Background: an optimization exercise with open tools, aiming at small area and few clock cycles. Do not read the settings as production practice.
Where RTL was checked, it was by simulation tests only, not by an equivalence proof against the original.
Some runs may be left out. An edit can pass the tests and still lose a function that they never use.
Only the layout flow was run in runs 5 and 6; the RTL was not checked for function there.

Fig. 1: run 1, signal wires on met4
Scale: 2 px per um.
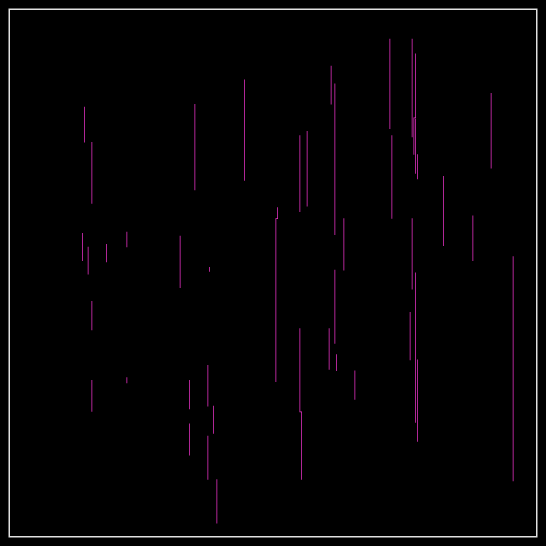
Fig. 2: run 1, metal 3
Scale: 2 px per um.
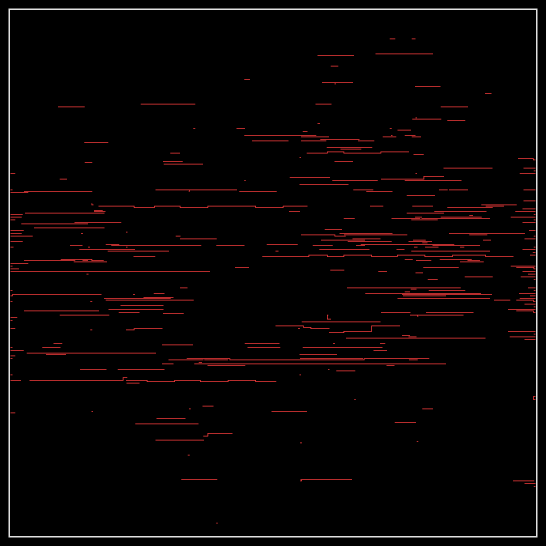
Fig. 3: run 1, M1 wires
Scale: 2 px per um.
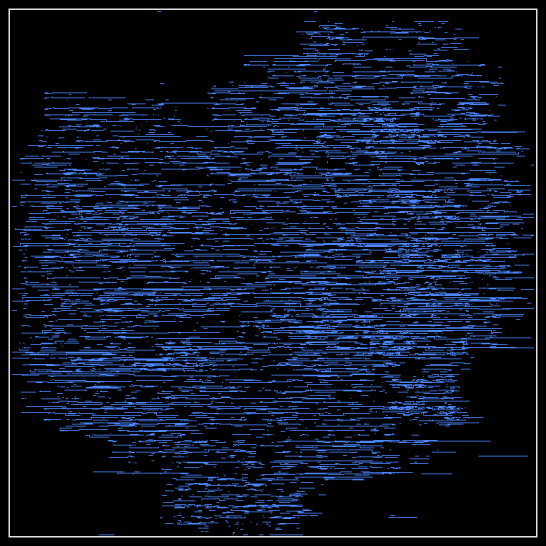
Fig. 4: run 1, signal wires on met2
Scale: 2 px per um.
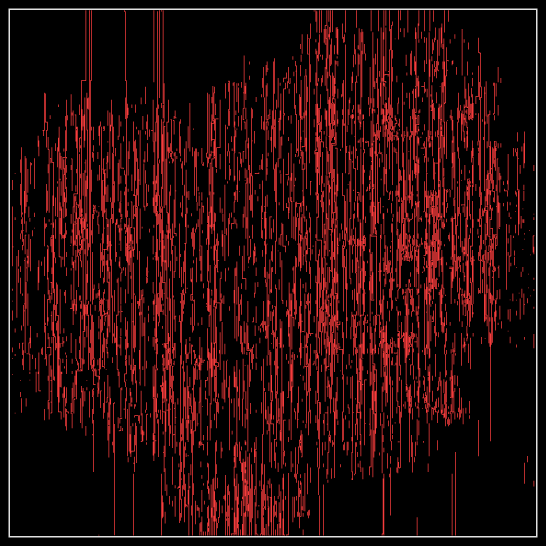
==> flow/design.v <==
module positive_edge_detector(
	clk,
	in,
	out
);
input clk;
input in;
output reg out;
reg in_delay;
always @ (posedge clk)
begin
	in_delay <= in;
end
always @ (posedge clk)
begin
	out <= in & ~in_delay;
end
endmodule
module data_reg #(
        parameter APB_DW = 8
)
(
        clk,
        rst,
        i_load,
        i_data,
        o_data
);
input                           clk;
input                           rst;
input                           i_load;
input [APB_DW - 1 : 0]          i_data;
output reg [APB_DW - 1 : 0]     o_data;
always @ (posedge clk, negedge rst)
begin
        if (rst == 1'b0) begin
                o_data <= 0;
        end else
        begin
                if(i_load == 1'b1) begin
                        o_data <= i_data;
                end
        end
end
endmodule
module demux #(
        parameter RATIO = 4,
        parameter logRATIO = 2
)
( 
        i_load, 
        i_load_sel, 
        o_load
);
input                   i_load;
input   [logRATIO-1:0]  i_load_sel;
output  [RATIO-1:0]     o_load; 
genvar i;
generate 
        for (i = 0; i < RATIO; i = i + 1) begin : demux_out 
                assign o_load[i] = i_load_sel == i ? i_load : 1'b0;
        end
endgenerate
endmodule
module hwdata_mux #(
        parameter AHB_DW = 32,
        parameter APB_DW = 8,
        parameter RATIO = 4,
        parameter logRATIO = 2
)
(
        in,
        sel,
        out
);
input [AHB_DW - 1 : 0]          in;
input [logRATIO - 1 : 0]        sel;
output [APB_DW - 1 : 0]         out;
wire [APB_DW - 1 : 0] in_partial [RATIO - 1 : 0];
genvar i;
generate
        for (i = 0; i < RATIO; i = i + 1) begin : mux_inputs
                assign in_partial[i] = in [(i + 1)*APB_DW - 1 : i*APB_DW];
        end
endgenerate
assign out = in_partial[sel];
endmodule
module hrdata_reg  #(
        parameter AHB_DW = 32,
        parameter APB_DW = 8
) 
(
        clk,
        rst,
        i_PRDATA,
        i_load,
        o_HRDATA
);
localparam RATIO = AHB_DW / APB_DW;
input                   clk;
input                   rst;
input [APB_DW - 1 : 0]  i_PRDATA;
input [RATIO - 1 : 0]   i_load;
output [AHB_DW - 1 : 0] o_HRDATA;
genvar i;
generate
        for (i = 0; i < RATIO; i = i + 1) begin : regs
                data_reg #(
                        .APB_DW(APB_DW)
                )
                r_data (
                        .clk(clk),
                        .rst(rst),
                        .i_load(i_load[i]),
                        .i_data(i_PRDATA),
                        .o_data(o_HRDATA[((i+1)*APB_DW - 1): i*APB_DW])
                );
        end
endgenerate
endmodule
module fifo_memory #(
        parameter AHB_AW = 32,
        parameter AHB_DW = 32,
        parameter FIFO_SIZE = 8
)
(
        clk,
        rst_n,
        i_haddr,
        i_hwdata,
        i_hsize,
        o_haddr,
        o_hwdata,
        o_hsize,
        o_fifo_full,
        o_fifo_empty,
        i_write,
        i_read
);
localparam FIFO_WIDTH = AHB_AW + AHB_DW + 3;
localparam logSIZE = clog2(FIFO_SIZE);
input                   clk;
input                   rst_n;
input [AHB_AW - 1 : 0]  i_haddr;
input [AHB_DW - 1 : 0]  i_hwdata;
input [2 : 0]           i_hsize;
input                   i_write;
input                   i_read;
output [AHB_AW - 1 : 0] o_haddr;
output [AHB_DW - 1 : 0] o_hwdata;
output [2 : 0]          o_hsize;
output reg              o_fifo_full;
output reg              o_fifo_empty;
reg [logSIZE : 0]               r_ptr_r;                                 
reg [logSIZE : 0]               w_ptr_r;                                 
reg [AHB_AW - 1 : 0]            fifo_mem_haddr_r [FIFO_SIZE - 1 : 0];    
reg [AHB_DW - 1 : 0]            fifo_mem_hwdata_r [FIFO_SIZE - 1 : 0];   
reg [2 : 0]                     fifo_mem_hsize_r [FIFO_SIZE - 1 : 0];    
wire    fifo_we_w;               
wire    fifo_re_w;               
wire    fifo_msb_comp_w;         
wire    pointer_equal_w;         
function integer clog2 (input integer n); 
integer j; 
begin 
        if(n > 1) begin
                n = n - 1;
                for (j = 0; n > 0; j = j + 1)        
                        n = n >> 1;
                clog2 = j;
        end else
        begin
                clog2 = 1;
        end
end
endfunction
assign fifo_msb_comp_w = w_ptr_r[logSIZE] ^ r_ptr_r[logSIZE];
assign fifo_we_w = (~o_fifo_full) & i_write;
assign fifo_re_w = (~o_fifo_empty) & i_read;
assign pointer_equal_w = (w_ptr_r[logSIZE - 1 : 0] - r_ptr_r [logSIZE - 1 : 0]) ? 1'b0 : 1'b1;
always @ (*)
begin
        o_fifo_full = fifo_msb_comp_w & pointer_equal_w;
        o_fifo_empty = (~fifo_msb_comp_w) & pointer_equal_w;
end 
always @ (posedge clk)
begin
        if(fifo_we_w) begin
                fifo_mem_haddr_r[w_ptr_r[logSIZE - 1 : 0]] <= i_haddr;
                fifo_mem_hwdata_r[w_ptr_r[logSIZE - 1 : 0]] <= i_hwdata;
                fifo_mem_hsize_r[w_ptr_r[logSIZE - 1 : 0]] <= i_hsize;
        end
end
assign o_haddr = fifo_mem_haddr_r[r_ptr_r[logSIZE - 1 : 0]];
assign o_hwdata = fifo_mem_hwdata_r[r_ptr_r[logSIZE - 1 : 0]];
assign o_hsize = fifo_mem_hsize_r[r_ptr_r[logSIZE - 1 : 0]];
always @ (posedge clk, negedge rst_n)
begin
        if (rst_n == 1'b0) begin
                r_ptr_r <= 0;
        end else
        begin
                if(fifo_re_w) begin
                        r_ptr_r <= r_ptr_r + 1'b1;
                end
        end
end
always @ (posedge clk, negedge rst_n)
begin
        if (rst_n == 1'b0) begin
                w_ptr_r <= 0;
        end else
        begin
                if(fifo_we_w) begin
                        w_ptr_r <= w_ptr_r + 1'b1;
                end
        end
end
endmodule
module internal_logic #(
        parameter AHB_AW = 32,
        parameter AHB_DW = 32
)
(
        hclk,
        rst_n,
        i_haddr_read,
        i_haddr_write,
        i_hsize_read,
        i_hsize_write,
        i_hready,
        o_haddr,
        o_hsize,
        i_fifo_empty,
        i_read_transfer,
        o_start_transfer
);
input hclk;
input rst_n;
input [AHB_AW - 1 : 0]  i_haddr_read;
input [AHB_AW - 1 : 0]  i_haddr_write;
input [2:0]             i_hsize_read;
input [2:0]             i_hsize_write;
input                   i_hready;
output [AHB_AW - 1 : 0] o_haddr;
output [2:0]            o_hsize;
input                   i_fifo_empty;
input                   i_read_transfer;
output                  o_start_transfer;
wire                    w_start_read_transfer;
wire                    w_start_write_transfer;
wire                    w_fifo_not_empty_detector;
wire                    w_start_read_transfer_detector;
wire                    w_start_write_transfer_detector;
reg                     r_hready_delay;
assign o_haddr = i_fifo_empty ? i_haddr_read : i_haddr_write;
assign o_hsize = i_fifo_empty ? i_hsize_read : i_hsize_write;
assign w_start_read_transfer = i_read_transfer & i_fifo_empty;
assign w_start_write_transfer = (r_hready_delay & (~i_fifo_empty)) | w_fifo_not_empty_detector;
always @ (posedge hclk)
begin
        r_hready_delay <= i_hready;
end
assign o_start_transfer = w_start_read_transfer_detector | w_start_write_transfer_detector;  
positive_edge_detector START_READ_TRANSFER(
        .clk(hclk),
        .in(w_start_read_transfer),
        .out(w_start_read_transfer_detector)
);
positive_edge_detector START_WRITE_TRANSFER(
        .clk(hclk),
        .in(w_start_write_transfer),
        .out(w_start_write_transfer_detector)
);
positive_edge_detector FIFO_NOT_EMPTY_DETECTOR(
        .clk(hclk),
        .in(~i_fifo_empty),
        .out(w_fifo_not_empty_detector)
);
endmodule
module ahb
#(
	parameter AHB_AW = 32,
	parameter AHB_DW = 32,
        parameter APB_DW = 8
)
(
	HCLK,				 
	HRESETn,			 
	i_HADDR,			 
	o_HADDR,			 
	i_HWRITE,			 
	i_HSIZE,			 
	o_HSIZE,			 
	o_HREADY,			 
	i_HREADY,			 
	i_HSEL,			         
	o_start_read_transfer, 	         
        o_start_write_transfer,          
        i_fifo_full,                     
        i_fifo_empty,                    
	i_HRESP,			 
	o_HRESP,			 
	i_HRDATA,		         
	o_HRDATA			 
);
input                   HCLK;
input                   HRESETn;
input [(AHB_AW-1):0]    i_HADDR;
input [2:0]             i_HSIZE;
input                   i_HWRITE;
input                   i_HREADY;
input                   i_HSEL;
input [(AHB_DW-1):0]    i_HRDATA;
input                   i_HRESP;
input                   i_fifo_full;
input                   i_fifo_empty;
output reg [(AHB_AW-1):0] o_HADDR;
output reg [2:0] o_HSIZE;
output reg o_start_read_transfer;
output reg o_start_write_transfer;
output reg o_HREADY;
output reg[(AHB_DW-1):0] o_HRDATA;
output o_HRESP;
localparam [1:0]
AHB_IDLE = 2'b00,
AHB_READ = 2'b01,
AHB_WRITE = 2'b10;
reg [1:0] r_current_state;
reg [1:0] r_next_state;
always @ (posedge HCLK, negedge HRESETn)
begin
	if(HRESETn == 0) begin
		r_current_state <= AHB_IDLE;
	end else
	begin
		r_current_state <= r_next_state;
	end
end
always @ (*)
begin
	r_next_state = r_current_state;
	case(r_current_state)
		AHB_IDLE: begin
			if (i_HSEL == 1'b1) begin 
				if (i_HWRITE == 1'b1) begin
                                        r_next_state = AHB_WRITE;
                                end else
                                begin
                                        r_next_state = AHB_READ;
                                end
			end
                end
		AHB_READ: begin
			if(i_HREADY == 1'b1 && i_fifo_empty == 1'b1) begin
                                if (i_HSEL == 1'b1) begin
                                        if (i_HWRITE == 1'b1) begin
                                                r_next_state = AHB_WRITE;
                                        end
                                end else
                                begin
                                        r_next_state = AHB_IDLE;
                                end
			end
		end
                AHB_WRITE: begin
                        if (i_fifo_full == 1'b0) begin
                                if (i_HSEL == 1'b0) begin
                                        r_next_state = AHB_IDLE;
                                end else
                                begin
                                        if (i_HWRITE == 1'b0) begin
                                                r_next_state = AHB_READ;
                                        end
                                end
                        end
                end
		default: begin
			r_next_state = AHB_IDLE;
		end
	endcase
end
always @ (*)
begin
	case(r_current_state)
		AHB_IDLE: begin
			o_start_read_transfer = 1'b0;
			o_HREADY = 1'b1;
                        o_start_write_transfer = 1'b0;
		end
		AHB_READ: begin
			o_HREADY = 1'b0;
			o_start_read_transfer = 1'b1;
                        o_start_write_transfer = 1'b0;
		end
                AHB_WRITE: begin
                        o_start_read_transfer = 1'b0;
                        o_start_write_transfer = 1'b1;
                        if (i_fifo_full == 1'b1) begin
                                o_HREADY = 1'b0;
                        end else
                        begin
                                o_HREADY = 1'b1;
                        end
                end
		default: begin
			o_start_read_transfer = 1'b0;
			o_HREADY = 1'b1;
                        o_start_write_transfer = 1'b0;
		end
	endcase
end
always @ (posedge HCLK, negedge HRESETn)
begin
        if(HRESETn == 1'b0) begin
		o_HADDR <= 0;
		o_HSIZE <= 0;
	end else
	begin
                if (o_HREADY == 1'b1 && i_HSEL == 1'b1) begin
                        o_HADDR <= i_HADDR;
			o_HSIZE <= i_HSIZE;
                end
	end
end
assign o_HRESP = i_HRESP;
always @ (*)
begin
        if(o_HSIZE < APB_DW) begin
                case(APB_DW)
			16: begin
                                if (o_HADDR[0] == 1'b1) begin
                                        o_HRDATA = {i_HRDATA[7:0],i_HRDATA[AHB_DW - 1 : 8]};
                                end else
                                begin
                                        o_HRDATA = i_HRDATA;
                                end
                        end
                        32: begin
                                case (o_HADDR[1:0])
                                        2'b00: begin
                                                o_HRDATA = i_HRDATA;
                                        end
                                        2'b01: begin
                                                o_HRDATA = {i_HRDATA[7:0],i_HRDATA[AHB_DW - 1 : 8]};
                                        end
                                        2'b10: begin
                                                o_HRDATA = {i_HRDATA[15:0],i_HRDATA[AHB_DW - 1 : 16]};
                                        end
                                        2'b11: begin
                                                o_HRDATA = {i_HRDATA[23:0],i_HRDATA[AHB_DW - 1 : 24]};
                                        end
                                        default: begin
                                                o_HRDATA = i_HADDR;
                                        end
                                endcase
                        end
                        default: begin
                                o_HRDATA = i_HRDATA;
                        end
                endcase
        end else
        begin
                o_HRDATA = i_HRDATA;
        end
end
endmodule
module apb
#(
        parameter AHB_AW = 32,
        parameter APB_AW = 32,
        parameter AHB_DW = 32,
        parameter APB_DW = 8
)
(
        PCLK,                    
        PRESETn,                 
        i_HADDR,                 
        i_HSIZE,                 
        i_HWDATA,                
        o_HRESP,                 
        o_HREADY,                
        i_start_transfer,        
        o_load,                  
        i_fifo_empty,            
        o_PADDR,                 
        o_PSEL,                  
        o_PENABLE,               
        o_PWRITE,                
        o_PWDATA,                
        i_PREADY,                
        i_PSLVERR                
);
localparam APB_DW_B = APB_DW / 8;        
localparam RATIO = AHB_DW / APB_DW;      
localparam logRATIO = clog2(RATIO);       
input [(AHB_AW-1):0]    i_HADDR;
input [2:0]             i_HSIZE;
input [AHB_DW - 1 : 0]  i_HWDATA;
input                   i_start_transfer;
output [RATIO - 1 : 0]  o_load;
input                   i_fifo_empty;
output o_HREADY;
output o_HRESP;
input PCLK;
input PRESETn;
input i_PREADY;
input i_PSLVERR;
output reg[(APB_AW-1):0] o_PADDR;
output reg o_PWRITE;
output reg o_PSEL;
output reg o_PENABLE;
output [(APB_DW - 1) : 0] o_PWDATA;
reg [7:0] r_cnt;
reg [7:0] r_hsize_byte_decoded;
reg [(logRATIO - 1):0] r_load_sel;
reg hready;
localparam [1:0]
APB_IDLE = 2'b00,
APB_SETUP = 2'b01,
APB_ACCESS = 2'b10;
reg [1:0] r_current_state;
reg [1:0] r_next_state;
function integer clog2 (input integer n); 
integer j; 
begin 
        if(n > 1) begin
                n = n - 1;
                for (j = 0; n > 0; j = j + 1)        
                        n = n >> 1;
                clog2 = j;
        end else
        begin
                clog2 = 1;
        end
end
endfunction
always @ (posedge PCLK, negedge PRESETn)
begin
        if(PRESETn == 0) begin
                r_current_state <= APB_IDLE;
        end else
        begin
                r_current_state <= r_next_state;
        end
end
always @ (*)
begin
        r_next_state = r_current_state;
        case(r_current_state)
                APB_IDLE: begin
                        if(i_start_transfer == 1'b1) begin
                                r_next_state = APB_SETUP;
                        end
                end
                APB_SETUP: begin
                        r_next_state = APB_ACCESS;
                end
                APB_ACCESS: begin
                        if(i_PREADY == 1'b1) begin
                                if(r_cnt == 0) begin
                                        r_next_state = APB_IDLE;
                                end else
                                begin
                                        r_next_state = APB_SETUP;
                                end
                        end
                end
                default: begin
                r_next_state = APB_IDLE;
                end
        endcase
end
always @ (*)
begin
        case(r_current_state)
                APB_IDLE: begin
                        hready = 1'b1;
                        o_PSEL = 1'b0;
                        o_PENABLE = 1'b0;
                end
                APB_SETUP: begin
                        hready = 1'b0;
                        o_PSEL = 1'b1;
                        o_PENABLE = 1'b0;
                end
                APB_ACCESS: begin
                        hready = 1'b0;
                        o_PSEL = 1'b1;
                        o_PENABLE = 1'b1;
                end
                default: begin
                        hready = 1'b1;
                        o_PSEL = 1'b0;
                        o_PENABLE = 1'b0;
                end
        endcase
end
always @ (*)
begin
        case(i_HSIZE)
                3'b000: begin
                        r_hsize_byte_decoded = 1;
                end
                3'b001: begin
                        r_hsize_byte_decoded = 2;
                end
                3'b010: begin
                        r_hsize_byte_decoded = 4;
                end
                3'b011: begin
                        r_hsize_byte_decoded = 8;
                end
                3'b100: begin
                        r_hsize_byte_decoded = 16;
                end
                3'b101: begin
                        r_hsize_byte_decoded = 32;
                end
                3'b110: begin
                        r_hsize_byte_decoded = 64;
                end
                3'b111: begin
                        r_hsize_byte_decoded = 128;
                end
                default: begin
                        r_hsize_byte_decoded = 4;
                end
        endcase
end
always @ (posedge PCLK, negedge PRESETn)
begin
        if(PRESETn == 1'b0) begin
                r_cnt <= 0;
                r_load_sel <= 0;
        end else
        begin
                case(r_current_state) 
                        APB_IDLE: begin
                                r_load_sel <= 0;
                                if(r_hsize_byte_decoded > APB_DW_B) begin
                                        r_cnt <= r_hsize_byte_decoded;
                                end else
                                begin
                                        r_cnt <= APB_DW_B;
                                end
                        end
                        APB_SETUP: begin
                                r_cnt <= r_cnt - APB_DW_B;
                        end
                        APB_ACCESS: begin
                                if (i_PREADY == 1'b1 && r_cnt > 0) begin
                                        r_load_sel <= r_load_sel + 1'b1;
                                end
                        end
                endcase
        end
end
always @ (posedge PCLK)
begin
        if (i_fifo_empty == 1'b1) begin
                o_PWRITE <= 1'b0;
        end else
        begin
                o_PWRITE <= 1'b1;
        end
end
always @ (posedge PCLK, negedge PRESETn)
begin
        if(PRESETn == 1'b0) begin
                o_PADDR <= 0;
        end else
        begin
                case(r_current_state)
                        APB_IDLE: begin
                                o_PADDR <= i_HADDR;  
                                case (APB_DW_B)
                                        2: begin
                                                o_PADDR [0] <= 1'b0;
                                        end
                                        4: begin
                                                o_PADDR [1:0] <= 2'b0;
                                        end
                                endcase
                        end
                        APB_ACCESS: begin
                                if (i_PREADY == 1'b1) begin
                                        o_PADDR <= o_PADDR + APB_DW_B;
                                end
                        end
                endcase
        end
end
assign o_HRESP = i_PSLVERR;
generate
        if(RATIO > 1) begin
                hwdata_mux #(
                        .AHB_DW(AHB_DW),
                        .APB_DW(APB_DW),
                        .RATIO(RATIO),
                        .logRATIO(logRATIO)
                )
                HWDATA_MUX(
                        .in(i_HWDATA),
                        .sel(r_load_sel),
                        .out(o_PWDATA)
                );
        end else
        begin
                assign o_PWDATA = i_HWDATA;
        end
endgenerate
demux #(
        .RATIO(RATIO),
        .logRATIO(logRATIO)
)
load_demux(
        .i_load(i_PREADY),
        .i_load_sel(r_load_sel),
        .o_load(o_load)
);
positive_edge_detector hready_detector(
        .clk(PCLK),
        .in(hready),
        .out(o_HREADY)
);
endmodule
module ahb_to_apb_bridge
#(
        parameter AHB_AW = 32,
        parameter APB_AW = 32,
        parameter AHB_DW = 32,
        parameter APB_DW = 8,
        parameter FIFO_SIZE = 8
)
(
        HCLK,        
        HRESETn,     
        HADDR,       
        HSIZE,       
        HWDATA,      
        HWRITE,      
        HRDATA,      
        HREADY,      
        HRESP,       
        HSELAPB,     
        PADDR,       
        PSEL,        
        PENABLE,     
        PWRITE,      
        PWDATA,      
        PRDATA,      
        PREADY,      
        PSLVERR      
);
localparam RATIO = AHB_DW / APB_DW;
input                   HCLK;
input                   HRESETn;
input [(AHB_AW-1):0]    HADDR;
input [2:0]             HSIZE;
input [(AHB_DW-1):0]    HWDATA;
input                   HWRITE;
input                   HSELAPB;
output [(AHB_DW-1):0]   HRDATA;
output                  HREADY;
output                  HRESP;
input [(APB_DW-1):0]    PRDATA;
input                   PREADY;
input                   PSLVERR;
output [(APB_AW-1):0]   PADDR;
output                  PSEL;
output                  PENABLE;
output                  PWRITE;
output [(APB_DW-1):0]   PWDATA;
wire                    w_hwrite_ahb_to_apb;
wire [AHB_DW - 1 : 0]   w_hrdata_apb_to_ahb;
wire [AHB_AW - 1 : 0]   w_haddr;
wire [2:0]              w_hsize;
wire                    w_hready;
wire                    w_fifo_empty;
wire                    w_fifo_full;
wire [AHB_DW - 1 : 0]   w_hrdata_hrdata_r_to_ahb;
wire                    w_hresp_apb_to_ahb;
wire                    w_read_transfer_ahb_to_internal_logic;
wire                    w_write_transfer_ahb_to_fifo;
wire [AHB_AW - 1 : 0]   w_haddr_fifo_to_internal_logic;
wire [AHB_DW - 1 : 0]   w_hwdata_fifo_to_apb;
wire [2:0]              w_hsize_fifo_to_internal_logic;
wire [AHB_AW - 1 : 0]   w_haddr_internal_logic_to_apb;
wire [2:0]              w_hsize_internal_logic_to_apb;
wire                    w_start_transfer_internal_logic_to_apb;
wire [RATIO - 1 : 0]    w_load_apb_to_hrdata_r;
ahb #(
        .AHB_AW(AHB_AW),
        .AHB_DW(AHB_DW),
        .APB_DW(APB_DW))
AHB (
        .HCLK(HCLK),
        .HRESETn(HRESETn),
        .i_HADDR(HADDR),
        .o_HADDR(w_haddr),
        .i_HSIZE(HSIZE),
        .o_HSIZE(w_hsize),
        .i_HWRITE(HWRITE),
        .i_HRDATA(w_hrdata_hrdata_r_to_ahb),
        .o_HRDATA(HRDATA),
        .i_HREADY(w_hready),
        .o_HREADY(HREADY),
        .i_HRESP(w_hresp_apb_to_ahb),
        .o_HRESP(HRESP),
        .i_HSEL(HSELAPB),
        .o_start_read_transfer(w_read_transfer_ahb_to_internal_logic),
        .o_start_write_transfer(w_write_transfer_ahb_to_fifo),
        .i_fifo_full(w_fifo_full),
        .i_fifo_empty(w_fifo_empty)
);
fifo_memory #(
        .AHB_AW(AHB_AW),
        .AHB_DW(AHB_DW),
        .FIFO_SIZE(FIFO_SIZE))
FIFO_MEMORY(
        .clk(HCLK),
        .rst_n(HRESETn),
        .i_haddr(w_haddr),
        .i_hwdata(HWDATA),
        .i_hsize(w_hsize),
        .o_haddr(w_haddr_fifo_to_internal_logic),
        .o_hwdata(w_hwdata_fifo_to_apb),
        .o_hsize(w_hsize_fifo_to_internal_logic),
        .o_fifo_full(w_fifo_full),
        .o_fifo_empty(w_fifo_empty),
        .i_write(w_write_transfer_ahb_to_fifo),
        .i_read(w_hready)
);
internal_logic #(
        .AHB_AW(AHB_AW),
        .AHB_DW(AHB_DW))
INTERNAL_LOGIC(
        .hclk(HCLK),
        .rst_n(HRESETn),
        .i_haddr_read(w_haddr),
        .i_haddr_write(w_haddr_fifo_to_internal_logic),
        .i_hsize_read(w_hsize),
        .i_hsize_write(w_hsize_fifo_to_internal_logic),
        .i_hready(w_hready),
        .o_haddr(w_haddr_internal_logic_to_apb),
        .o_hsize(w_hsize_internal_logic_to_apb),
        .i_fifo_empty(w_fifo_empty),
        .i_read_transfer(w_read_transfer_ahb_to_internal_logic),
        .o_start_transfer(w_start_transfer_internal_logic_to_apb)
); 
hrdata_reg #(
        .AHB_DW(AHB_DW),
        .APB_DW(APB_DW))
HRDATA_REG (
        .clk(HCLK),
        .rst(HRESETn),
        .i_PRDATA(PRDATA),
        .i_load(w_load_apb_to_hrdata_r),
        .o_HRDATA(w_hrdata_hrdata_r_to_ahb)
);
apb #(
        .AHB_AW(AHB_AW),
        .APB_AW(APB_AW),
        .AHB_DW(AHB_DW),
        .APB_DW(APB_DW))
APB (
        .PCLK(HCLK),                         
        .PRESETn(HRESETn),                   
        .i_HADDR(w_haddr_internal_logic_to_apb),             
        .i_HSIZE(w_hsize_internal_logic_to_apb),            
        .i_HWDATA(w_hwdata_fifo_to_apb),          
        .o_HRESP(w_hresp_apb_to_ahb),            
        .o_HREADY(w_hready),          
        .i_start_transfer(w_start_transfer_internal_logic_to_apb),    
        .i_fifo_empty(w_fifo_empty),
        .o_PADDR(PADDR),                       
        .o_PENABLE(PENABLE),                   
        .o_PSEL(PSEL),                         
        .i_PREADY(PREADY),                     
        .o_PWRITE(PWRITE),                     
        .i_PSLVERR(PSLVERR),                   
        .o_PWDATA(PWDATA),                     
        .o_load(w_load_apb_to_hrdata_r)
);
endmodule
==> flow/run.sh <==
#!/bin/bash
# synth_recipe.tcl (not shown) runs the flow's synth.tcl, then flattens the netlist and writes it again
# the make line also repeats each setting of config.mk as NAME=value (left out here)
make -C /OpenROAD-flow-scripts/flow DESIGN_CONFIG=/design/flow/config.mk WORK_HOME=/design/flow/orfs CLKGATE_MAP_FILE= SYNTH_SCRIPT=/design/flow/synth_recipe.tcl finish
==> flow/config.mk <==
export PLATFORM = sky130hd
export DESIGN_NAME = ahb_to_apb_bridge
export DESIGN_NICKNAME = ahb_to_apb_bridge
export VERILOG_FILES = /design/flow/design.v
export SDC_FILE = /design/flow/constraint.sdc
export NUM_CORES = 4
export LEC_CHECK = 0
export CAP_MARGIN = 20
export CORE_MARGIN = 2
export CORE_UTILIZATION = 40
export SLEW_MARGIN = 20
==> flow/constraint.sdc <==
create_clock -name core_clock -period 6.0 [get_ports {HCLK}]
set_input_delay 1.2000 -clock core_clock [delete_from_list [all_inputs] [get_ports {HCLK}]]
set_output_delay 1.2000 -clock core_clock [all_outputs]
set_load 0.01 [all_outputs]
==> summary.txt, run 1 <==
Critical path
  – CP Cell Sequence: buf_4 -> mux4_2 -> a22o_1 -> a221oi_1 -> a22oi_1 -> clkdlybuf4s50_1
  – Crit path max fanout: 24
  – Critical Path Sink Type: output pin
  – Crit start category: flip-flop
  – Slowest CP cell: dfrtp_4
  – Worst R2R Setup Slack: 2.07 ns
  – Critical path class: reg -> out
  – Worst path bufs/invs: 2
  – Reg2Reg Depth: 8
  – Worst Path Required: 4.80 ns

Min path
  – WHS Path Cells: 1
  – Hold Path Class: reg -> reg

Timing
  – Max Freq: 213.7 MHz
  – Worst hold slack: 0.3818 ns
  – RSZ-0062 raised after global routing: false
  – Skew final: 0.03238 ns
  – Setup_tns: 0 ns
  – Fin crit share: 77.98%
  – Final max-slew violation count: 0
  – Worst slew pin tran: 1.083 ns

Layout
  – Area Growth Syn to Fin: 18.41%
  – Commonest non-fill, non-tap cell in the layout: edfxtp_1
  – Layout cells sized above 1: 21.45%
  – Final Cell Area: 0.03177 mm2
  – Diode count: 0
  – Final #Nets: 1730
  – Final design utilization: 48.07%

Clock network
  – Post-CTS Hold Fix Bufs: 0
  – Post-CTS Repair Setup Buffers: 0
  – Clock-pin slew on the worst setup and hold paths: 0.06 ns
  – Number of CTS-inserted buffers: 71
  – Post-cts resize count: 0
  – H-tree Lvls: 3

Route
  – WL final: 63900 um
  – 1st-pass router iterations: 5
  – Via count: 14.41k
  – Routed Antenna Nets: 0
  – Wire per inst: 25.04 um
  – Via density: 5.648
  – Residual DRC: 0
  – DRT iter0 DRCs: 1279

Synthesis
  – Post-Synth XOR/XNOR Area: 0.6435%
  – Yosys reg bits: 666
  – Mux cell area share after synthesis: 16.06%
  – Sequential share of the synthesized area: 71.94%
  – Ys flop type: edfxtp_1
  – Mean Syn Cell Area: 18.53 um2
  – Syn_nets: 1545
  – Compound-gate portion of the synthesized area: 4.201%
  – Top-count cell post-synth: edfxtp_1
  – Synthesized area: 0.02683 mm2
  – Synth top cells by count: 536 x edfxtp_1, 133 x mux4_2, 121 x dfrtp_1
  – Largest family of logic cells by synthesized area: multiplexers
  – Share of synthesized registers carrying an async set or reset: 18.17%
  – Synth area leader: edfxtp_1

Floorplan
  – Initial Util: 40.60%
  – Die Y: 263.0 um
  – Core Area: 0.06610 mm2
  – Boundary Pins: 158

Place
  – Placed Area: 0.02945 mm2
  – Gpl congestion: 0.7915
  – Post-Place Setup Slack: 1.921 ns

GRT
  – Busiest grt layer: met2
  – Vias in the first global route: 14.80k
  – Met2 Usage GRT: 30.04%
  – Tot GR Track Use: 18.67%
  – Met1 track demand over resource: 26.02%
  – Initial antenna violation count: 7
  – Total gr overflow: 0

Outcome
  – Outcome: no timing/DRC/antenna violations

Flow run
  – Max-cap violation count: 0
Testbench counts for the RTL of run 1, summed over its fixed seeds: cycles 57,776.
About Fig. 1:
wire length on this layer: 1400 um
main direction: vertical

About Fig. 2:
share of all routed wire: 6.6%
main direction: horizontal
wire length on this layer: 4200 um

About Fig. 3:
share of all routed wire: 43%
nets with wire on the layer: 1615
longest straight run: 84.2 um

About Fig. 4:
main direction: vertical
wire length on this layer: 30.8 mm
longest straight run: 118 um
nets with wire on the layer: 1525
share of all routed wire: 48%

[run 1: area by class of cell]
class	count	area (um2)
Clock buffer	99	2017
Clock inverter	29	295.3
Fill cell	5531	34330
Inverter	20	75.07
Multi-Input combinational cell	684	7164
Sequential cell	666	19310
Tap cell	864	1081
Timing Repair Buffer	190	1826
[run 1: through the flow]
stage / std cells
after floorplan: 1448
after global placement: 2423
after detailed placement: 2423
after CTS: 2551
after global routing: 2552
final: 2552
[run 1: worst paths after layout]
check	endpoint	start
worst max-delay path	PWDATA[4]	FIFO_MEMORY.r_ptr_r[0]
worst min-delay path	APB.hready_detector.out	APB.hready_detector.in_delay
min in group asynchronous	APB.r_cnt[4]	HRESETn
worst min register to register	APB.hready_detector.out	APB.hready_detector.in_delay
max in group asynchronous	HRDATA_REG.regs[0].r_data.o_data[1]	HRESETn
worst max register to register	AHB.o_HADDR[17]	FIFO_MEMORY.r_ptr_r[1]
[run 1: kinds of logic after synthesis]
group | Yosys count
compound gates | 156
xor+xnor | 18
fa+ha+maj | 16
buf+inv | 98
flops | 666
mux | 244
simple gates | 250
[run 1: per-layer routing]
layer	vias to the layer above	share of wire, %
li1	6225	-
met1	7603	43
met2	473	48
met3	108	6.6
met4	4	2.2
met5	-	0.045
[run 1: sequential cells by signal, indices dropped and copies added, names as in the netlist, 2 cells and up]
signal                         flops
APB.r_cnt                          8
HRDATA_REG.regs.r_data.o_data     32
APB.o_PADDR                       32
FIFO_MEMORY.fifo_mem_hwdata_r    256
APB.r_load_sel                     2
AHB.r_current_state                2
FIFO_MEMORY.fifo_mem_haddr_r     256
FIFO_MEMORY.fifo_mem_hsize_r      24
FIFO_MEMORY.r_ptr_r                4
APB.r_current_state                2
AHB.o_HSIZE                        3
AHB.o_HADDR                       32
FIFO_MEMORY.w_ptr_r                4
Fig. 5: run 1, the worst timing path
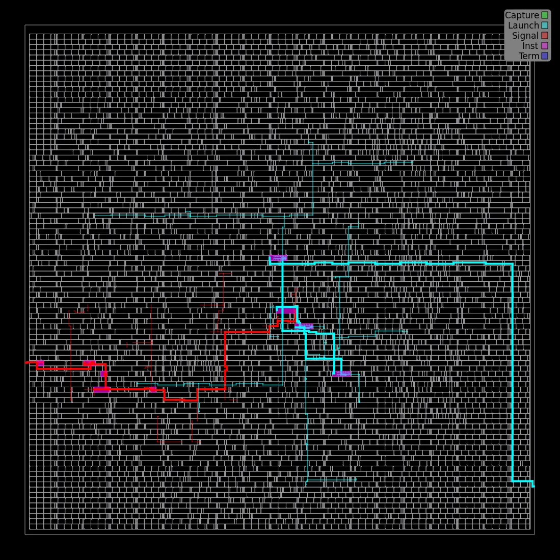

==> run 2: a larger rewrite; changed files in full <==
==> flow/design.v <==
module ahb_to_apb_bridge (
        input             HCLK,
        input             HRESETn,
        input      [31:0] HADDR,
        input      [2:0]  HSIZE,
        input      [31:0] HWDATA,
        input             HWRITE,
        output     [31:0] HRDATA,
        output            HREADY,
        output            HRESP,
        input             HSELAPB,
        output     [31:0] PADDR,
        output            PSEL,
        output reg        PENABLE,
        output            PWRITE,
        output     [7:0]  PWDATA,
        input      [7:0]  PRDATA,
        input             PREADY,
        input             PSLVERR
);
assign HRESP = PSLVERR;
reg  [31:0] s_addr;
reg  [1:0]  s_size;
reg         s_wr;
reg         dp;                  
wire acc = HSELAPB & HREADY;     
always @(posedge HCLK)
        if (acc) begin
                s_addr <= HADDR;
                s_size <= HSIZE[1:0];
                s_wr   <= HWRITE;
        end
reg  [31:0] f_addr [0:7];
reg  [31:0] f_data [0:7];
reg  [1:0]  f_size [0:7];
reg  [3:0]  wptr;
reg  [3:0]  rptr;
wire f_empty = (wptr == rptr);
wire f_full  = (wptr[3] != rptr[3]) && (wptr[2:0] == rptr[2:0]);
wire [31:0] h_addr = f_addr[rptr[2:0]];
wire [31:0] h_data = f_data[rptr[2:0]];
wire [1:0]  h_size = f_size[rptr[2:0]];
reg  [1:0]  beat;
reg         psel_r;
wire        rd_now   = HSELAPB & ~HWRITE & ~psel_r & ~dp & f_empty & HRESETn;
assign PSEL = psel_r | rd_now;
wire [31:0] src_addr = f_empty ? (dp ? s_addr : HADDR) : h_addr;
wire [1:0]  src_size = f_empty ? s_size : h_size;
wire        last     = (beat == {src_size[1], src_size[1] | src_size[0]});
wire        beat_end = PENABLE & PREADY;
wire        xfer_end = beat_end & last;
wire        pop      = xfer_end & ~f_empty;
wire        rd_done  = xfer_end & f_empty;
assign HREADY = ~dp | (s_wr ? (~f_full | pop) : rd_done);
wire push = dp & s_wr & HREADY;
always @(posedge HCLK)
        if (push) begin
                f_addr[wptr[2:0]] <= s_addr;
                f_data[wptr[2:0]] <= HWDATA;
                f_size[wptr[2:0]] <= s_size;
        end
assign PADDR  = src_addr + {30'd0, beat};
assign PWRITE = ~f_empty | (dp ? s_wr : HWRITE);
assign PWDATA = f_empty ? HWDATA[7:0] : h_data[8*beat +: 8];
wire [3:0] wptr_n = wptr + {3'd0, push};
wire [3:0] rptr_n = rptr + {3'd0, pop};
wire dp_next = acc | (dp & ~HREADY);
wire more    = (wptr_n != rptr_n) | dp_next;    
always @(posedge HCLK or negedge HRESETn)
        if (!HRESETn) begin
                dp      <= 1'b0;
                wptr    <= 4'd0;
                rptr    <= 4'd0;
                psel_r  <= 1'b0;
                PENABLE <= 1'b0;
                beat    <= 2'd0;
        end else begin
                dp <= dp_next;
                wptr <= wptr_n;
                rptr <= rptr_n;
                if (!psel_r) begin
                        psel_r  <= more;
                        PENABLE <= rd_now;
                        beat    <= 2'd0;
                end else if (!PENABLE) begin
                        PENABLE <= 1'b1;
                end else if (PREADY) begin
                        PENABLE <= 1'b0;
                        if (last) begin
                                psel_r <= more;
                                beat <= 2'd0;
                        end else
                                beat <= beat + 2'd1;
                end
        end
reg [7:0] r0, r1, r2;
always @(posedge HCLK)
        if (beat_end) begin
                if (beat == 2'd0) r0 <= PRDATA;
                if (beat == 2'd1) r1 <= PRDATA;
                if (beat == 2'd2) r2 <= PRDATA;
        end
assign HRDATA = {PRDATA, r2,
                 (beat == 2'd1) ? PRDATA : r1,
                 (beat == 2'd0) ? PRDATA : r0};
endmodule
Fig. 6: run 2, the worst timing path
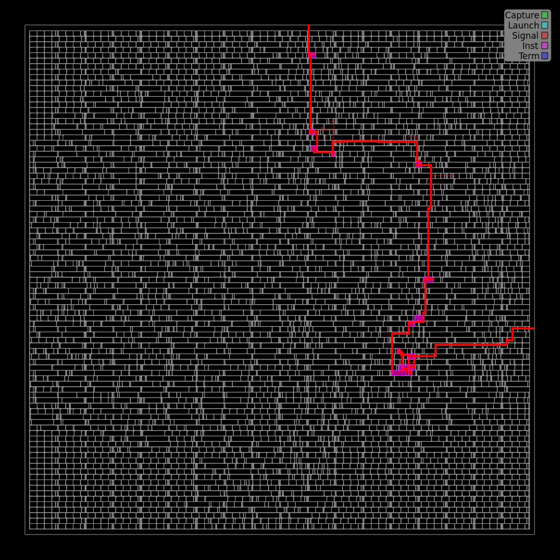
setup_tns: 0 ns
Non-Filler Instances: 2238
final design utilization: 48.16%
final critical path time including I/O delays and setup: 5.810 ns

Fig. 7: run 2, signal wires on met4
Scale: 2 px per um.
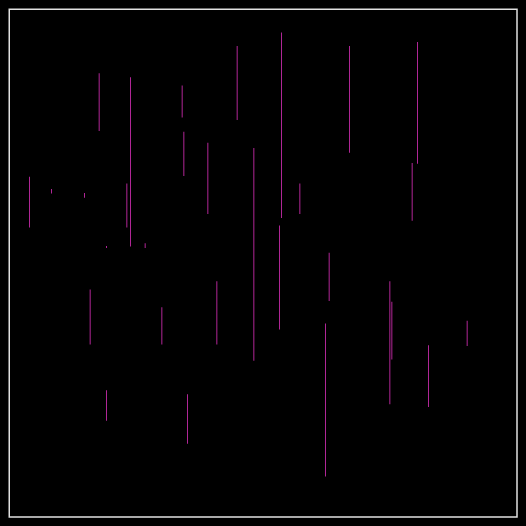
via count: 12.14k
WL final: 53740 um

Fig. 8: run 2, signal wires on met2
Scale: 3 px per um.
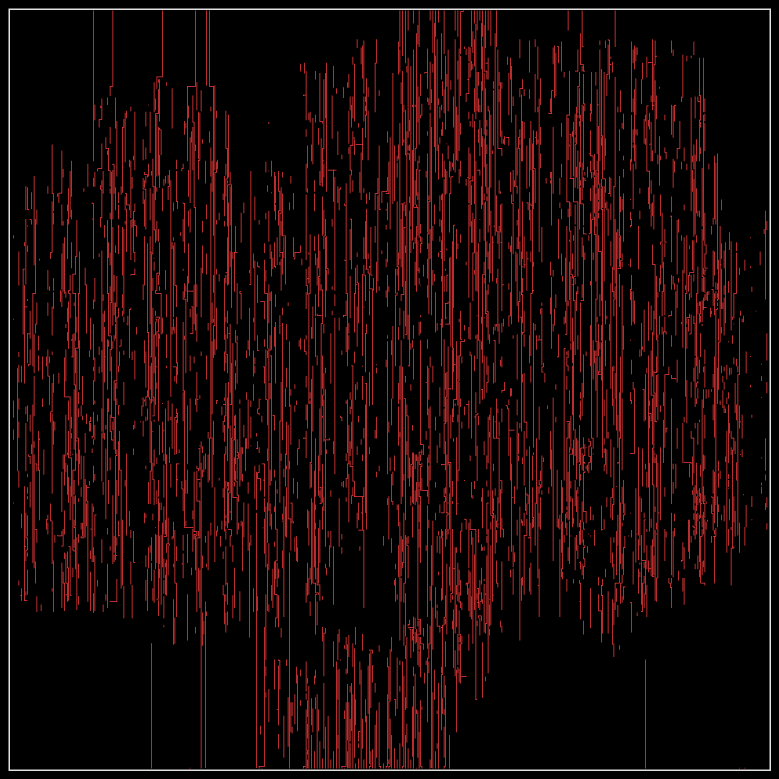
main direction: vertical
longest straight run: 102 um
nets with wire on the layer: 1341
wire length on this layer: 27.1 mm
share of all routed wire: 50%

Fig. 9: run 2, metal 3
Scale: 2 px per um.
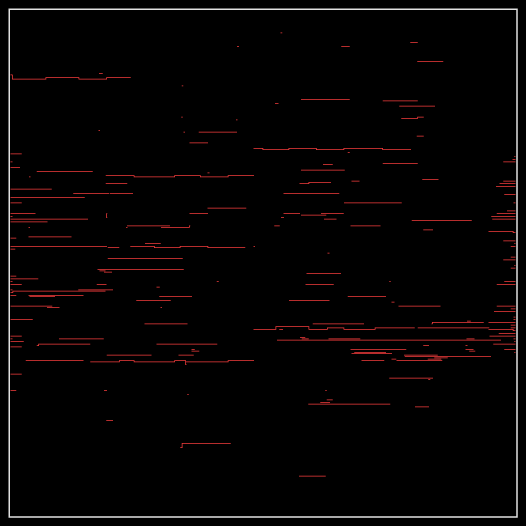
nets with wire on the layer: 117
wire length on this layer: 2480 um
main direction: horizontal
longest straight run: 112 um
share of all routed wire: 4.6%

==> run 2 against run 1 <==
Compared with the run above:
- still clean on timing, DRC and antenna
- critical path depth increased by 8
- first-iteration DRC count down 35%
- area after synthesis fell by 7.5%
- flip-flop and latch count fell by 66
- die area fell by 7.4%
- non-clock buffer count increased by 12
- global-route usage fell by 1.5 points
==> summary.txt, run 2 <==
Outcome
  – Outcome: no timing/DRC/antenna violations

Timing
  – Worst hold slack: 0.5333 ns
  – RSZ-0062 raised after global routing: false
  – Worst slew pin tran: 1.077 ns
  – Hold Fails Final Rpt: 0
  – Fin crit share: 96.84%
  – Final max-slew violation count: 0
  – Skew final: 0.01433 ns
  – Max Freq: 172.1 MHz

Place
  – Gpl congestion: 0.7488
  – Hpwl dp: 29860 um
  – Post-Place Setup Slack: -0.1473 ns
  – Placed Area: 0.02742 mm2
  – Placed insts: 2120

Route
  – DRT iter0 DRCs: 829
  – Residual DRC: 0
  – Via density: 5.426
  – Routed Antenna Nets: 0
  – Wire per inst: 24.01 um

Critical path
  – Worst Path Required: 4.80 ns
  – CP startpoint: HADDR[0]
  – Crit path max fanout: 4
  – Critical R2R Capture: psel_r
  – Worst R2R Setup Slack: 0.93 ns
  – Reg2Reg Depth: 15
  – Crit start category: input pin
  – Critical path class: in -> out
  – Critical Path Sink Type: output pin
  – Crit Reg-Reg Startpoint: rptr[1]

Floorplan
  – Die Y: 253.1 um
  – Boundary Pins: 158
  – Core Area: 0.06148 mm2
  – Initial Util: 40.38%

Layout
  – Final Cell Area: 0.02961 mm2
  – Fillers: 5102
  – Commonest non-fill, non-tap cell in the layout: edfxtp_1
  – Layout cells sized above 1: 21.35%
  – Area Growth Syn to Fin: 19.28%

GRT
  – Tot GR Track Use: 17.18%
  – Initial antenna violation count: 3
  – Met2 Usage GRT: 28.82%
  – Met1 track demand over resource: 22.94%
  – Total gr overflow: 0
  – Busiest grt layer: met2
  – Vias in the first global route: 12.77k

Synthesis
  – Yosys reg bits: 600
  – Synthesized area: 0.02483 mm2
  – Synth area leader: edfxtp_1
  – Synth top cells by count: 587 x edfxtp_1, 100 x mux4_2, 60 x mux2i_1
  – Mean Syn Cell Area: 20.67 um2
  – Ys flop type: edfxtp_1
  – Top-count cell post-synth: edfxtp_1
  – Cell variety after synth: 71
  – Synth warn: 1
  – Mapped Cells: 1201
  – Sequential share of the synthesized area: 72.31%
  – Syn_nets: 1292

Clock network
  – Post-CTS Hold Fix Bufs: 0
  – Clock-pin slew on the worst setup and hold paths: 0.06 ns
  – Number of CTS-inserted buffers: 66
  – Root buffer cell: clkbuf_16
  – H-tree Lvls: 3

Min path
  – Hold Path Class: reg -> reg
  – Worst Hold End: rptr[3]
  – Hold path start: rptr[3]

Flow run
  – Max-cap violation count: 0
Testbench counts for the RTL of run 2, summed over its fixed seeds: cycles 32,537.
[run 2: how the worst max path moves through the flow]
stage	end	slack (ns)	depth (start not counted)
6_report	PADDR[30]	0.19	14
5_1_grt	PADDR[30]	0.009	15
4_1_cts	PADDR[22]	0.01	15
3_5_place_dp	PADDR[26]	-0.15	14
3_3_place_gp	PADDR[26]	-0.14	14
2_1_floorplan	f_addr[3][0]	-1.32	10
[run 2: metal layers]
layer / up-vias / wire (um)
met5: - / 43
met4: 6 / 1032
met3: 70 / 2475
met2: 281 / 27120
met1: 6389 / 23070
li1: 5397 / -
[run 2: what timing repair did]
item,CTS,global route
hold endpoints to repair,0,0
buffers inserted,0,0
endpoints found under the setup margin,10,13
resized for setup,5,17
[run 2: final cells by class]
cell class / count / area [um2] / share of cell area, %
antenna: 1 / 2.502 / 0.008451
clock buffer: 85 / 1765 / 5.962
clock inverter: 32 / 349.1 / 1.179
inverter: 7 / 26.28 / 0.08873
multi-input combinational: 521 / 6456 / 21.80
sequential: 600 / 17960 / 60.67
tap: 790 / 988.4 / 3.338
timing repair buffer: 202 / 2059 / 6.955
[run 2: cell families after synthesis]
group / Yosys count / share of synthesized area (%)
buffers and inverters: 80 / 2.218
AO/OA/AOI/OAI: 81 / 2.354
AND/OR/NAND/NOR: 157 / 3.619
XOR/XNOR: 43 / 1.517
flip-flops: 600 / 72.31
adder cells (fa/ha/maj): 10 / 0.5342
multiplexers: 230 / 17.45
[run 2: critical path, cell delays in order]
cell	delay, ns
clkdlybuf4s50_1	0.48
mux2i_1	0.07
a21oi_1	0.17
ha_1	0.19
inv_1	0.06
fa_1	0.40
or4_1	0.56
o31ai_2	0.10
nor2b_4	0.24
buf_4	0.17
nand3_1	0.10
xor2_1	0.19
buf_4	0.15
clkdlybuf4s50_1	0.53
Fig. 10: run 2, M1 wires
Scale: 2 px per um.
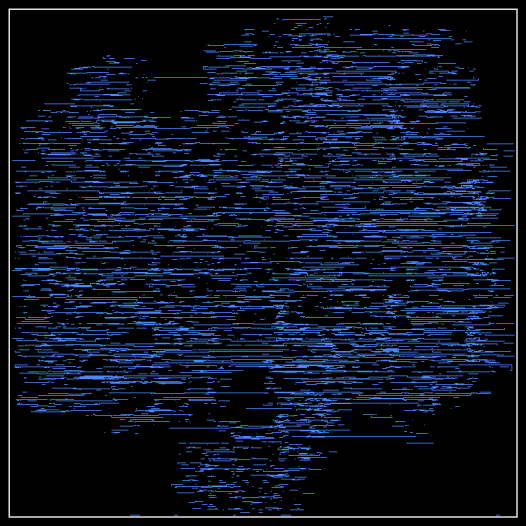

==> inputs of run 3 (changes only) <==
--- a/flow/design.v
+++ b/flow/design.v
@@ -33,3 +33,6 @@
 reg  [31:0] f_addr [0:7];
-reg  [31:0] f_data [0:7];
+reg  [7:0]  f_d0 [0:7];          
+reg  [7:0]  f_d1 [0:7];
+reg  [7:0]  f_d2 [0:7];
+reg  [7:0]  f_d3 [0:7];
 reg  [1:0]  f_size [0:7];
@@ -39,5 +42,17 @@
 wire f_full  = (wptr[3] != rptr[3]) && (wptr[2:0] == rptr[2:0]);
-wire [31:0] h_addr = f_addr[rptr[2:0]];
-wire [31:0] h_data = f_data[rptr[2:0]];
-wire [1:0]  h_size = f_size[rptr[2:0]];
+wire [7:0]  rsel = 8'd1 << rptr[2:0];
+reg  [31:0] h_addr;
+reg  [31:0] h_data;
+reg  [1:0]  h_size;
+integer j;
+always @(*) begin
+        h_addr = 32'd0;
+        h_data = 32'd0;
+        h_size = 2'd0;
+        for (j = 0; j < 8; j = j + 1) begin
+                h_addr = h_addr | ({32{rsel[j]}} & f_addr[j]);
+                h_data = h_data | ({32{rsel[j]}} & {f_d3[j], f_d2[j], f_d1[j], f_d0[j]});
+                h_size = h_size | ({2{rsel[j]}} & f_size[j]);
+        end
+end
 reg  [1:0]  beat;
@@ -46,3 +61,4 @@
 assign PSEL = psel_r | rd_now;
-wire [31:0] src_addr = f_empty ? (dp ? s_addr : HADDR) : h_addr;
+wire [31:0] src_addr = ({32{~f_empty}} & h_addr) | ({32{f_empty & dp}} & s_addr) |
+                       ({32{f_empty & ~dp}} & HADDR);
 wire [1:0]  src_size = f_empty ? s_size : h_size;
@@ -55,11 +71,20 @@
 wire push = dp & s_wr & HREADY;
-always @(posedge HCLK)
+wire rd_st = beat_end & f_empty;
+always @(posedge HCLK) begin
         if (push) begin
                 f_addr[wptr[2:0]] <= s_addr;
-                f_data[wptr[2:0]] <= HWDATA;
                 f_size[wptr[2:0]] <= s_size;
+                f_d3[wptr[2:0]]   <= HWDATA[31:24];
         end
+        if (push | rd_st & (beat == 2'd0)) f_d0[wptr[2:0]] <= push ? HWDATA[7:0]   : PRDATA;
+        if (push | rd_st & (beat == 2'd1)) f_d1[wptr[2:0]] <= push ? HWDATA[15:8]  : PRDATA;
+        if (push | rd_st & (beat == 2'd2)) f_d2[wptr[2:0]] <= push ? HWDATA[23:16] : PRDATA;
+end
 assign PADDR  = src_addr + {30'd0, beat};
 assign PWRITE = ~f_empty | (dp ? s_wr : HWRITE);
-assign PWDATA = f_empty ? HWDATA[7:0] : h_data[8*beat +: 8];
+assign PWDATA = ({8{f_empty}} & HWDATA[7:0]) |
+                ({8{~f_empty & (beat == 2'd0)}} & h_data[7:0]) |
+                ({8{~f_empty & (beat == 2'd1)}} & h_data[15:8]) |
+                ({8{~f_empty & (beat == 2'd2)}} & h_data[23:16]) |
+                ({8{~f_empty & (beat == 2'd3)}} & h_data[31:24]);
 wire [3:0] wptr_n = wptr + {3'd0, push};
@@ -95,12 +120,5 @@
         end
-reg [7:0] r0, r1, r2;
-always @(posedge HCLK)
-        if (beat_end) begin
-                if (beat == 2'd0) r0 <= PRDATA;
-                if (beat == 2'd1) r1 <= PRDATA;
-                if (beat == 2'd2) r2 <= PRDATA;
-        end
-assign HRDATA = {PRDATA, r2,
-                 (beat == 2'd1) ? PRDATA : r1,
-                 (beat == 2'd0) ? PRDATA : r0};
+assign HRDATA = {PRDATA, h_data[23:16],
+                 (beat == 2'd1) ? PRDATA : h_data[15:8],
+                 (beat == 2'd0) ? PRDATA : h_data[7:0]};
 endmodule
--- a/flow/config.mk
+++ b/flow/config.mk
@@ -10,2 +10,3 @@
 export CORE_UTILIZATION = 40
+export CTS_BUF_LIST = sky130_fd_sc_hd__clkbuf_4
 export SLEW_MARGIN = 20
Fig. 11: run 3, M1 wires
Scale: 2 px per um.
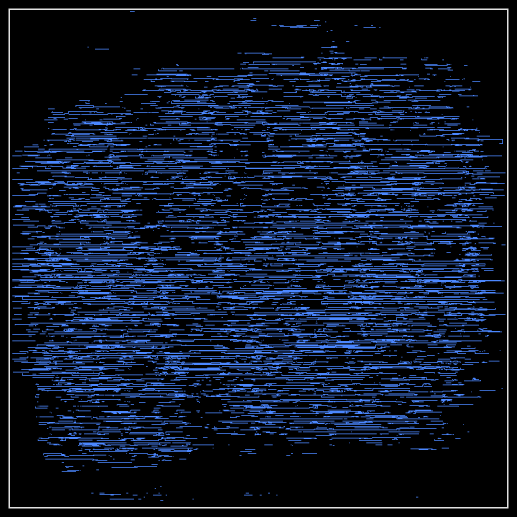
met1 track demand over resource: 28.95%
WL final: 68330 um
via count: 15.09k

Fig. 12: run 3, clock tree branches
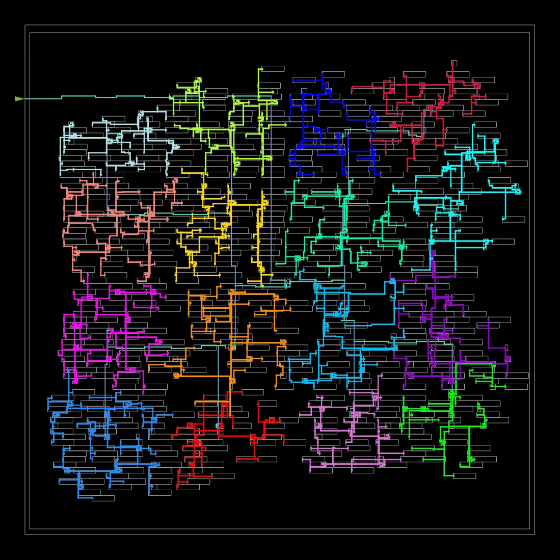
sequential cell count: 576
clock tree sinks: 576
root buffer cell: clkbuf_4
H-tree Lvls: 4
number of CTS-inserted buffers: 148

==> run 3 against run 2 <==
Compared with the run above:
- routed wire length increased by 27%
- clock skew rose by 0.056 ns
- flip-flop and latch count is 24 lower
- worst setup slack got worse by 0.15 ns
- area after synthesis shrank 3.7%
- largest cell class unchanged
==> summary.txt, run 3 <==
Outcome
  – Outcome: no timing/DRC/antenna violations

Route
  – 1st-pass router iterations: 5
  – DRT iter0 DRCs: 1374
  – Residual DRC: 0
  – Via density: 5.652
  – Routed Antenna Nets: 0
  – Wire per inst: 25.59 um

Floorplan
  – Die Y: 248.5 um
  – Core Area: 0.05902 mm2
  – Rows: 89
  – Boundary Pins: 158
  – Die ar.: 0.06176 mm2
  – Initial Util: 40.52%
  – Die X: 248.5 um

GRT
  – Tot GR Track Use: 21.88%
  – Largest net degree at the start of global routing: 43
  – Vias in the first global route: 15.41k
  – Initial antenna violation count: 5
  – Total gr overflow: 0
  – Wire length of the first global-routing pass: 99780 um

Timing
  – Fin crit share: 99.39%
  – Final max-slew violation count: 0
  – Final critical path time including I/O delays and setup: 5.963 ns
  – Final setup violation count: 0
  – Worst slew pin tran: 0.7561 ns
  – Skew final: 0.06998 ns
  – Worst setup margin: 0.03677 ns
  – Max Freq: 167.7 MHz
  – Slew headroom: 49.06%
  – RSZ-0062 raised after global routing: true
  – Hold Fails Final Rpt: 0

Synthesis
  – Synthesized area: 0.02392 mm2
  – Synth area leader: edfxtp_1
  – Yosys reg bits: 576
  – Post-synth top area share: 70.69%
  – Syn_nets: 1538
  – Synth top cells by count: 563 x edfxtp_1, 115 x a22oi_1, 72 x mux2_2
  – Mapped Cells: 1446
  – Cell variety after synth: 85
  – Top-count cell post-synth: edfxtp_1
  – Ys flop type: edfxtp_1
  – Share of synthesized registers carrying an async set or reset: 2.257%
  – Area contributors post-synth: edfxtp_1 71%, a22oi_1 3.6%, mux2_2 3.4%
  – Post-synth EDFFs: 563
  – Synth warn: 1
  – Sequential share of the synthesized area: 72.05%
  – Mean Syn Cell Area: 16.54 um2

Place
  – Post-Place Setup Slack: 0.1537 ns
  – Number of port buffers: 154
  – Placed insts: 2364
  – Hpwl dp: 41700 um
  – Placed Area: 0.02674 mm2
  – Gpl congestion: 0.8180

Critical path
  – Crit-path leading delay family: simple AND/OR/NAND/NOR gates
  – Worst path bufs/invs: 6
  – Slowest CP cell: dfrtp_4
  – Critical Path Sink Type: output pin
  – Crit path max fanout: 17
  – Slowest stage delay, CP: 0.56 ns
  – Most used cell, CP: buf_4
  – CP arrival: 4.76 ns
  – Crit start category: flip-flop
  – CP Cell Sequence: buf_16 -> nor2b_1 -> buf_4 -> a221oi_1 -> a31o_1 -> a31oi_2 -> buf_4 -> or4b_1 -> or3_4 -> buf_4 -> buf_4 -> nor4_4 -> xnor2_1 -> dlygate4sd2_1
  – Worst Path Required: 4.80 ns
  – Critical path class: reg -> out

Layout
  – Non-Filler Instances: 2670
  – Final Cell Area: 0.02924 mm2
  – Fillers: 5068
  – Commonest non-fill, non-tap cell in the layout: edfxtp_1
  – Area Growth Syn to Fin: 22.25%
  – Layout cells sized above 1: 27.30%
  – Sequential cell area: 0.01724 mm2
  – Multi-input gate area: 0.006211 mm2
  – Final #Nets: 1880
  – Most frequent cells in the layout: 563 x edfxtp_1, 212 x clkbuf_4, 136 x clkdlybuf4s50_1
  – Max reg flops: 256

Clock network
  – CTS tree: done
  – Longest Clk Path Bufs: 3
  – Clock-pin slew on the worst setup and hold paths: 0.06 ns
  – Worst-Skew Late Latency: 1.01 ns

Flow run
  – Max-cap violation count: 0

Min path
  – Hold Path Class: reg -> reg
Testbench counts for the RTL of run 3, summed over its fixed seeds: cycles 32,537.
Fig. 13: run 3, signal wires on met2
Scale: 3 px per um.
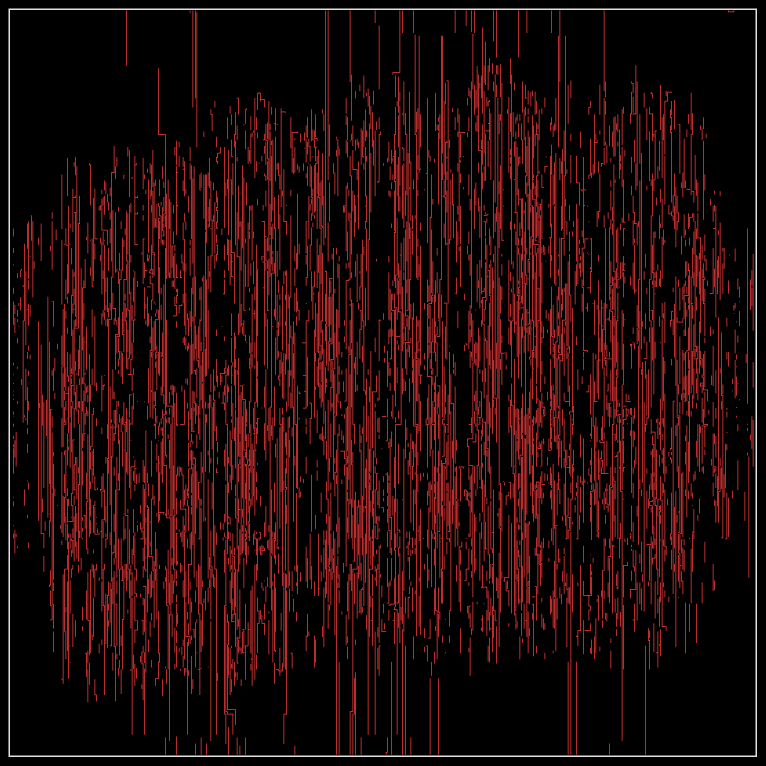
met2 Usage GRT: 35.75%

Fig. 14: run 3, metal 3
Scale: 2 px per um.
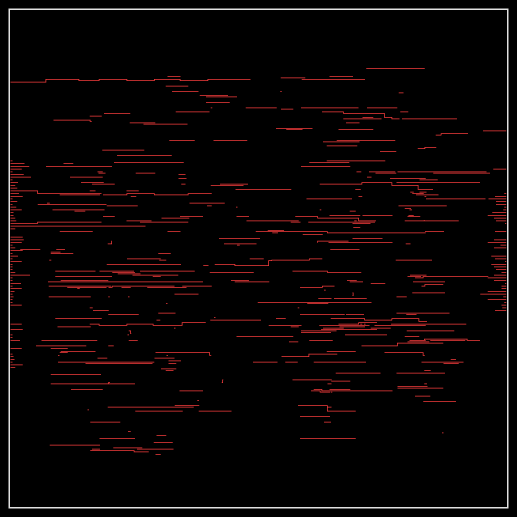
share of all routed wire: 7.6%
nets with wire on the layer: 252
wire length on this layer: 5160 um
longest straight run: 77.3 um

==> run 3: cell types whose count changed after synthesis, moves of 25 or more <==
cell and change:
a21oi_1 +25, a221oi_1 +39, mux4_2 -84, a22oi_1 +115, mux2_2 +48, mux4_1 -46
==> run 3: repair_timing <==
action,CTS,global route
gates cloned,0,2
endpoints found under the setup margin,29,16
buffers inserted,19,26
pin swaps,5,8
hold buffers,0,0
resized for setup,20,39
==> run 3: per-stage QoR <==
step	util (%)	TNS, ns	hold slack [ns]
5_1_grt	49.53	-0.3063	0.5988
2_1_floorplan	-	0	0.5046
6_report	49.54	0	0.5782
3_5_place_dp	45.30	0	0.5855
4_1_cts	48.85	-0.03093	0.5338
3_3_place_gp	45.30	0	0.5642
==> run 3: path summary, 6_finish.rpt <==
check / start / to / slack (ns) / cells after the start
worst max-delay path: rptr[0] / PADDR[31] / 0.04 / 14
worst min-delay path: psel_r / beat[0] / 0.58 / 1
worst max register to register: rptr[0] / psel_r / 1.47 / 16
worst min register to register: psel_r / beat[0] / 0.58 / 1
max in group asynchronous: HRESETn / rptr[2] / 4.88 / 1
min in group asynchronous: HRESETn / wptr[2] / 0.61 / 1
==> run 3: cell type report <==
cell class,count,area share [%]
Sequential cell,576,58.97
Multi-Input combinational cell,761,21.24
Timing Repair Buffer,293,9.903
Clock buffer,211,5.418
Tap cell,773,3.308
Clock inverter,41,0.9672
Inverter,8,0.1284
Antenna cell,7,0.05991
==> run 3: cell families (layout without fill, tap and decap cells) <==
logic type / Yosys count / count (layout) / synth area share (%)
AOI/OAI and AO/OA: 329 / 329 / 10.15
xor gates and xnor gates: 42 / 42 / 1.538
DFF: 576 / 576 / 72.05
buffers and inverters: 109 / 553 / 2.825
adders and majority gates: 11 / 11 / 0.6069
other: 0 / 7 / 0
and+or+nand+nor: 235 / 235 / 5.582
muxes: 144 / 144 / 7.241
==> run 3: per-layer routing <==
metal	vias to the layer above	GRT usage (%)	routed length (um)
met5	-	0	34
met2	675	35.75	33470
met3	98	5.286	5157
met1	7663	28.95	28500
met4	6	6.672	1175
li1	6650	-	-
Fig. 15: run 3, signal wires on met4
Scale: 2 px per um.
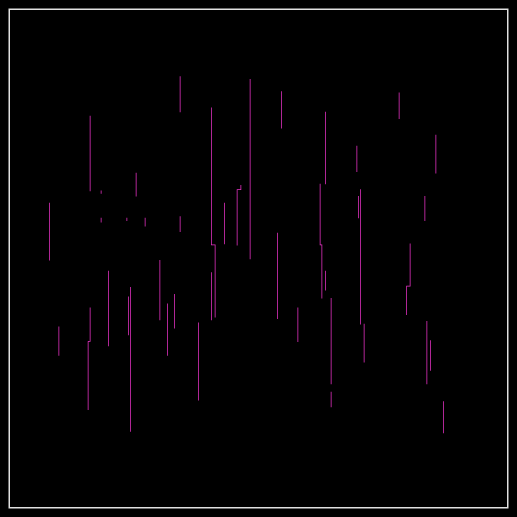

==> inputs of run 4 (changes only) <==
--- a/flow/config.mk
+++ b/flow/config.mk
@@ -10,3 +10,2 @@
 export CORE_UTILIZATION = 40
-export CTS_BUF_LIST = sky130_fd_sc_hd__clkbuf_4
 export SLEW_MARGIN = 20
Fig. 16: run 4, signal wires on met4
Scale: 2 px per um.
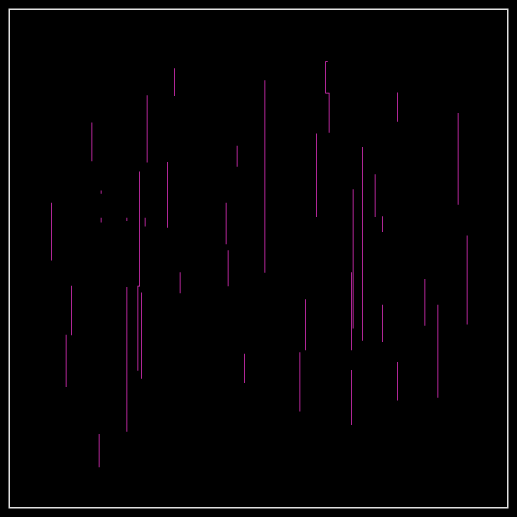
longest straight run: 96.6 um
nets with wire on the layer: 17
main direction: vertical

Fig. 17: run 4, M1 wires
Scale: 2 px per um.
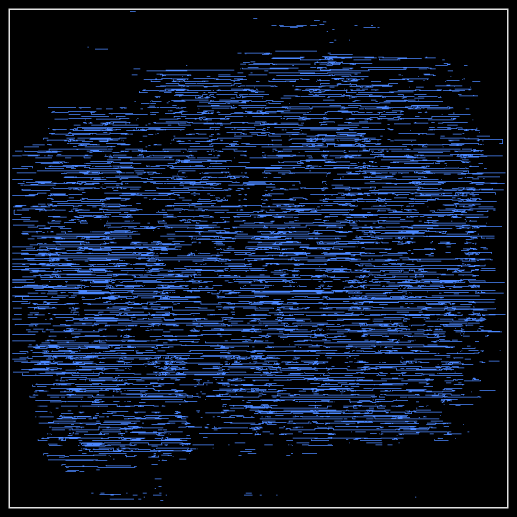
share of all routed wire: 42%
nets with wire on the layer: 1636
main direction: horizontal
longest straight run: 70.8 um

Fig. 18: run 4, the worst timing path
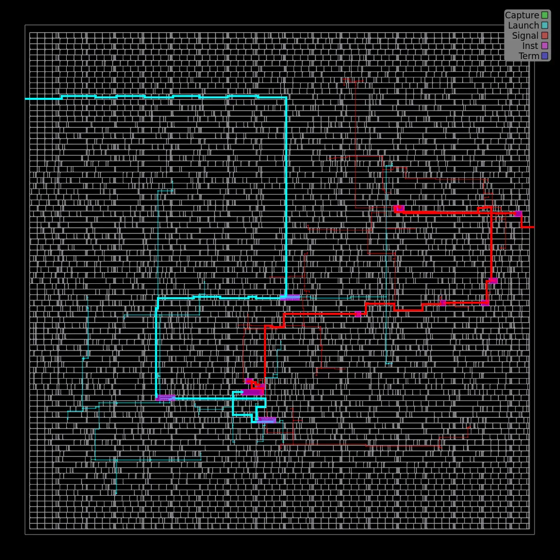
worst setup margin: 0.1817 ns
final critical path time including I/O delays and setup: 5.818 ns
final design utilization: 48.40%
Non-Filler Instances: 2471

Fig. 19: run 4, clock tree branches
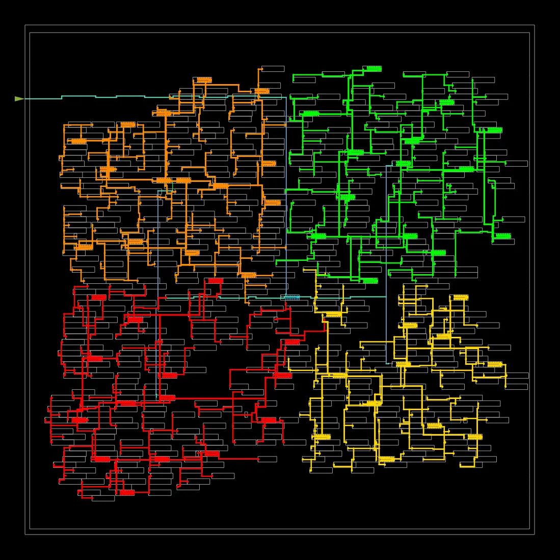
root buffer cell: clkbuf_16
H-tree Lvls: 2
number of CTS-inserted buffers: 57

==> run 4 against run 3 <==
Compared with the run above:
- non-clock buffer count shrank 37
- first-iteration DRC count shrank 4.3%
- register-to-register slack about the same
- fmax rose by 2.5%
- global-route usage down 0.86 points
- clock skew shrank 0.044 ns
- sequential share of layout area increased by 1.4 points
- critical path type unchanged
- highest routed layer unchanged
==> summary.txt, run 4 <==
Route
  – Wire per inst: 26.72 um
  – 1st-pass router iterations: 6
  – WL final: 66030 um
  – Residual DRC: 0
  – Routed Antenna Nets: 0
  – Via density: 5.758
  – Via count: 14.23k
  – DRT iter0 DRCs: 1315

Critical path
  – Crit path max fanout: 25
  – Worst Path Required: 4.80 ns
  – Worst R2R Setup Slack: 1.48 ns
  – Crit start category: flip-flop
  – CP arrival: 4.62 ns
  – Critical Path Sink Type: output pin
  – Critical path class: reg -> out
  – CP startpoint: rptr[2]

Synthesis
  – Mean Syn Cell Area: 16.54 um2
  – Mux cell area share after synthesis: 7.241%
  – Mapped Cells: 1446
  – Yosys reg bits: 576
  – Share of synthesized registers carrying an async set or reset: 2.257%
  – Post-synth top area share: 70.69%
  – Ys flop type: edfxtp_1
  – Compound-gate portion of the synthesized area: 10.15%
  – Synth top cells by count: 563 x edfxtp_1, 115 x a22oi_1, 72 x mux2_2
  – Synthesized area: 0.02392 mm2
  – Top-count cell post-synth: edfxtp_1
  – Area contributors post-synth: edfxtp_1 71%, a22oi_1 3.6%, mux2_2 3.4%
  – Largest family of logic cells by synthesized area: compound AO/OA/AOI/OAI gates
  – Synth warn: 1
  – Post-Synth XOR/XNOR Area: 1.538%
  – Sequential share of the synthesized area: 72.05%
  – Synth area leader: edfxtp_1

Timing
  – Fin crit share: 96.97%
  – RSZ-0062 raised after global routing: false
  – Max Freq: 171.9 MHz
  – Final setup violation count: 0
  – Slew headroom: 52.86%
  – Skew final: 0.02563 ns
  – Final max-slew violation count: 0
  – Hold Fails Final Rpt: 0
  – Setup_tns: 0 ns
  – Worst slew pin tran: 0.6998 ns

Min path
  – Hold Path Class: reg -> reg
  – Hold path start: psel_r

Place
  – Number of port buffers: 154
  – Hpwl dp: 41700 um
  – Gpl congestion: 0.8180

GRT
  – Wire length of the first global-routing pass: 96860 um
  – Vias in the first global route: 14.42k
  – Initial antenna violation count: 3

Clock network
  – Clock-pin slew on the worst setup and hold paths: 0.06 ns
  – Longest Clk Path Bufs: 3
  – Worst-Skew Late Latency: 0.62 ns
  – Clock tree sinks: 576
  – Post-CTS Hold Fix Bufs: 0
  – CTS tree: done

Layout
  – Multi-input gate area: 0.006106 mm2
  – Sequential cell area: 0.01724 mm2
  – Fillers: 5026
  – Most frequent cells in the layout: 563 x edfxtp_1, 154 x clkdlybuf4s50_1, 115 x a22oi_1
  – Layout cells sized above 1: 18.08%
  – Max reg flops: 256
  – Diode count: 0
  – Final #Nets: 1752

Flow run
  – Max-cap violation count: 0

Floorplan
  – Die Y: 248.5 um
  – Rows: 89
  – Boundary Pins: 158
  – Die X: 248.5 um
  – Initial Util: 40.52%
  – Core Area: 0.05902 mm2

Outcome
  – Outcome: no timing/DRC/antenna violations
-- run 4: per-layer routing --
layer | part of all wire [%] | track usage, % | wire length [um] | vias to the layer above
li1 | - | - | - | 6281
met1 | 42 | 28.84 | 28040 | 7294
met2 | 49 | 35.04 | 32340 | 563
met3 | 6.7 | 3.507 | 4410 | 85
met4 | 1.8 | 4.962 | 1191 | 6
met5 | 0.056 | 0 | 37 | -
-- run 4: area by class of cell --
type,instances,area share [%]
repair buffers,256,8.773
multi-input cells,761,21.37
clock buffers,70,5.238
clock inverters,27,0.7489
inverters,8,0.1183
well taps,773,3.386
flip-flops and latches,576,60.36
-- run 4: final timing paths --
check | endpoint | cells past startpoint
worst max-delay path | PADDR[26] | 9
worst min-delay path | PENABLE | 1
worst max register to register | psel_r | 15
worst min register to register | PENABLE | 1
max in group asynchronous | rptr[0] | 1
min in group asynchronous | PENABLE | 1
-- run 4: cells by family (layout without fill, tap and decap cells) --
| family | count (synthesis) | in the layout |
|---|---|---|
| adders and majority gates | 11 | 11 |
| buffers and inverters | 109 | 361 |
| muxes | 144 | 144 |
| and+or+nand+nor | 235 | 235 |
| DFF | 576 | 576 |
| xor gates and xnor gates | 42 | 42 |
| AOI/OAI and AO/OA | 329 | 329 |
-- run 4: repair_timing --
| action | CTS | global route |
|---|---|---|
| pin swaps | 0 | 3 |
| gates resized for setup | 4 | 7 |
| endpoints found under the setup margin | 19 | 13 |
| setup buffers | 2 | 8 |
-- run 4: per-stage QoR --
stage          util (%)  cell area, um2  instances  hold slack, ns  worst slack [ns]
3_5_place_dp      45.30           26740       2364          0.5855            0.1537
2_1_floorplan         -           23920       1446          0.5046            0.8965
4_1_cts           48.26           28480       2463          0.5977          0.003520
6_report          48.40           28570       2471          0.5875            0.1817
3_3_place_gp      45.30           26740       2364          0.5642            0.1567
5_1_grt           48.40           28570       2471          0.6176          0.003747
-- run 4: critical path: stages, from the launching register on --
cell and delay [ns]:
dfrtp_4 0.59, xnor2_1 0.27, and4_4 0.42, buf_4 0.37
o31ai_1 0.18, or4b_1 0.55, or3_4 0.45, nor3_1 0.24
xor2_1 0.30, clkdlybuf4s50_1 0.60
Fig. 20: run 4, signal wires on met2
Scale: 3 px per um.
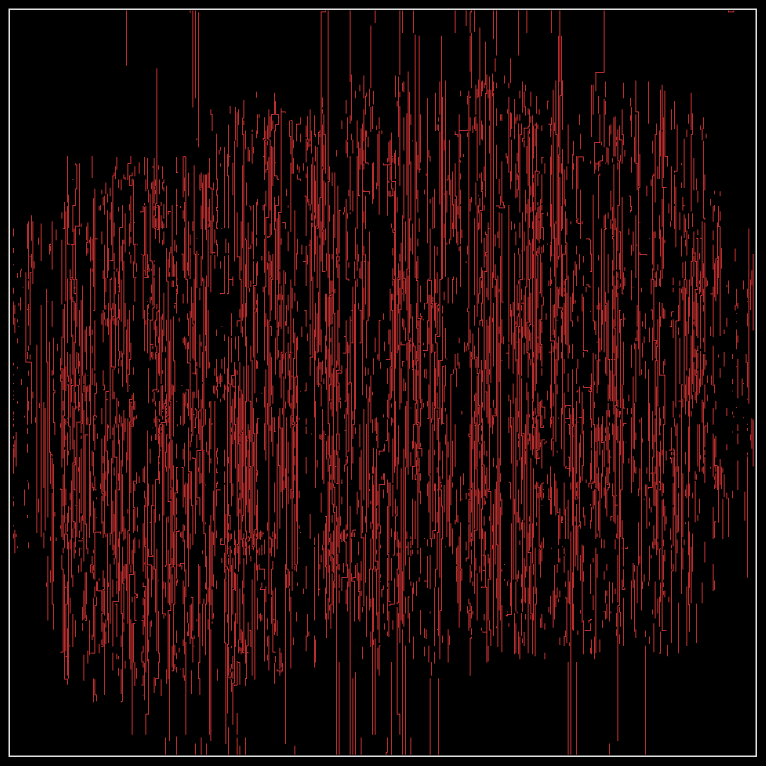

==> inputs of run 5 (changes only) <==
--- a/flow/design.v
+++ b/flow/design.v
@@ -40,3 +40,3 @@
 reg  [3:0]  rptr;
-wire f_empty = (wptr == rptr);
+reg  f_empty;                    
 wire f_full  = (wptr[3] != rptr[3]) && (wptr[2:0] == rptr[2:0]);
@@ -92,3 +92,4 @@
 wire dp_next = acc | (dp & ~HREADY);
-wire more    = (wptr_n != rptr_n) | dp_next;    
+wire one    = (rptr + 4'd1 == wptr);           
+wire more    = dp_next | push | ~f_empty & ~(pop & one);    
 always @(posedge HCLK or negedge HRESETn)
@@ -96,2 +97,3 @@
                 dp      <= 1'b0;
+                f_empty <= 1'b1;
                 wptr    <= 4'd0;
@@ -103,2 +105,3 @@
                 dp <= dp_next;
+                f_empty <= f_empty ? ~push : (pop & one & ~push);
                 wptr <= wptr_n;
Fig. 21: run 5, signal wires on met2
Scale: 3 px per um.
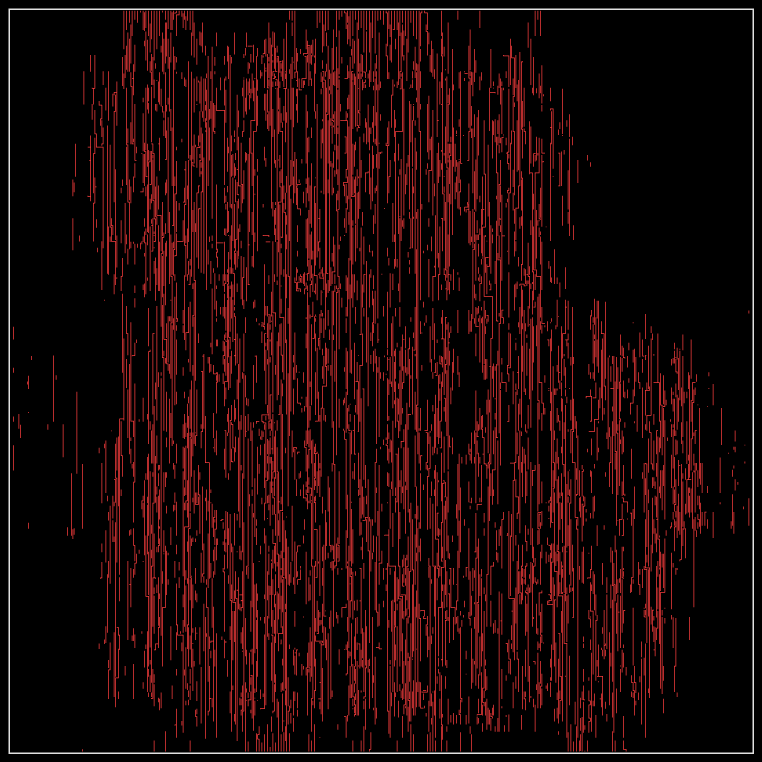
nets with wire on the layer: 1441
wire length on this layer: 30.3 mm

Fig. 22: run 5, metal 3
Scale: 2 px per um.
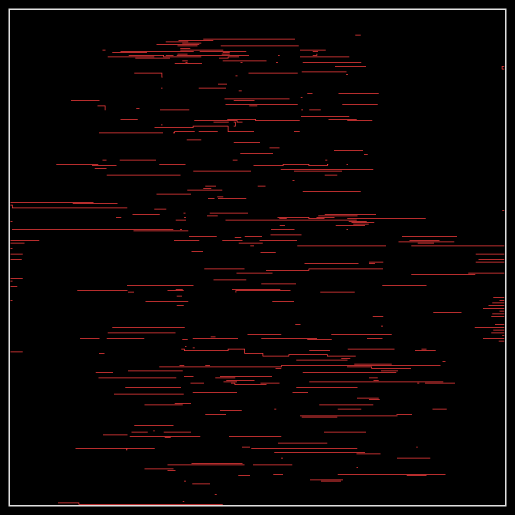
grt met3 use: 4.098%
via count: 14.13k
WL final: 64570 um

Fig. 23: run 5, M1 wires
Scale: 2 px per um.
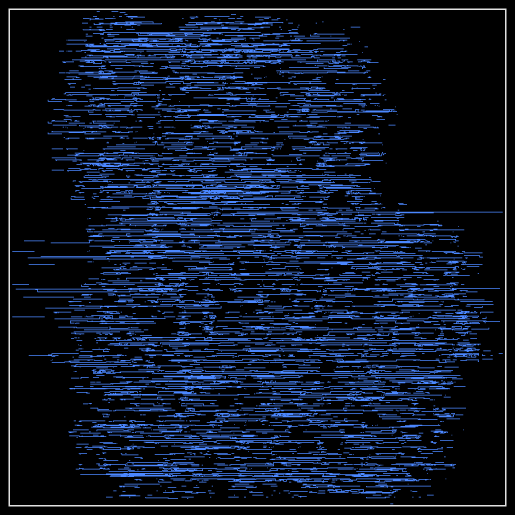
share of all routed wire: 43%
longest straight run: 83.3 um

Fig. 24: run 5, signal wires on met4
Scale: 2 px per um.
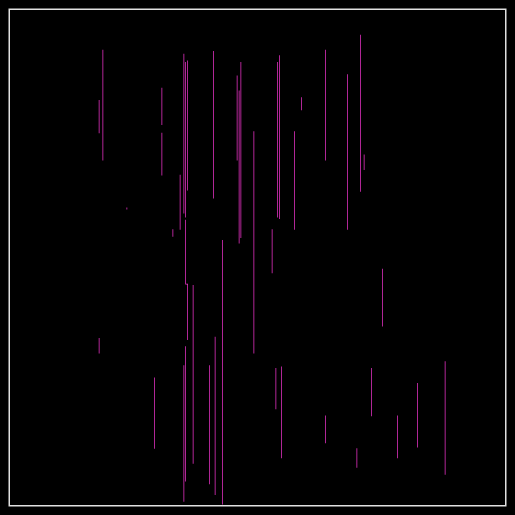
longest straight run: 132 um
nets with wire on the layer: 31
wire length on this layer: 2060 um
main direction: vertical

==> run 5 against run 4 <==
Compared with the run above:
- critical path type unchanged
- largest cell class unchanged
- hold slack got worse by 0.097 ns
- final cell count fell by 1.8%
- final area fell by 0.44%
- first-iteration DRC count rose by 12%
- routed wire length fell by 2.2%
- utilization barely moved
==> summary.txt, run 5 <==
Layout
  – Max reg flops: 256
  – Final design utilization: 48.37%
  – Commonest non-fill, non-tap cell in the layout: edfxtp_1
  – Area Growth Syn to Fin: 19.95%
  – Most frequent cells in the layout: 563 x edfxtp_1, 151 x clkdlybuf4s50_1, 72 x a22oi_1
  – Layout cells sized above 1: 15.97%
  – Final #Nets: 1703
  – Non-Filler Instances: 2427

Timing
  – Worst slew pin tran: 0.8729 ns
  – Max Freq: 172.7 MHz
  – Slew headroom: 41.81%
  – Worst hold slack: 0.4909 ns
  – Worst setup margin: 0.2101 ns
  – Final max-slew violation count: 0
  – Final critical path time including I/O delays and setup: 5.790 ns
  – Fin crit share: 96.50%
  – Final setup violation count: 0
  – Skew final: 0.02322 ns
  – Hold Fails Final Rpt: 0

Critical path
  – Capture point of the worst path: PADDR[28]
  – Worst R2R Setup Slack: 1.53 ns
  – Crit Reg-Reg Startpoint: rptr[0]
  – Critical R2R Capture: f_addr[1][4]
  – Critical path class: reg -> out
  – Crit path max fanout: 20
  – Crit start category: flip-flop
  – Worst Path Required: 4.80 ns
  – Reg2Reg Depth: 12
  – Critical Path Sink Type: output pin
  – CP arrival: 4.59 ns
  – CP startpoint: rptr[0]

Synthesis
  – Yosys reg bits: 577
  – Mapped Cells: 1422
  – Top-count cell post-synth: edfxtp_1
  – Post-synth EDFFs: 563
  – Mean Syn Cell Area: 16.67 um2
  – Syn_nets: 1520
  – Synth top cells by count: 563 x edfxtp_1, 72 x a22oi_1, 68 x nand2_1
  – Cell variety after synth: 73
  – Synth area leader: edfxtp_1
  – Area contributors post-synth: edfxtp_1 71%, mux2i_1 2.7%, a22oi_1 2.3%
  – Post-synth top area share: 71.30%
  – Synth warn: 1
  – Synthesized area: 0.02371 mm2
  – Ys flop type: edfxtp_1
  – Sequential share of the synthesized area: 72.78%
  – Share of synthesized registers carrying an async set or reset: 2.426%

Floorplan
  – Boundary Pins: 158
  – Rows: 89
  – Die Y: 247.5 um
  – Initial Util: 40.33%
  – Die X: 247.5 um
  – Core Area: 0.05880 mm2
  – Die ar.: 0.06124 mm2

GRT
  – Tot GR Track Use: 20.80%
  – Initial antenna violation count: 3
  – Wire length of the first global-routing pass: 92870 um
  – Vias in the first global route: 13.87k
  – Total gr overflow: 0
  – Largest net degree at the start of global routing: 74

Clock network
  – Clock-pin slew on the worst setup and hold paths: 0.06 ns
  – Number of CTS-inserted buffers: 59
  – Longest Clk Path Bufs: 3
  – Worst-Skew Late Latency: 0.62 ns
  – CTS tree: done
  – Clock tree sinks: 577
  – H-tree Lvls: 2
  – Root buffer cell: clkbuf_16
  – Post-CTS Hold Fix Bufs: 0

Route
  – Wire per inst: 26.60 um
  – DRT iter0 DRCs: 1471
  – 1st-pass router iterations: 6
  – Routed Antenna Nets: 0
  – Via density: 5.820
  – Residual DRC: 0

Place
  – Hpwl dp: 36930 um
  – Gpl congestion: 0.7780
  – Placed insts: 2312
  – Number of port buffers: 154
  – Post-Place Setup Slack: 0.1646 ns

Min path
  – Hold Path Class: reg -> reg
  – Hold path start: rptr[3]

Flow run
  – Max-cap violation count: 0

Outcome
  – Outcome: no timing/DRC/antenna violations
run 5: cell type report:
| class | count | area [um2] |
|---|---|---|
| inverters | 17 | 67.56 |
| well taps | 773 | 967.2 |
| flip-flops and latches | 577 | 17270 |
| clock inverters | 33 | 297.8 |
| multi-input cells | 724 | 5931 |
| repair buffers | 226 | 2350 |
| fillers | 4955 | 30360 |
| diodes | 1 | 2.502 |
| clock buffers | 76 | 1560 |
run 5: worst max-delay path, cell delays in order, from the launching register on:
cell,delay [ns]
dfrtp_2,0.47
inv_1,0.13
ha_1,0.21
buf_4,0.32
and2b_1,0.38
a32o_1,0.18
o32ai_1,0.08
buf_4,0.17
nor4_4,0.44
nand4_2,0.29
buf_4,0.27
nor4_2,0.30
xnor2_1,0.15
clkdlybuf4s50_1,0.56
run 5: worst min-delay path by stage:
stage | to | slack [ns] | cells after the start
2_1_floorplan | rptr[3] | 0.47 | 1
3_3_place_gp | rptr[3] | 0.48 | 1
3_5_place_dp | rptr[3] | 0.49 | 1
4_1_cts | rptr[3] | 0.49 | 1
5_1_grt | wptr[3] | 0.53 | 1
6_report | rptr[3] | 0.49 | 1
run 5: logic make-up (layout without fill, tap and decap cells):
logic type	Yosys count	count (layout)	synth area share, %
flip-flops	577	577	72.78
adder cells (fa/ha/maj)	17	17	0.9287
XOR/XNOR	43	43	1.588
multiplexers	128	128	6.052
other	0	1	0
AND/OR/NAND/NOR	191	191	4.538
buffers and inverters	121	352	2.960
AO/OA/AOI/OAI	345	345	11.15
run 5: repair_timing:
item                       CTS  global route
resized for setup            3            19
cloned                       1             1
setup endpoints to repair   15            23
buffers inserted             1             2
pin swaps                    1             5
run 5: layer usage:
layer,track usage (%),routed length [um],vias to the layer above
met4,7.150,2057,4
met1,28.81,27490,7270
met2,32.86,30340,554
met5,0,22,-
li1,-,-,6198
met3,4.098,4654,99
run 5: per-stage QoR:
| stage | area, um2 | TNS (ns) |
|---|---|---|
| final | 28440 | 0 |
| after global routing | 28440 | -0.05276 |
| after CTS | 28290 | 0 |
| after detailed placement | 26370 | 0 |
| after global placement | 26370 | 0 |
| after floorplan | 23710 | 0 |
Fig. 25: run 5, clock tree branches
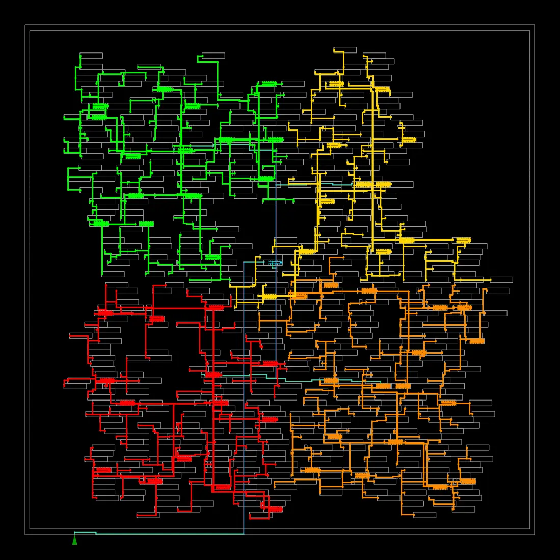

==> inputs of run 6 (changes only) <==
--- a/flow/config.mk
+++ b/flow/config.mk
@@ -10,2 +10,3 @@
 export CORE_UTILIZATION = 40
+export GPL_TIMING_DRIVEN = 0
 export SLEW_MARGIN = 20
Fig. 26: run 6, clock tree branches
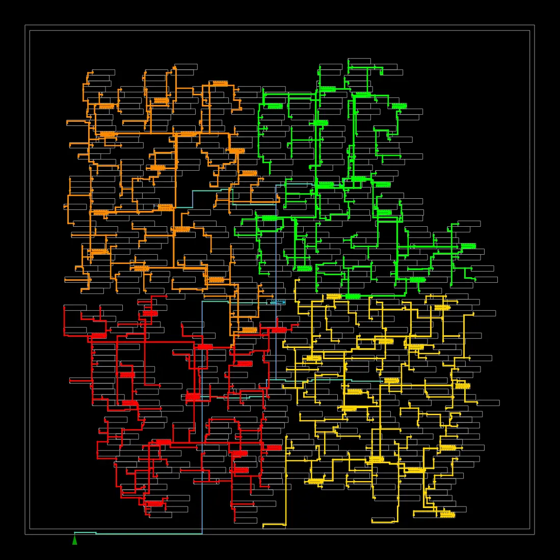
sequential cell count: 577
clock tree sinks: 577

Fig. 27: run 6, the worst timing path
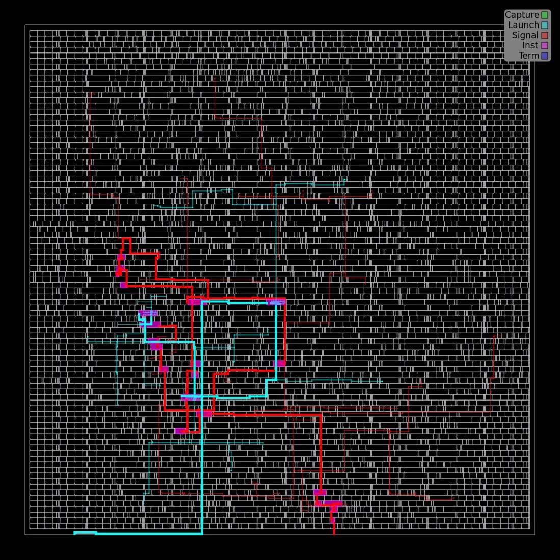
worst setup margin: 0.1069 ns
final critical path time including I/O delays and setup: 5.893 ns
final design utilization: 49.67%
Non-Filler Instances: 2487

==> run 6 against run 5 <==
Compared with the run above:
- still clean
- global-route usage increased by 1.6 points
- worst setup slack got worse by 0.10 ns
- first-iteration DRC count increased by 9.6%
- non-clock buffer count increased by 65
- largest cell class unchanged
==> summary.txt, run 6 <==
Floorplan
  – Initial Util: 40.33%
  – Die Y: 247.5 um
  – Core Area: 0.05880 mm2
  – Rows: 89
  – Boundary Pins: 158
  – Die X: 247.5 um
  – Die ar.: 0.06124 mm2

Critical path
  – Worst Path Required: 4.80 ns
  – Slowest stage delay, CP: 0.61 ns
  – CP Cell Sequence: ha_2 -> ha_2 -> buf_6 -> buf_8 -> clkbuf_16 -> a222oi_1 -> nand2_1 -> nor3_2 -> a21oi_2 -> ha_1 -> a21oi_2 -> or4b_4 -> buf_12 -> nor3_4 -> buf_4 -> nor4b_4 -> xnor2_1 -> buf_2
  – Slowest CP cell: or4b_4
  – Critical R2R Capture: f_addr[2][10]
  – Crit start category: flip-flop
  – Reg2Reg Depth: 18
  – Worst path bufs/invs: 6
  – CP arrival: 4.69 ns
  – Worst R2R Setup Slack: 1.11 ns
  – Critical path class: reg -> out
  – Crit path max fanout: 19
  – Crit-path leading delay family: simple AND/OR/NAND/NOR gates
  – Critical Path Sink Type: output pin
  – Crit Reg-Reg Startpoint: rptr[2]

Synthesis
  – Simple-gate area share of the yosys netlist: 4.538%
  – Yosys reg bits: 577
  – Syn_nets: 1520
  – Adder-Cell Fraction of Synth Area: 0.9287%
  – Compound-gate portion of the synthesized area: 11.15%
  – Sequential share of the synthesized area: 72.78%
  – Post-synth EDFFs: 563
  – Mux cell area share after synthesis: 6.052%
  – Synth warn: 1
  – Synth top cells by count: 563 x edfxtp_1, 72 x a22oi_1, 68 x nand2_1
  – Area contributors post-synth: edfxtp_1 71%, mux2i_1 2.7%, a22oi_1 2.3%
  – Mapped Cells: 1422
  – Share of synthesized registers carrying an async set or reset: 2.426%
  – Cell variety after synth: 73
  – Synth area leader: edfxtp_1
  – Top-count cell post-synth: edfxtp_1
  – Post-synth top area share: 71.30%
  – Mean Syn Cell Area: 16.67 um2
  – Largest family of logic cells by synthesized area: compound AO/OA/AOI/OAI gates
  – Ys flop type: edfxtp_1
  – Post-Synth XOR/XNOR Area: 1.588%
  – Synthesized area: 0.02371 mm2

Layout
  – Commonest non-fill, non-tap cell in the layout: edfxtp_1
  – Most frequent cells in the layout: 563 x edfxtp_1, 130 x clkdlybuf4s50_1, 72 x a22oi_1
  – Final #Nets: 1766
  – Fillers: 4875
  – Multi-input gate area: 0.006056 mm2
  – Max reg flops: 256
  – Sequential cell area: 0.01726 mm2
  – Diode count: 0
  – Layout cells sized above 1: 19.84%
  – Area Growth Syn to Fin: 23.17%

Timing
  – Worst hold slack: 0.4919 ns
  – Slew headroom: 25.34%
  – RSZ-0062 raised after global routing: false
  – Fin crit share: 98.22%
  – Final max-slew violation count: 0
  – Worst slew pin tran: 1.120 ns
  – Final setup violation count: 0
  – Max Freq: 169.7 MHz
  – Setup_tns: 0 ns
  – Skew final: 0.02364 ns
  – Hold Fails Final Rpt: 0

Route
  – DRT iter0 DRCs: 1612
  – 1st-pass router iterations: 7
  – Wire per inst: 27.74 um
  – Via density: 5.873
  – Residual DRC: 0
  – Routed Antenna Nets: 0

GRT
  – Initial antenna violation count: 2
  – Largest net degree at the start of global routing: 38
  – Tot GR Track Use: 22.36%
  – Vias in the first global route: 14.32k
  – Total gr overflow: 0
  – Wire length of the first global-routing pass: 98980 um

Place
  – Number of port buffers: 155
  – Hpwl dp: 46110 um
  – Placed insts: 2367
  – Gpl congestion: 0.8699

Min path
  – Hold path start: rptr[3]
  – Hold Path Class: reg -> reg
  – WHS Path Cells: 1
  – Worst Hold End: rptr[3]

Clock network
  – H-tree Lvls: 2
  – Post-CTS Hold Fix Bufs: 0
  – Number of CTS-inserted buffers: 57
  – Longest Clk Path Bufs: 3
  – CTS tree: done
  – Worst-Skew Late Latency: 0.62 ns
  – Root buffer cell: clkbuf_16
  – Clock-pin slew on the worst setup and hold paths: 0.06 ns

Flow run
  – Max-cap violation count: 0

Outcome
  – Outcome: no timing/DRC/antenna violations
Fig. 28: run 6, signal wires on met4
Scale: 2 px per um.
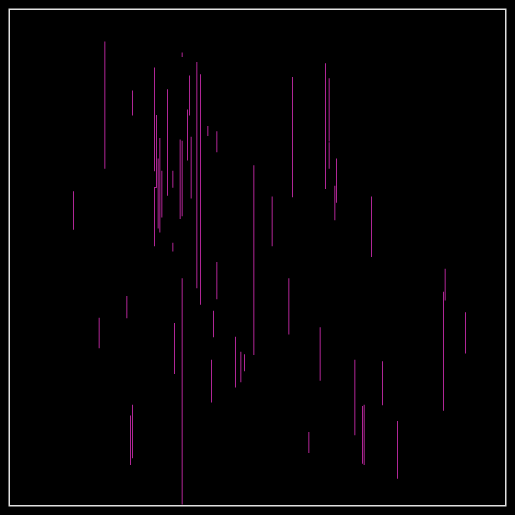
WL final: 68990 um
via count: 14.61k

Fig. 29: run 6, metal 3
Scale: 2 px per um.
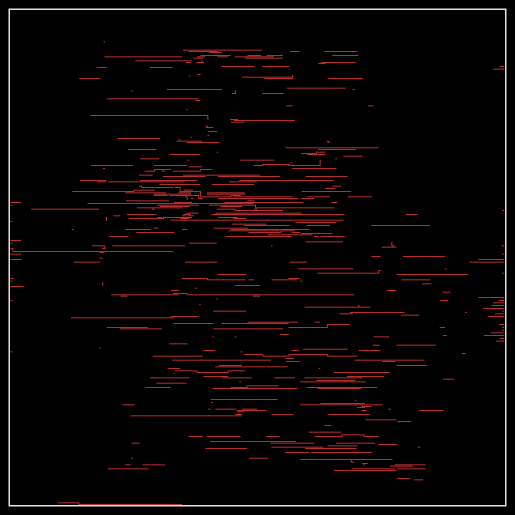
share of all routed wire: 7.6%
nets with wire on the layer: 198
longest straight run: 86.5 um
wire length on this layer: 5220 um
main direction: horizontal

-- run 6: changes by cell type in the layout (fill, tap and decap cells not counted), moves of 5 or more --
cell and delta:
clkbuf_1 +11, clkdlybuf4s50_1 -21, dlygate4sd2_1 +11, clkinv_1 +5
buf_2 +24, buf_6 +10, a21oi_2 +13, a21oi_1 -13
buf_16 +8, clkinv_2 -5, buf_8 +7
-- run 6: how the worst max path moves through the flow --
stage / to / cells after the start / slack [ns] / startpoint
2_1_floorplan: PADDR[15] / 21 / 0.30 / rptr[2]
3_3_place_gp: PADDR[16] / 22 / -4.50 / rptr[2]
3_5_place_dp: PADDR[31] / 21 / -3.30 / rptr[2]
4_1_cts: PADDR[31] / 21 / -0.12 / rptr[2]
5_1_grt: PADDR[28] / 21 / 0.008 / rptr[2]
6_report: PADDR[15] / 18 / 0.11 / rptr[0]
-- run 6: per-stage QoR --
stage | setup WS [ns] | area (um2)
detailed placement | -3.304 | 26690
CTS | -0.1216 | 29150
finish | 0.1069 | 29200
global placement | -4.498 | 26230
global route | 0.007964 | 29200
floorplan | 0.3040 | 23710
-- run 6: cells by family after synthesis --
family	after synthesis
muxes	128
DFF	577
and+or+nand+nor	191
AOI/OAI and AO/OA	345
buffers and inverters	121
xor gates and xnor gates	43
adders and majority gates	17
-- run 6: routing by layer --
layer	global-route usage, %	share of wire (%)
met5	0	0.032
met4	6.076	2.5
met3	3.720	7.6
met2	36.16	48
met1	31.35	42
-- run 6: layout make-up --
cell class              instances  share of cell area, %
plain buffers                  84                  2.781
clock buffers                  72                  5.223
clock inverters                33                  1.114
inverters                      17                 0.2656
multi-input cells             724                  20.74
flip-flops and latches        577                  59.11
well taps                     773                  3.312
repair buffers                207                  7.463
-- run 6: timing repair --
item / 4_1_cts / 5_1_grt
setup endpoints to repair: 81 / 22
buffers inserted: 23 / 12
resized for setup: 191 / 28
pin swaps: 13 / 15
cloned: 1 / 0
Fig. 30: run 6, signal wires on met2
Scale: 3 px per um.
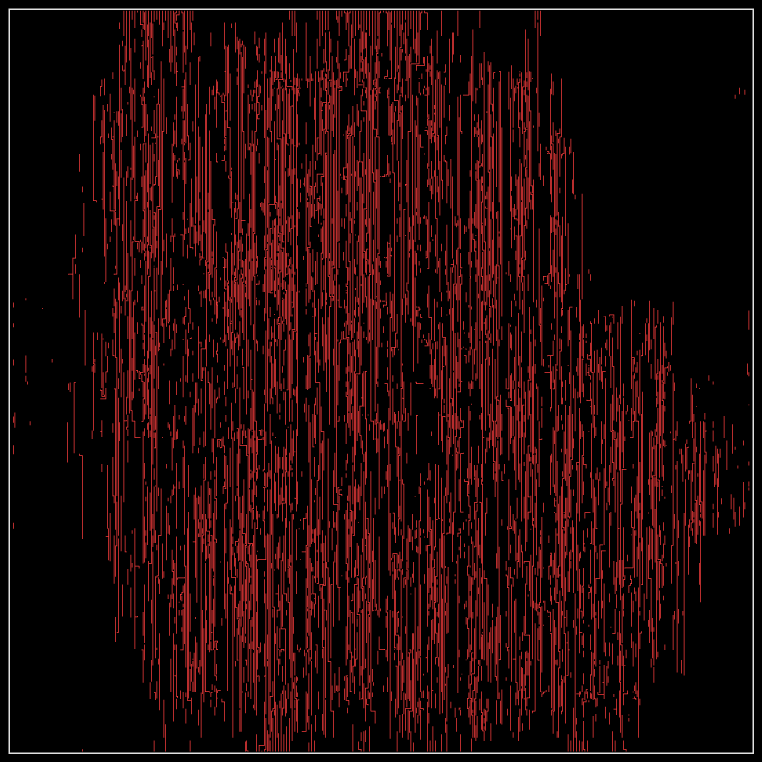

==> inputs of run 7 (changes only) <==
--- a/flow/design.v
+++ b/flow/design.v
@@ -37,3 +37,3 @@
 reg  [7:0]  f_d3 [0:7];
-reg  [1:0]  f_size [0:7];
+reg         f_word [0:7];        
 reg  [3:0]  wptr;
@@ -45,3 +45,3 @@
 reg  [31:0] h_data;
-reg  [1:0]  h_size;
+reg         h_word;
 integer j;
@@ -50,3 +50,3 @@
         h_data = 32'd0;
-        h_size = 2'd0;
+        h_word = 1'b0;
         for (j = 0; j < 8; j = j + 1) begin
@@ -54,3 +54,3 @@
                 h_data = h_data | ({32{rsel[j]}} & {f_d3[j], f_d2[j], f_d1[j], f_d0[j]});
-                h_size = h_size | ({2{rsel[j]}} & f_size[j]);
+                h_word = h_word | (rsel[j] & f_word[j]);
         end
@@ -63,2 +63,3 @@
                        ({32{f_empty & ~dp}} & HADDR);
+wire [1:0]  h_size   = {h_word, ~h_word & h_data[31]};
 wire [1:0]  src_size = f_empty ? s_size : h_size;
@@ -75,4 +76,4 @@
                 f_addr[wptr[2:0]] <= s_addr;
-                f_size[wptr[2:0]] <= s_size;
-                f_d3[wptr[2:0]]   <= HWDATA[31:24];
+                f_word[wptr[2:0]] <= s_size[1];
+                f_d3[wptr[2:0]]   <= {s_size[1] ? HWDATA[31] : s_size[0], HWDATA[30:24]};
         end
--- a/flow/config.mk
+++ b/flow/config.mk
@@ -10,3 +10,4 @@
 export CORE_UTILIZATION = 40
-export GPL_TIMING_DRIVEN = 0
+export CTS_CLUSTER_DIAMETER = 120
+export CTS_CLUSTER_SIZE = 30
 export SLEW_MARGIN = 20
Fig. 31: run 7, signal wires on met2
Scale: 3 px per um.
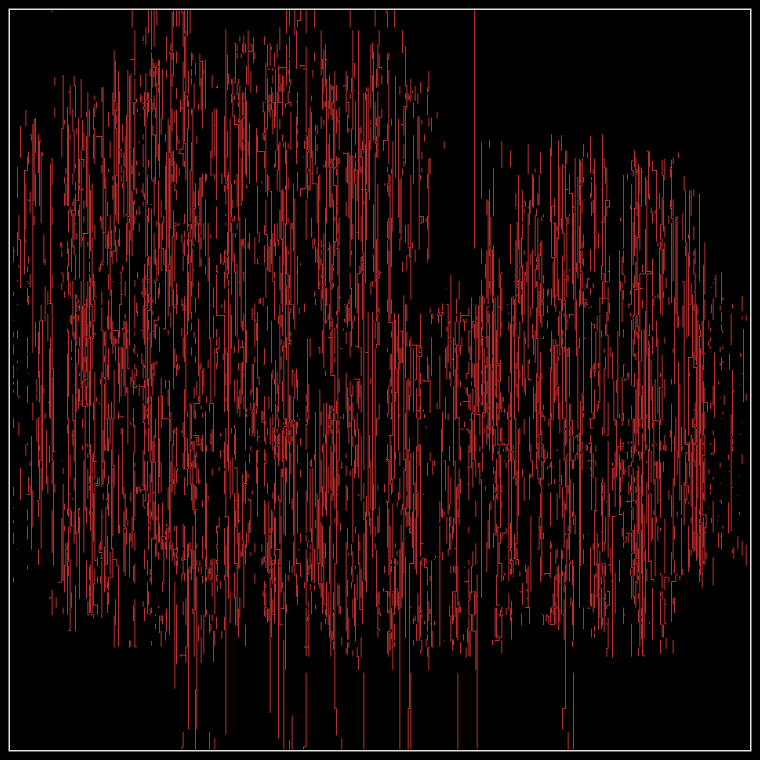
longest straight run: 81.9 um
main direction: vertical
nets with wire on the layer: 1352

Fig. 32: run 7, metal 3
Scale: 2 px per um.
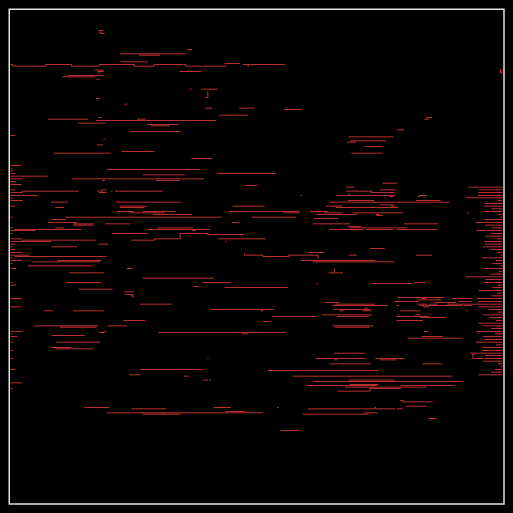
wire length on this layer: 4490 um
main direction: horizontal
share of all routed wire: 7.2%

==> run 7 against run 6 <==
Compared with the run above:
- still clean
- sequential share of layout area grew 4.6 points
- non-clock buffer count shrank 81
- critical path type unchanged
- largest cell class unchanged
==> summary.txt, run 7 <==
Layout
  – Final design utilization: 46.12%
  – Commonest non-fill, non-tap cell in the layout: edfxtp_1
  – Max reg flops: 256
  – Area Growth Syn to Fin: 13.41%
  – Final #Nets: 1634
  – Fillers: 5078
  – Most frequent cells in the layout: 555 x edfxtp_1, 153 x clkdlybuf4s50_1, 64 x mux2_2
  – Layout cells sized above 1: 13.34%

Place
  – Hpwl dp: 36380 um
  – Number of port buffers: 154
  – Gpl congestion: 0.7977

GRT
  – Initial antenna violation count: 1
  – Busiest grt layer: met2
  – Total gr overflow: 0
  – Grt met3 use: 2.616%
  – Vias in the first global route: 13.43k
  – Largest net degree at the start of global routing: 100
  – Met2 Usage GRT: 32.71%
  – Met1 track demand over resource: 28.66%
  – Tot GR Track Use: 19.94%

Critical path
  – Worst R2R Setup Slack: 1.50 ns
  – Slowest CP cell: dfrtp_4
  – Critical Path Sink Type: output pin
  – Critical path class: reg -> out
  – Reg2Reg Depth: 12
  – Crit Reg-Reg Startpoint: rptr[1]
  – Crit path max fanout: 36
  – Worst path bufs/invs: 3
  – Crit-path leading delay family: compound AO/OA/AOI/OAI gates
  – Crit start category: flip-flop
  – Critical R2R Capture: f_d1[0][3]
  – CP arrival: 4.59 ns
  – CP Cell Sequence: inv_2 -> ha_2 -> buf_6 -> a221oi_1 -> o21ai_1 -> o22ai_1 -> a2111oi_4 -> nand4_4 -> nor4_1 -> xnor2_1 -> clkdlybuf4s50_1
  – Slowest stage delay, CP: 0.62 ns

Synthesis
  – Cell variety after synth: 80
  – Top-count cell post-synth: edfxtp_1
  – Ys flop type: edfxtp_1
  – Synth area leader: edfxtp_1
  – Yosys reg bits: 569
  – Synth top cells by count: 555 x edfxtp_1, 64 x mux2_2, 63 x a221oi_1
  – Post-synth top area share: 70.76%
  – Synthesized area: 0.02355 mm2
  – Synth warn: 1
  – Mapped Cells: 1408
  – Mean Syn Cell Area: 16.73 um2
  – Post-synth EDFFs: 555
  – Sequential share of the synthesized area: 72.26%
  – Share of synthesized registers carrying an async set or reset: 2.460%

Route
  – Via count: 13.68k
  – Via density: 5.900
  – Met1 wire length: 27400 um
  – 1st-pass router iterations: 7
  – WL final: 62340 um
  – Metal3 WL: 4485 um
  – WL met2: 29390 um
  – Routed Antenna Nets: 0
  – Wire per inst: 26.89 um
  – DRT iter0 DRCs: 1546
  – Max layer used: met4

Clock network
  – Longest Clk Path Bufs: 3
  – Post-CTS Hold Fix Bufs: 0
  – Root buffer cell: clkbuf_16
  – CTS tree: done

Timing
  – Fin crit share: 96.44%
  – Max Freq: 172.8 MHz
  – Final max-slew violation count: 0
  – Slew headroom: 31.36%
  – Worst slew pin tran: 1.026 ns
  – Hold Fails Final Rpt: 0
  – Final setup violation count: 0
  – Final critical path time including I/O delays and setup: 5.786 ns
  – Worst hold slack: 0.5060 ns

Floorplan
  – Initial Util: 40.66%
  – Boundary Pins: 158
  – Die Y: 246.7 um
  – Rows: 88
  – Die ar.: 0.06084 mm2
  – Core Area: 0.05792 mm2

Min path
  – Hold path start: wptr[3]
  – Worst Hold End: wptr[3]

Outcome
  – Outcome: no timing/DRC/antenna violations

Flow run
  – Max-cap violation count: 0
Testbench counts for the RTL of run 7, summed over its fixed seeds: cycles 32,537.
Fig. 33: run 7, clock tree branches
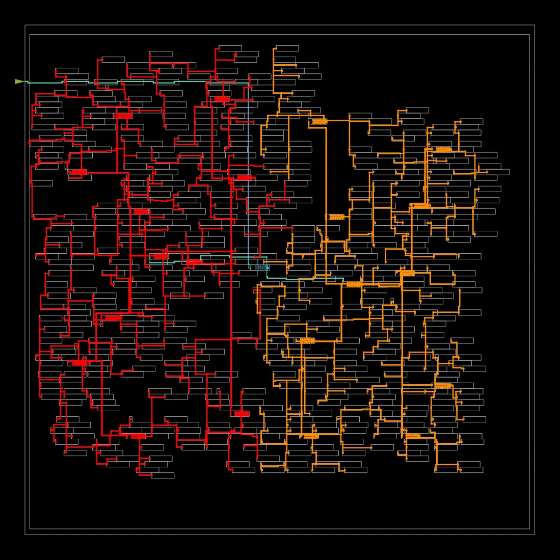
H-tree Lvls: 1
sequential cell count: 569
clock tree sinks: 569
number of CTS-inserted buffers: 22

Fig. 34: run 7, M1 wires
Scale: 2 px per um.
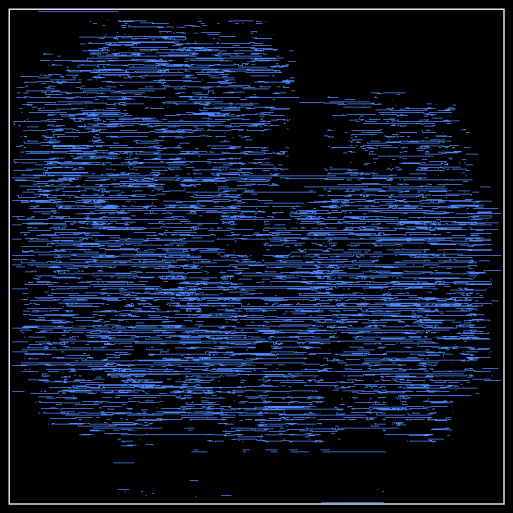
main direction: horizontal
longest straight run: 75.9 um
nets with wire on the layer: 1496
share of all routed wire: 44%

[run 7: changes by cell type in the layout (fill, tap and decap cells not counted), moves of 22 or more]
cell,previous run,this run
a22oi_1,72,48
o22ai_1,56,22
clkdlybuf4s50_1,130,153
o21ai_0,13,35
clkbuf_16,62,24
nor2_1,20,44
buf_2,24,0
mux2_2,38,64
a221oi_1,40,63
nand2_1,67,42
[run 7: logic make-up (layout without fill, tap and decap cells)]
family	count (synthesis)	count (layout)	synth area share, %
compound gates	353	353	12.26
other cells	0	1	0
mux	127	127	5.865
simple gates	177	177	3.937
xor+xnor	43	43	1.599
fa+ha+maj	17	17	0.9350
flops	569	569	72.26
buf+inv	122	266	3.150
[run 7: through the flow]
| stage | cell area, um2 | TNS, ns | instances | setup slack, ns |
|---|---|---|---|---|
| floorplan | 23550 | 0 | 1408 | 0.4362 |
| global placement | 25820 | 0 | 2258 | 0.2371 |
| detailed placement | 25820 | 0 | 2258 | 0.2487 |
| CTS | 26540 | 0 | 2302 | 0.01409 |
| global route | 26710 | -0.02248 | 2318 | -0.02248 |
| finish | 26710 | 0 | 2318 | 0.2138 |
[run 7: what timing repair did]
action                     CTS  global route
pin swaps                    1             4
setup endpoints to repair    8            20
cloned                       1             1
resized for setup            3             8
buffers inserted             3            14
[run 7: worst max path at each step]
stage / slack, ns / cells past startpoint / from / endpoint
6_report: 0.21 / 11 / rptr[2] / PADDR[30]
2_1_floorplan: 0.44 / 21 / rptr[2] / PADDR[28]
4_1_cts: 0.01 / 17 / rptr[1] / PADDR[16]
3_5_place_dp: 0.25 / 13 / HADDR[0] / PADDR[16]
3_3_place_gp: 0.24 / 13 / HADDR[0] / PADDR[16]
5_1_grt: -0.02 / 16 / rptr[0] / PADDR[31]
[run 7: area by class of cell]
class / instances / area, um2 / share of cell area [%]
Sequential cell: 569 / 17030 / 63.74
Multi-Input combinational cell: 717 / 5911 / 22.13
Timing Repair Buffer: 210 / 2116 / 7.921
Tap cell: 765 / 957.2 / 3.583
Clock buffer: 40 / 639.4 / 2.394
Inverter: 16 / 60.06 / 0.2248
Antenna cell: 1 / 2.502 / 0.009369
Fig. 35: run 7, the worst timing path
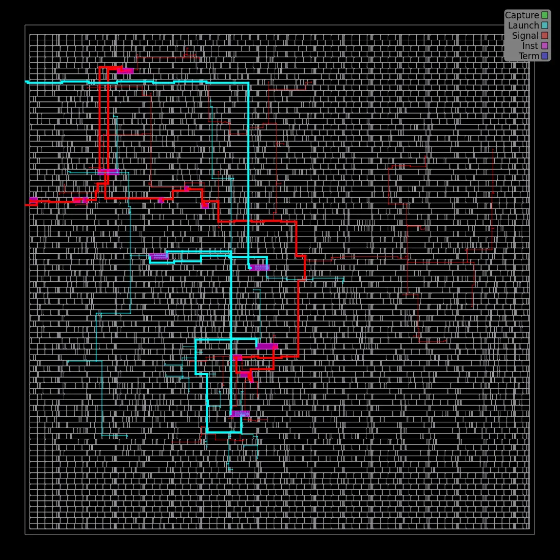

==> inputs of run 8 (changes only) <==
==> flow/flow/run.sh (new file) <==
#!/bin/bash
# The standard layout (standard.sh), with plain buf_2 cells as the port buffers.
export BUFFER_PORTS_ARGS="-buffer_cell sky130_fd_sc_hd__buf_2"
bash standard.sh > standard.log 2>&1
==> flow/standard.sh (new file) <==
#!/bin/bash
# synth_recipe.tcl (not shown) runs the flow's synth.tcl, then flattens the netlist and writes it again
# the make line also repeats each setting of config.mk as NAME=value (left out here)
make -C /OpenROAD-flow-scripts/flow DESIGN_CONFIG=/design/flow/config.mk WORK_HOME=/design/flow/orfs CLKGATE_MAP_FILE= SYNTH_SCRIPT=/design/flow/synth_recipe.tcl "${@:-finish}"
--- a/flow/config.mk
+++ b/flow/config.mk
@@ -10,3 +10,3 @@
 export CORE_UTILIZATION = 40
-export CTS_CLUSTER_DIAMETER = 120
+export CTS_CLUSTER_DIAMETER = 60
 export CTS_CLUSTER_SIZE = 30
removed: flow/run.sh
Fig. 36: run 8, the worst timing path
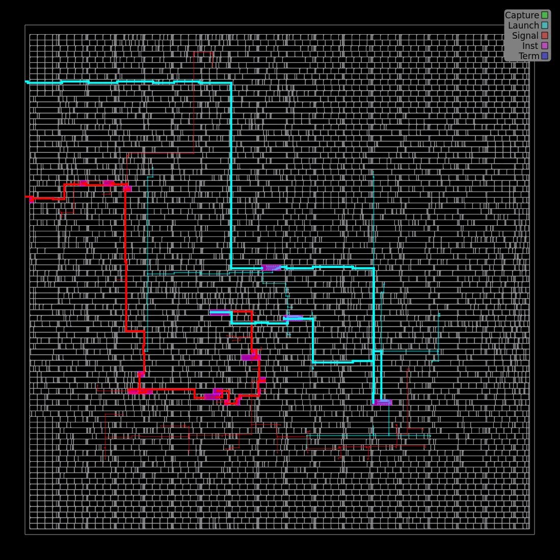
worst setup margin: 0.3638 ns
final critical path time including I/O delays and setup: 5.636 ns
final design utilization: 45.46%
Non-Filler Instances: 2327

Fig. 37: run 8, signal wires on met4
Scale: 2 px per um.
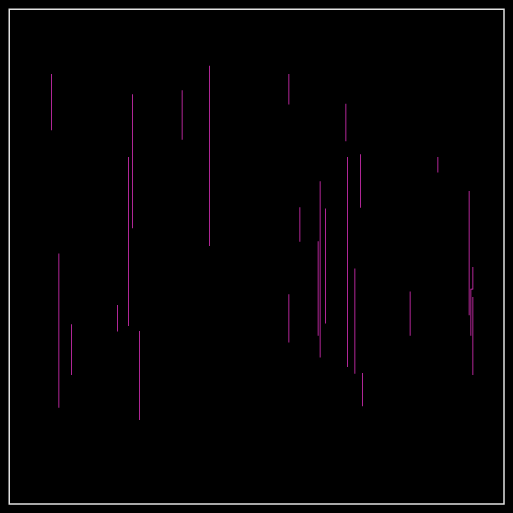
longest straight run: 105 um
wire length on this layer: 1080 um
main direction: vertical
share of all routed wire: 1.8%
nets with wire on the layer: 13

==> run 8 against run 7 <==
Compared with the run above:
- still clean on timing, DRC and antenna
- clock-buffer cell count did not move
- routed wire length fell by 1.7%
- utilization fell by 0.66 points
- flip-flop and latch count did not move
- highest routed layer unchanged
==> summary.txt, run 8 <==
Timing
  – Max Freq: 177.4 MHz
  – Worst slew pin tran: 1.032 ns
  – Setup_tns: 0 ns
  – Fin crit share: 93.94%
  – Slew headroom: 30.94%
  – Hold Fails Final Rpt: 0
  – Skew final: 0.03794 ns
  – Final max-slew violation count: 0
  – RSZ-0062 raised after global routing: false

Clock network
  – Worst-Skew Late Latency: 0.59 ns
  – Longest Clk Path Bufs: 3
  – Root buffer cell: clkbuf_16
  – Post-CTS Hold Fix Bufs: 0
  – Clock tree sinks: 569
  – Clock-pin slew on the worst setup and hold paths: 0.08 ns
  – CTS tree: done

Critical path
  – Worst Path Required: 4.80 ns
  – Most used cell, CP: nand2_1
  – CP Cell Sequence: inv_1 -> ha_4 -> nor2b_2 -> nand2_1 -> nand2_1 -> nor3_1 -> a21oi_1 -> ha_1 -> fa_1 -> o211ai_2 -> a2111oi_2 -> buf_4 -> nand3_2 -> nor4_2 -> xnor2_1 -> buf_2
  – Crit Reg-Reg Startpoint: rptr[1]
  – Worst path bufs/invs: 3
  – Critical path class: reg -> out
  – Slowest stage delay, CP: 0.48 ns
  – Slowest CP cell: dfrtp_1
  – Crit path max fanout: 25
  – Crit-path leading delay family: simple AND/OR/NAND/NOR gates

Route
  – Routed Antenna Nets: 0
  – WL final: 61270 um
  – Via density: 5.924
  – Residual DRC: 0
  – Wire per inst: 26.33 um
  – DRT iter0 DRCs: 1453

Synthesis
  – Syn_nets: 1506
  – Sequential share of the synthesized area: 72.26%
  – Area contributors post-synth: edfxtp_1 71%, mux2_2 3.1%, mux2i_1 2.4%
  – Mean Syn Cell Area: 16.73 um2
  – Top-count cell post-synth: edfxtp_1
  – Adder-Cell Fraction of Synth Area: 0.9350%
  – Share of synthesized registers carrying an async set or reset: 2.460%
  – Yosys reg bits: 569
  – Mapped Cells: 1408
  – Compound-gate portion of the synthesized area: 12.26%
  – Post-Synth XOR/XNOR Area: 1.599%
  – Mux cell area share after synthesis: 5.865%
  – Largest family of logic cells by synthesized area: compound AO/OA/AOI/OAI gates
  – Synthesized area: 0.02355 mm2
  – Ys flop type: edfxtp_1
  – Synth area leader: edfxtp_1
  – Cell variety after synth: 80
  – Synth warn: 1
  – Synth top cells by count: 555 x edfxtp_1, 64 x mux2_2, 63 x a221oi_1

Layout
  – Max reg flops: 256
  – Commonest non-fill, non-tap cell in the layout: edfxtp_1
  – Diode count: 0
  – Layout cells sized above 1: 24.20%
  – Area Growth Syn to Fin: 11.78%
  – Final #Nets: 1632
  – Final Cell Area: 0.02633 mm2

Min path
  – Hold Path Class: reg -> reg
  – Hold path start: rptr[3]

Place
  – Hpwl dp: 36150 um
  – Gpl congestion: 0.7951
  – Placed Area: 0.02507 mm2
  – Placed insts: 2259
  – Post-Place Setup Slack: 0.8952 ns
  – Number of port buffers: 154

Floorplan
  – Die ar.: 0.06084 mm2
  – Die X: 246.7 um
  – Initial Util: 40.66%
  – Die Y: 246.7 um
  – Rows: 88

Outcome
  – Outcome: no timing/DRC/antenna violations

GRT
  – Tot GR Track Use: 20.10%
  – Total gr overflow: 0
  – Initial antenna violation count: 0
  – Largest net degree at the start of global routing: 97

Flow run
  – Max-cap violation count: 0
Fig. 38: run 8, clock tree branches
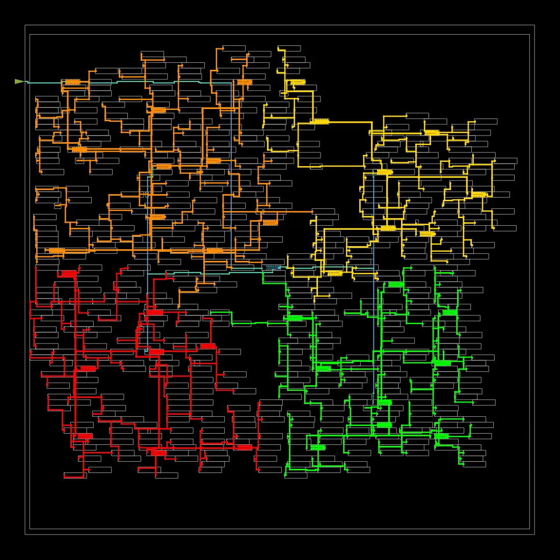
number of CTS-inserted buffers: 36
H-tree Lvls: 2

Fig. 39: run 8, metal 3
Scale: 2 px per um.
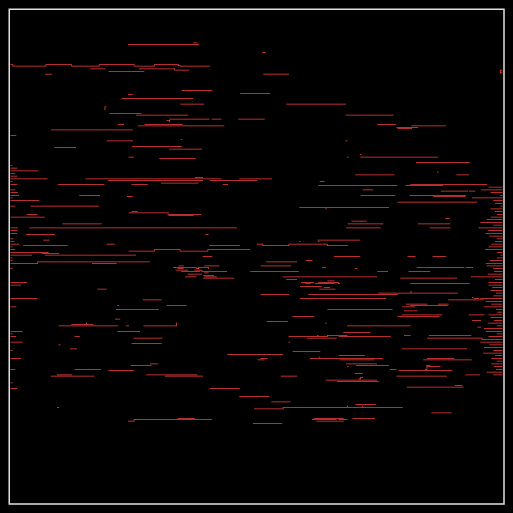
via count: 13.79k
grt met3 use: 2.594%

## run 8: cell count changes in the layout (fill, tap and decap cells not counted), moves of 3 or more
cell	change
clkbuf_1	-14
clkdlybuf4s50_1	-153
inv_6	+4
clkbuf_16	+13
clkinv_8	+3
buf_4	-11
clkinv_1	+6
buf_2	+154
buf_6	-3
inv_8	+6
buf_12	+3
## run 8: cell families after synthesis
logic type / Yosys count
xor+xnor: 43
mux: 127
simple gates: 177
buf+inv: 122
compound gates: 353
fa+ha+maj: 17
flops: 569
## run 8: path summary, 6_finish.rpt
check	end	slack (ns)	depth (start not counted)
worst max-delay path	PADDR[28]	0.36	16
worst min-delay path	rptr[3]	0.50	1
worst max register to register	f_d2[1][5]	1.22	11
worst min register to register	rptr[3]	0.50	1
max in group asynchronous	rptr[2]	5.13	1
min in group asynchronous	psel_r	0.53	1
## run 8: area by class of cell
cell class / instances / area, um2
Sequential cell: 569 / 17020
Inverter: 16 / 60.06
Timing Repair Buffer: 194 / 1159
Tap cell: 765 / 957.2
Clock inverter: 26 / 292.8
Multi-Input combinational cell: 717 / 5898
Clock buffer: 40 / 937.1
Fill cell: 5076 / 31590
## run 8: per-layer routing
layer | up-vias | wire [um] | part of all wire [%] | track usage [%]
met4 | 0 | 1082 | 1.8 | 4.890
li1 | 6055 | - | - | -
met2 | 587 | 29130 | 48 | 32.62
met3 | 64 | 4238 | 6.9 | 2.594
met5 | - | 0 | 0 | 0
met1 | 7080 | 26810 | 44 | 28.79
## run 8: timing repair
item,4_1_cts,5_1_grt
buffers inserted,0,2
endpoints found under the setup margin,0,3
gates resized for setup,0,2
## run 8: per-stage QoR
stage	utilization [%]	hold slack [ns]
global route	45.46	0.5301
detailed placement	43.29	0.4914
finish	45.46	0.4999
global placement	43.29	0.4819
floorplan	-	0.4656
CTS	45.41	0.4973

## afterwards: timing with drivers on the ports
The flow's constraints put no driver on any port. The routed layouts listed below were extracted and timed again, unchanged, in two steps.
Step 1: set_driving_cell puts a clkbuf_16 on HCLK and a buf_2 on each other input, an assumption about the parent block.
Step 2 times the ports against the registers' clock, not the clock port: input delays grow and output delays shrink by t, the midpoint of the rising clock arrivals with the driver on.
Three values: ideal ports, drivers, drivers and shift; two values: the first two.
run	shift t [ns]	setup WS [ns]	pins driven straight from the clock port
run 1	0.661	1.321 / 1.257 / 1.918	1
run 2	0.641	0.190 / 0.110 / 0.110	1
run 3	1.025	0.037 / -0.018 / 0.547	1
run 4	0.673	0.182 / 0.120 / 0.328	1
run 5	0.664	0.210 / 0.157 / 0.531	1
run 6	0.665	0.107 / 0.048 / 0.653	1
run 7	0.635	0.214 / 0.155 / 0.235	1
run 8	0.633	0.364 / 0.304 / 0.937	1
After both steps every run listed still meets setup and hold. For run 2, which loses most, drivers alone change the setup slack by -0.080 ns; drivers and shift together by -0.080 ns.
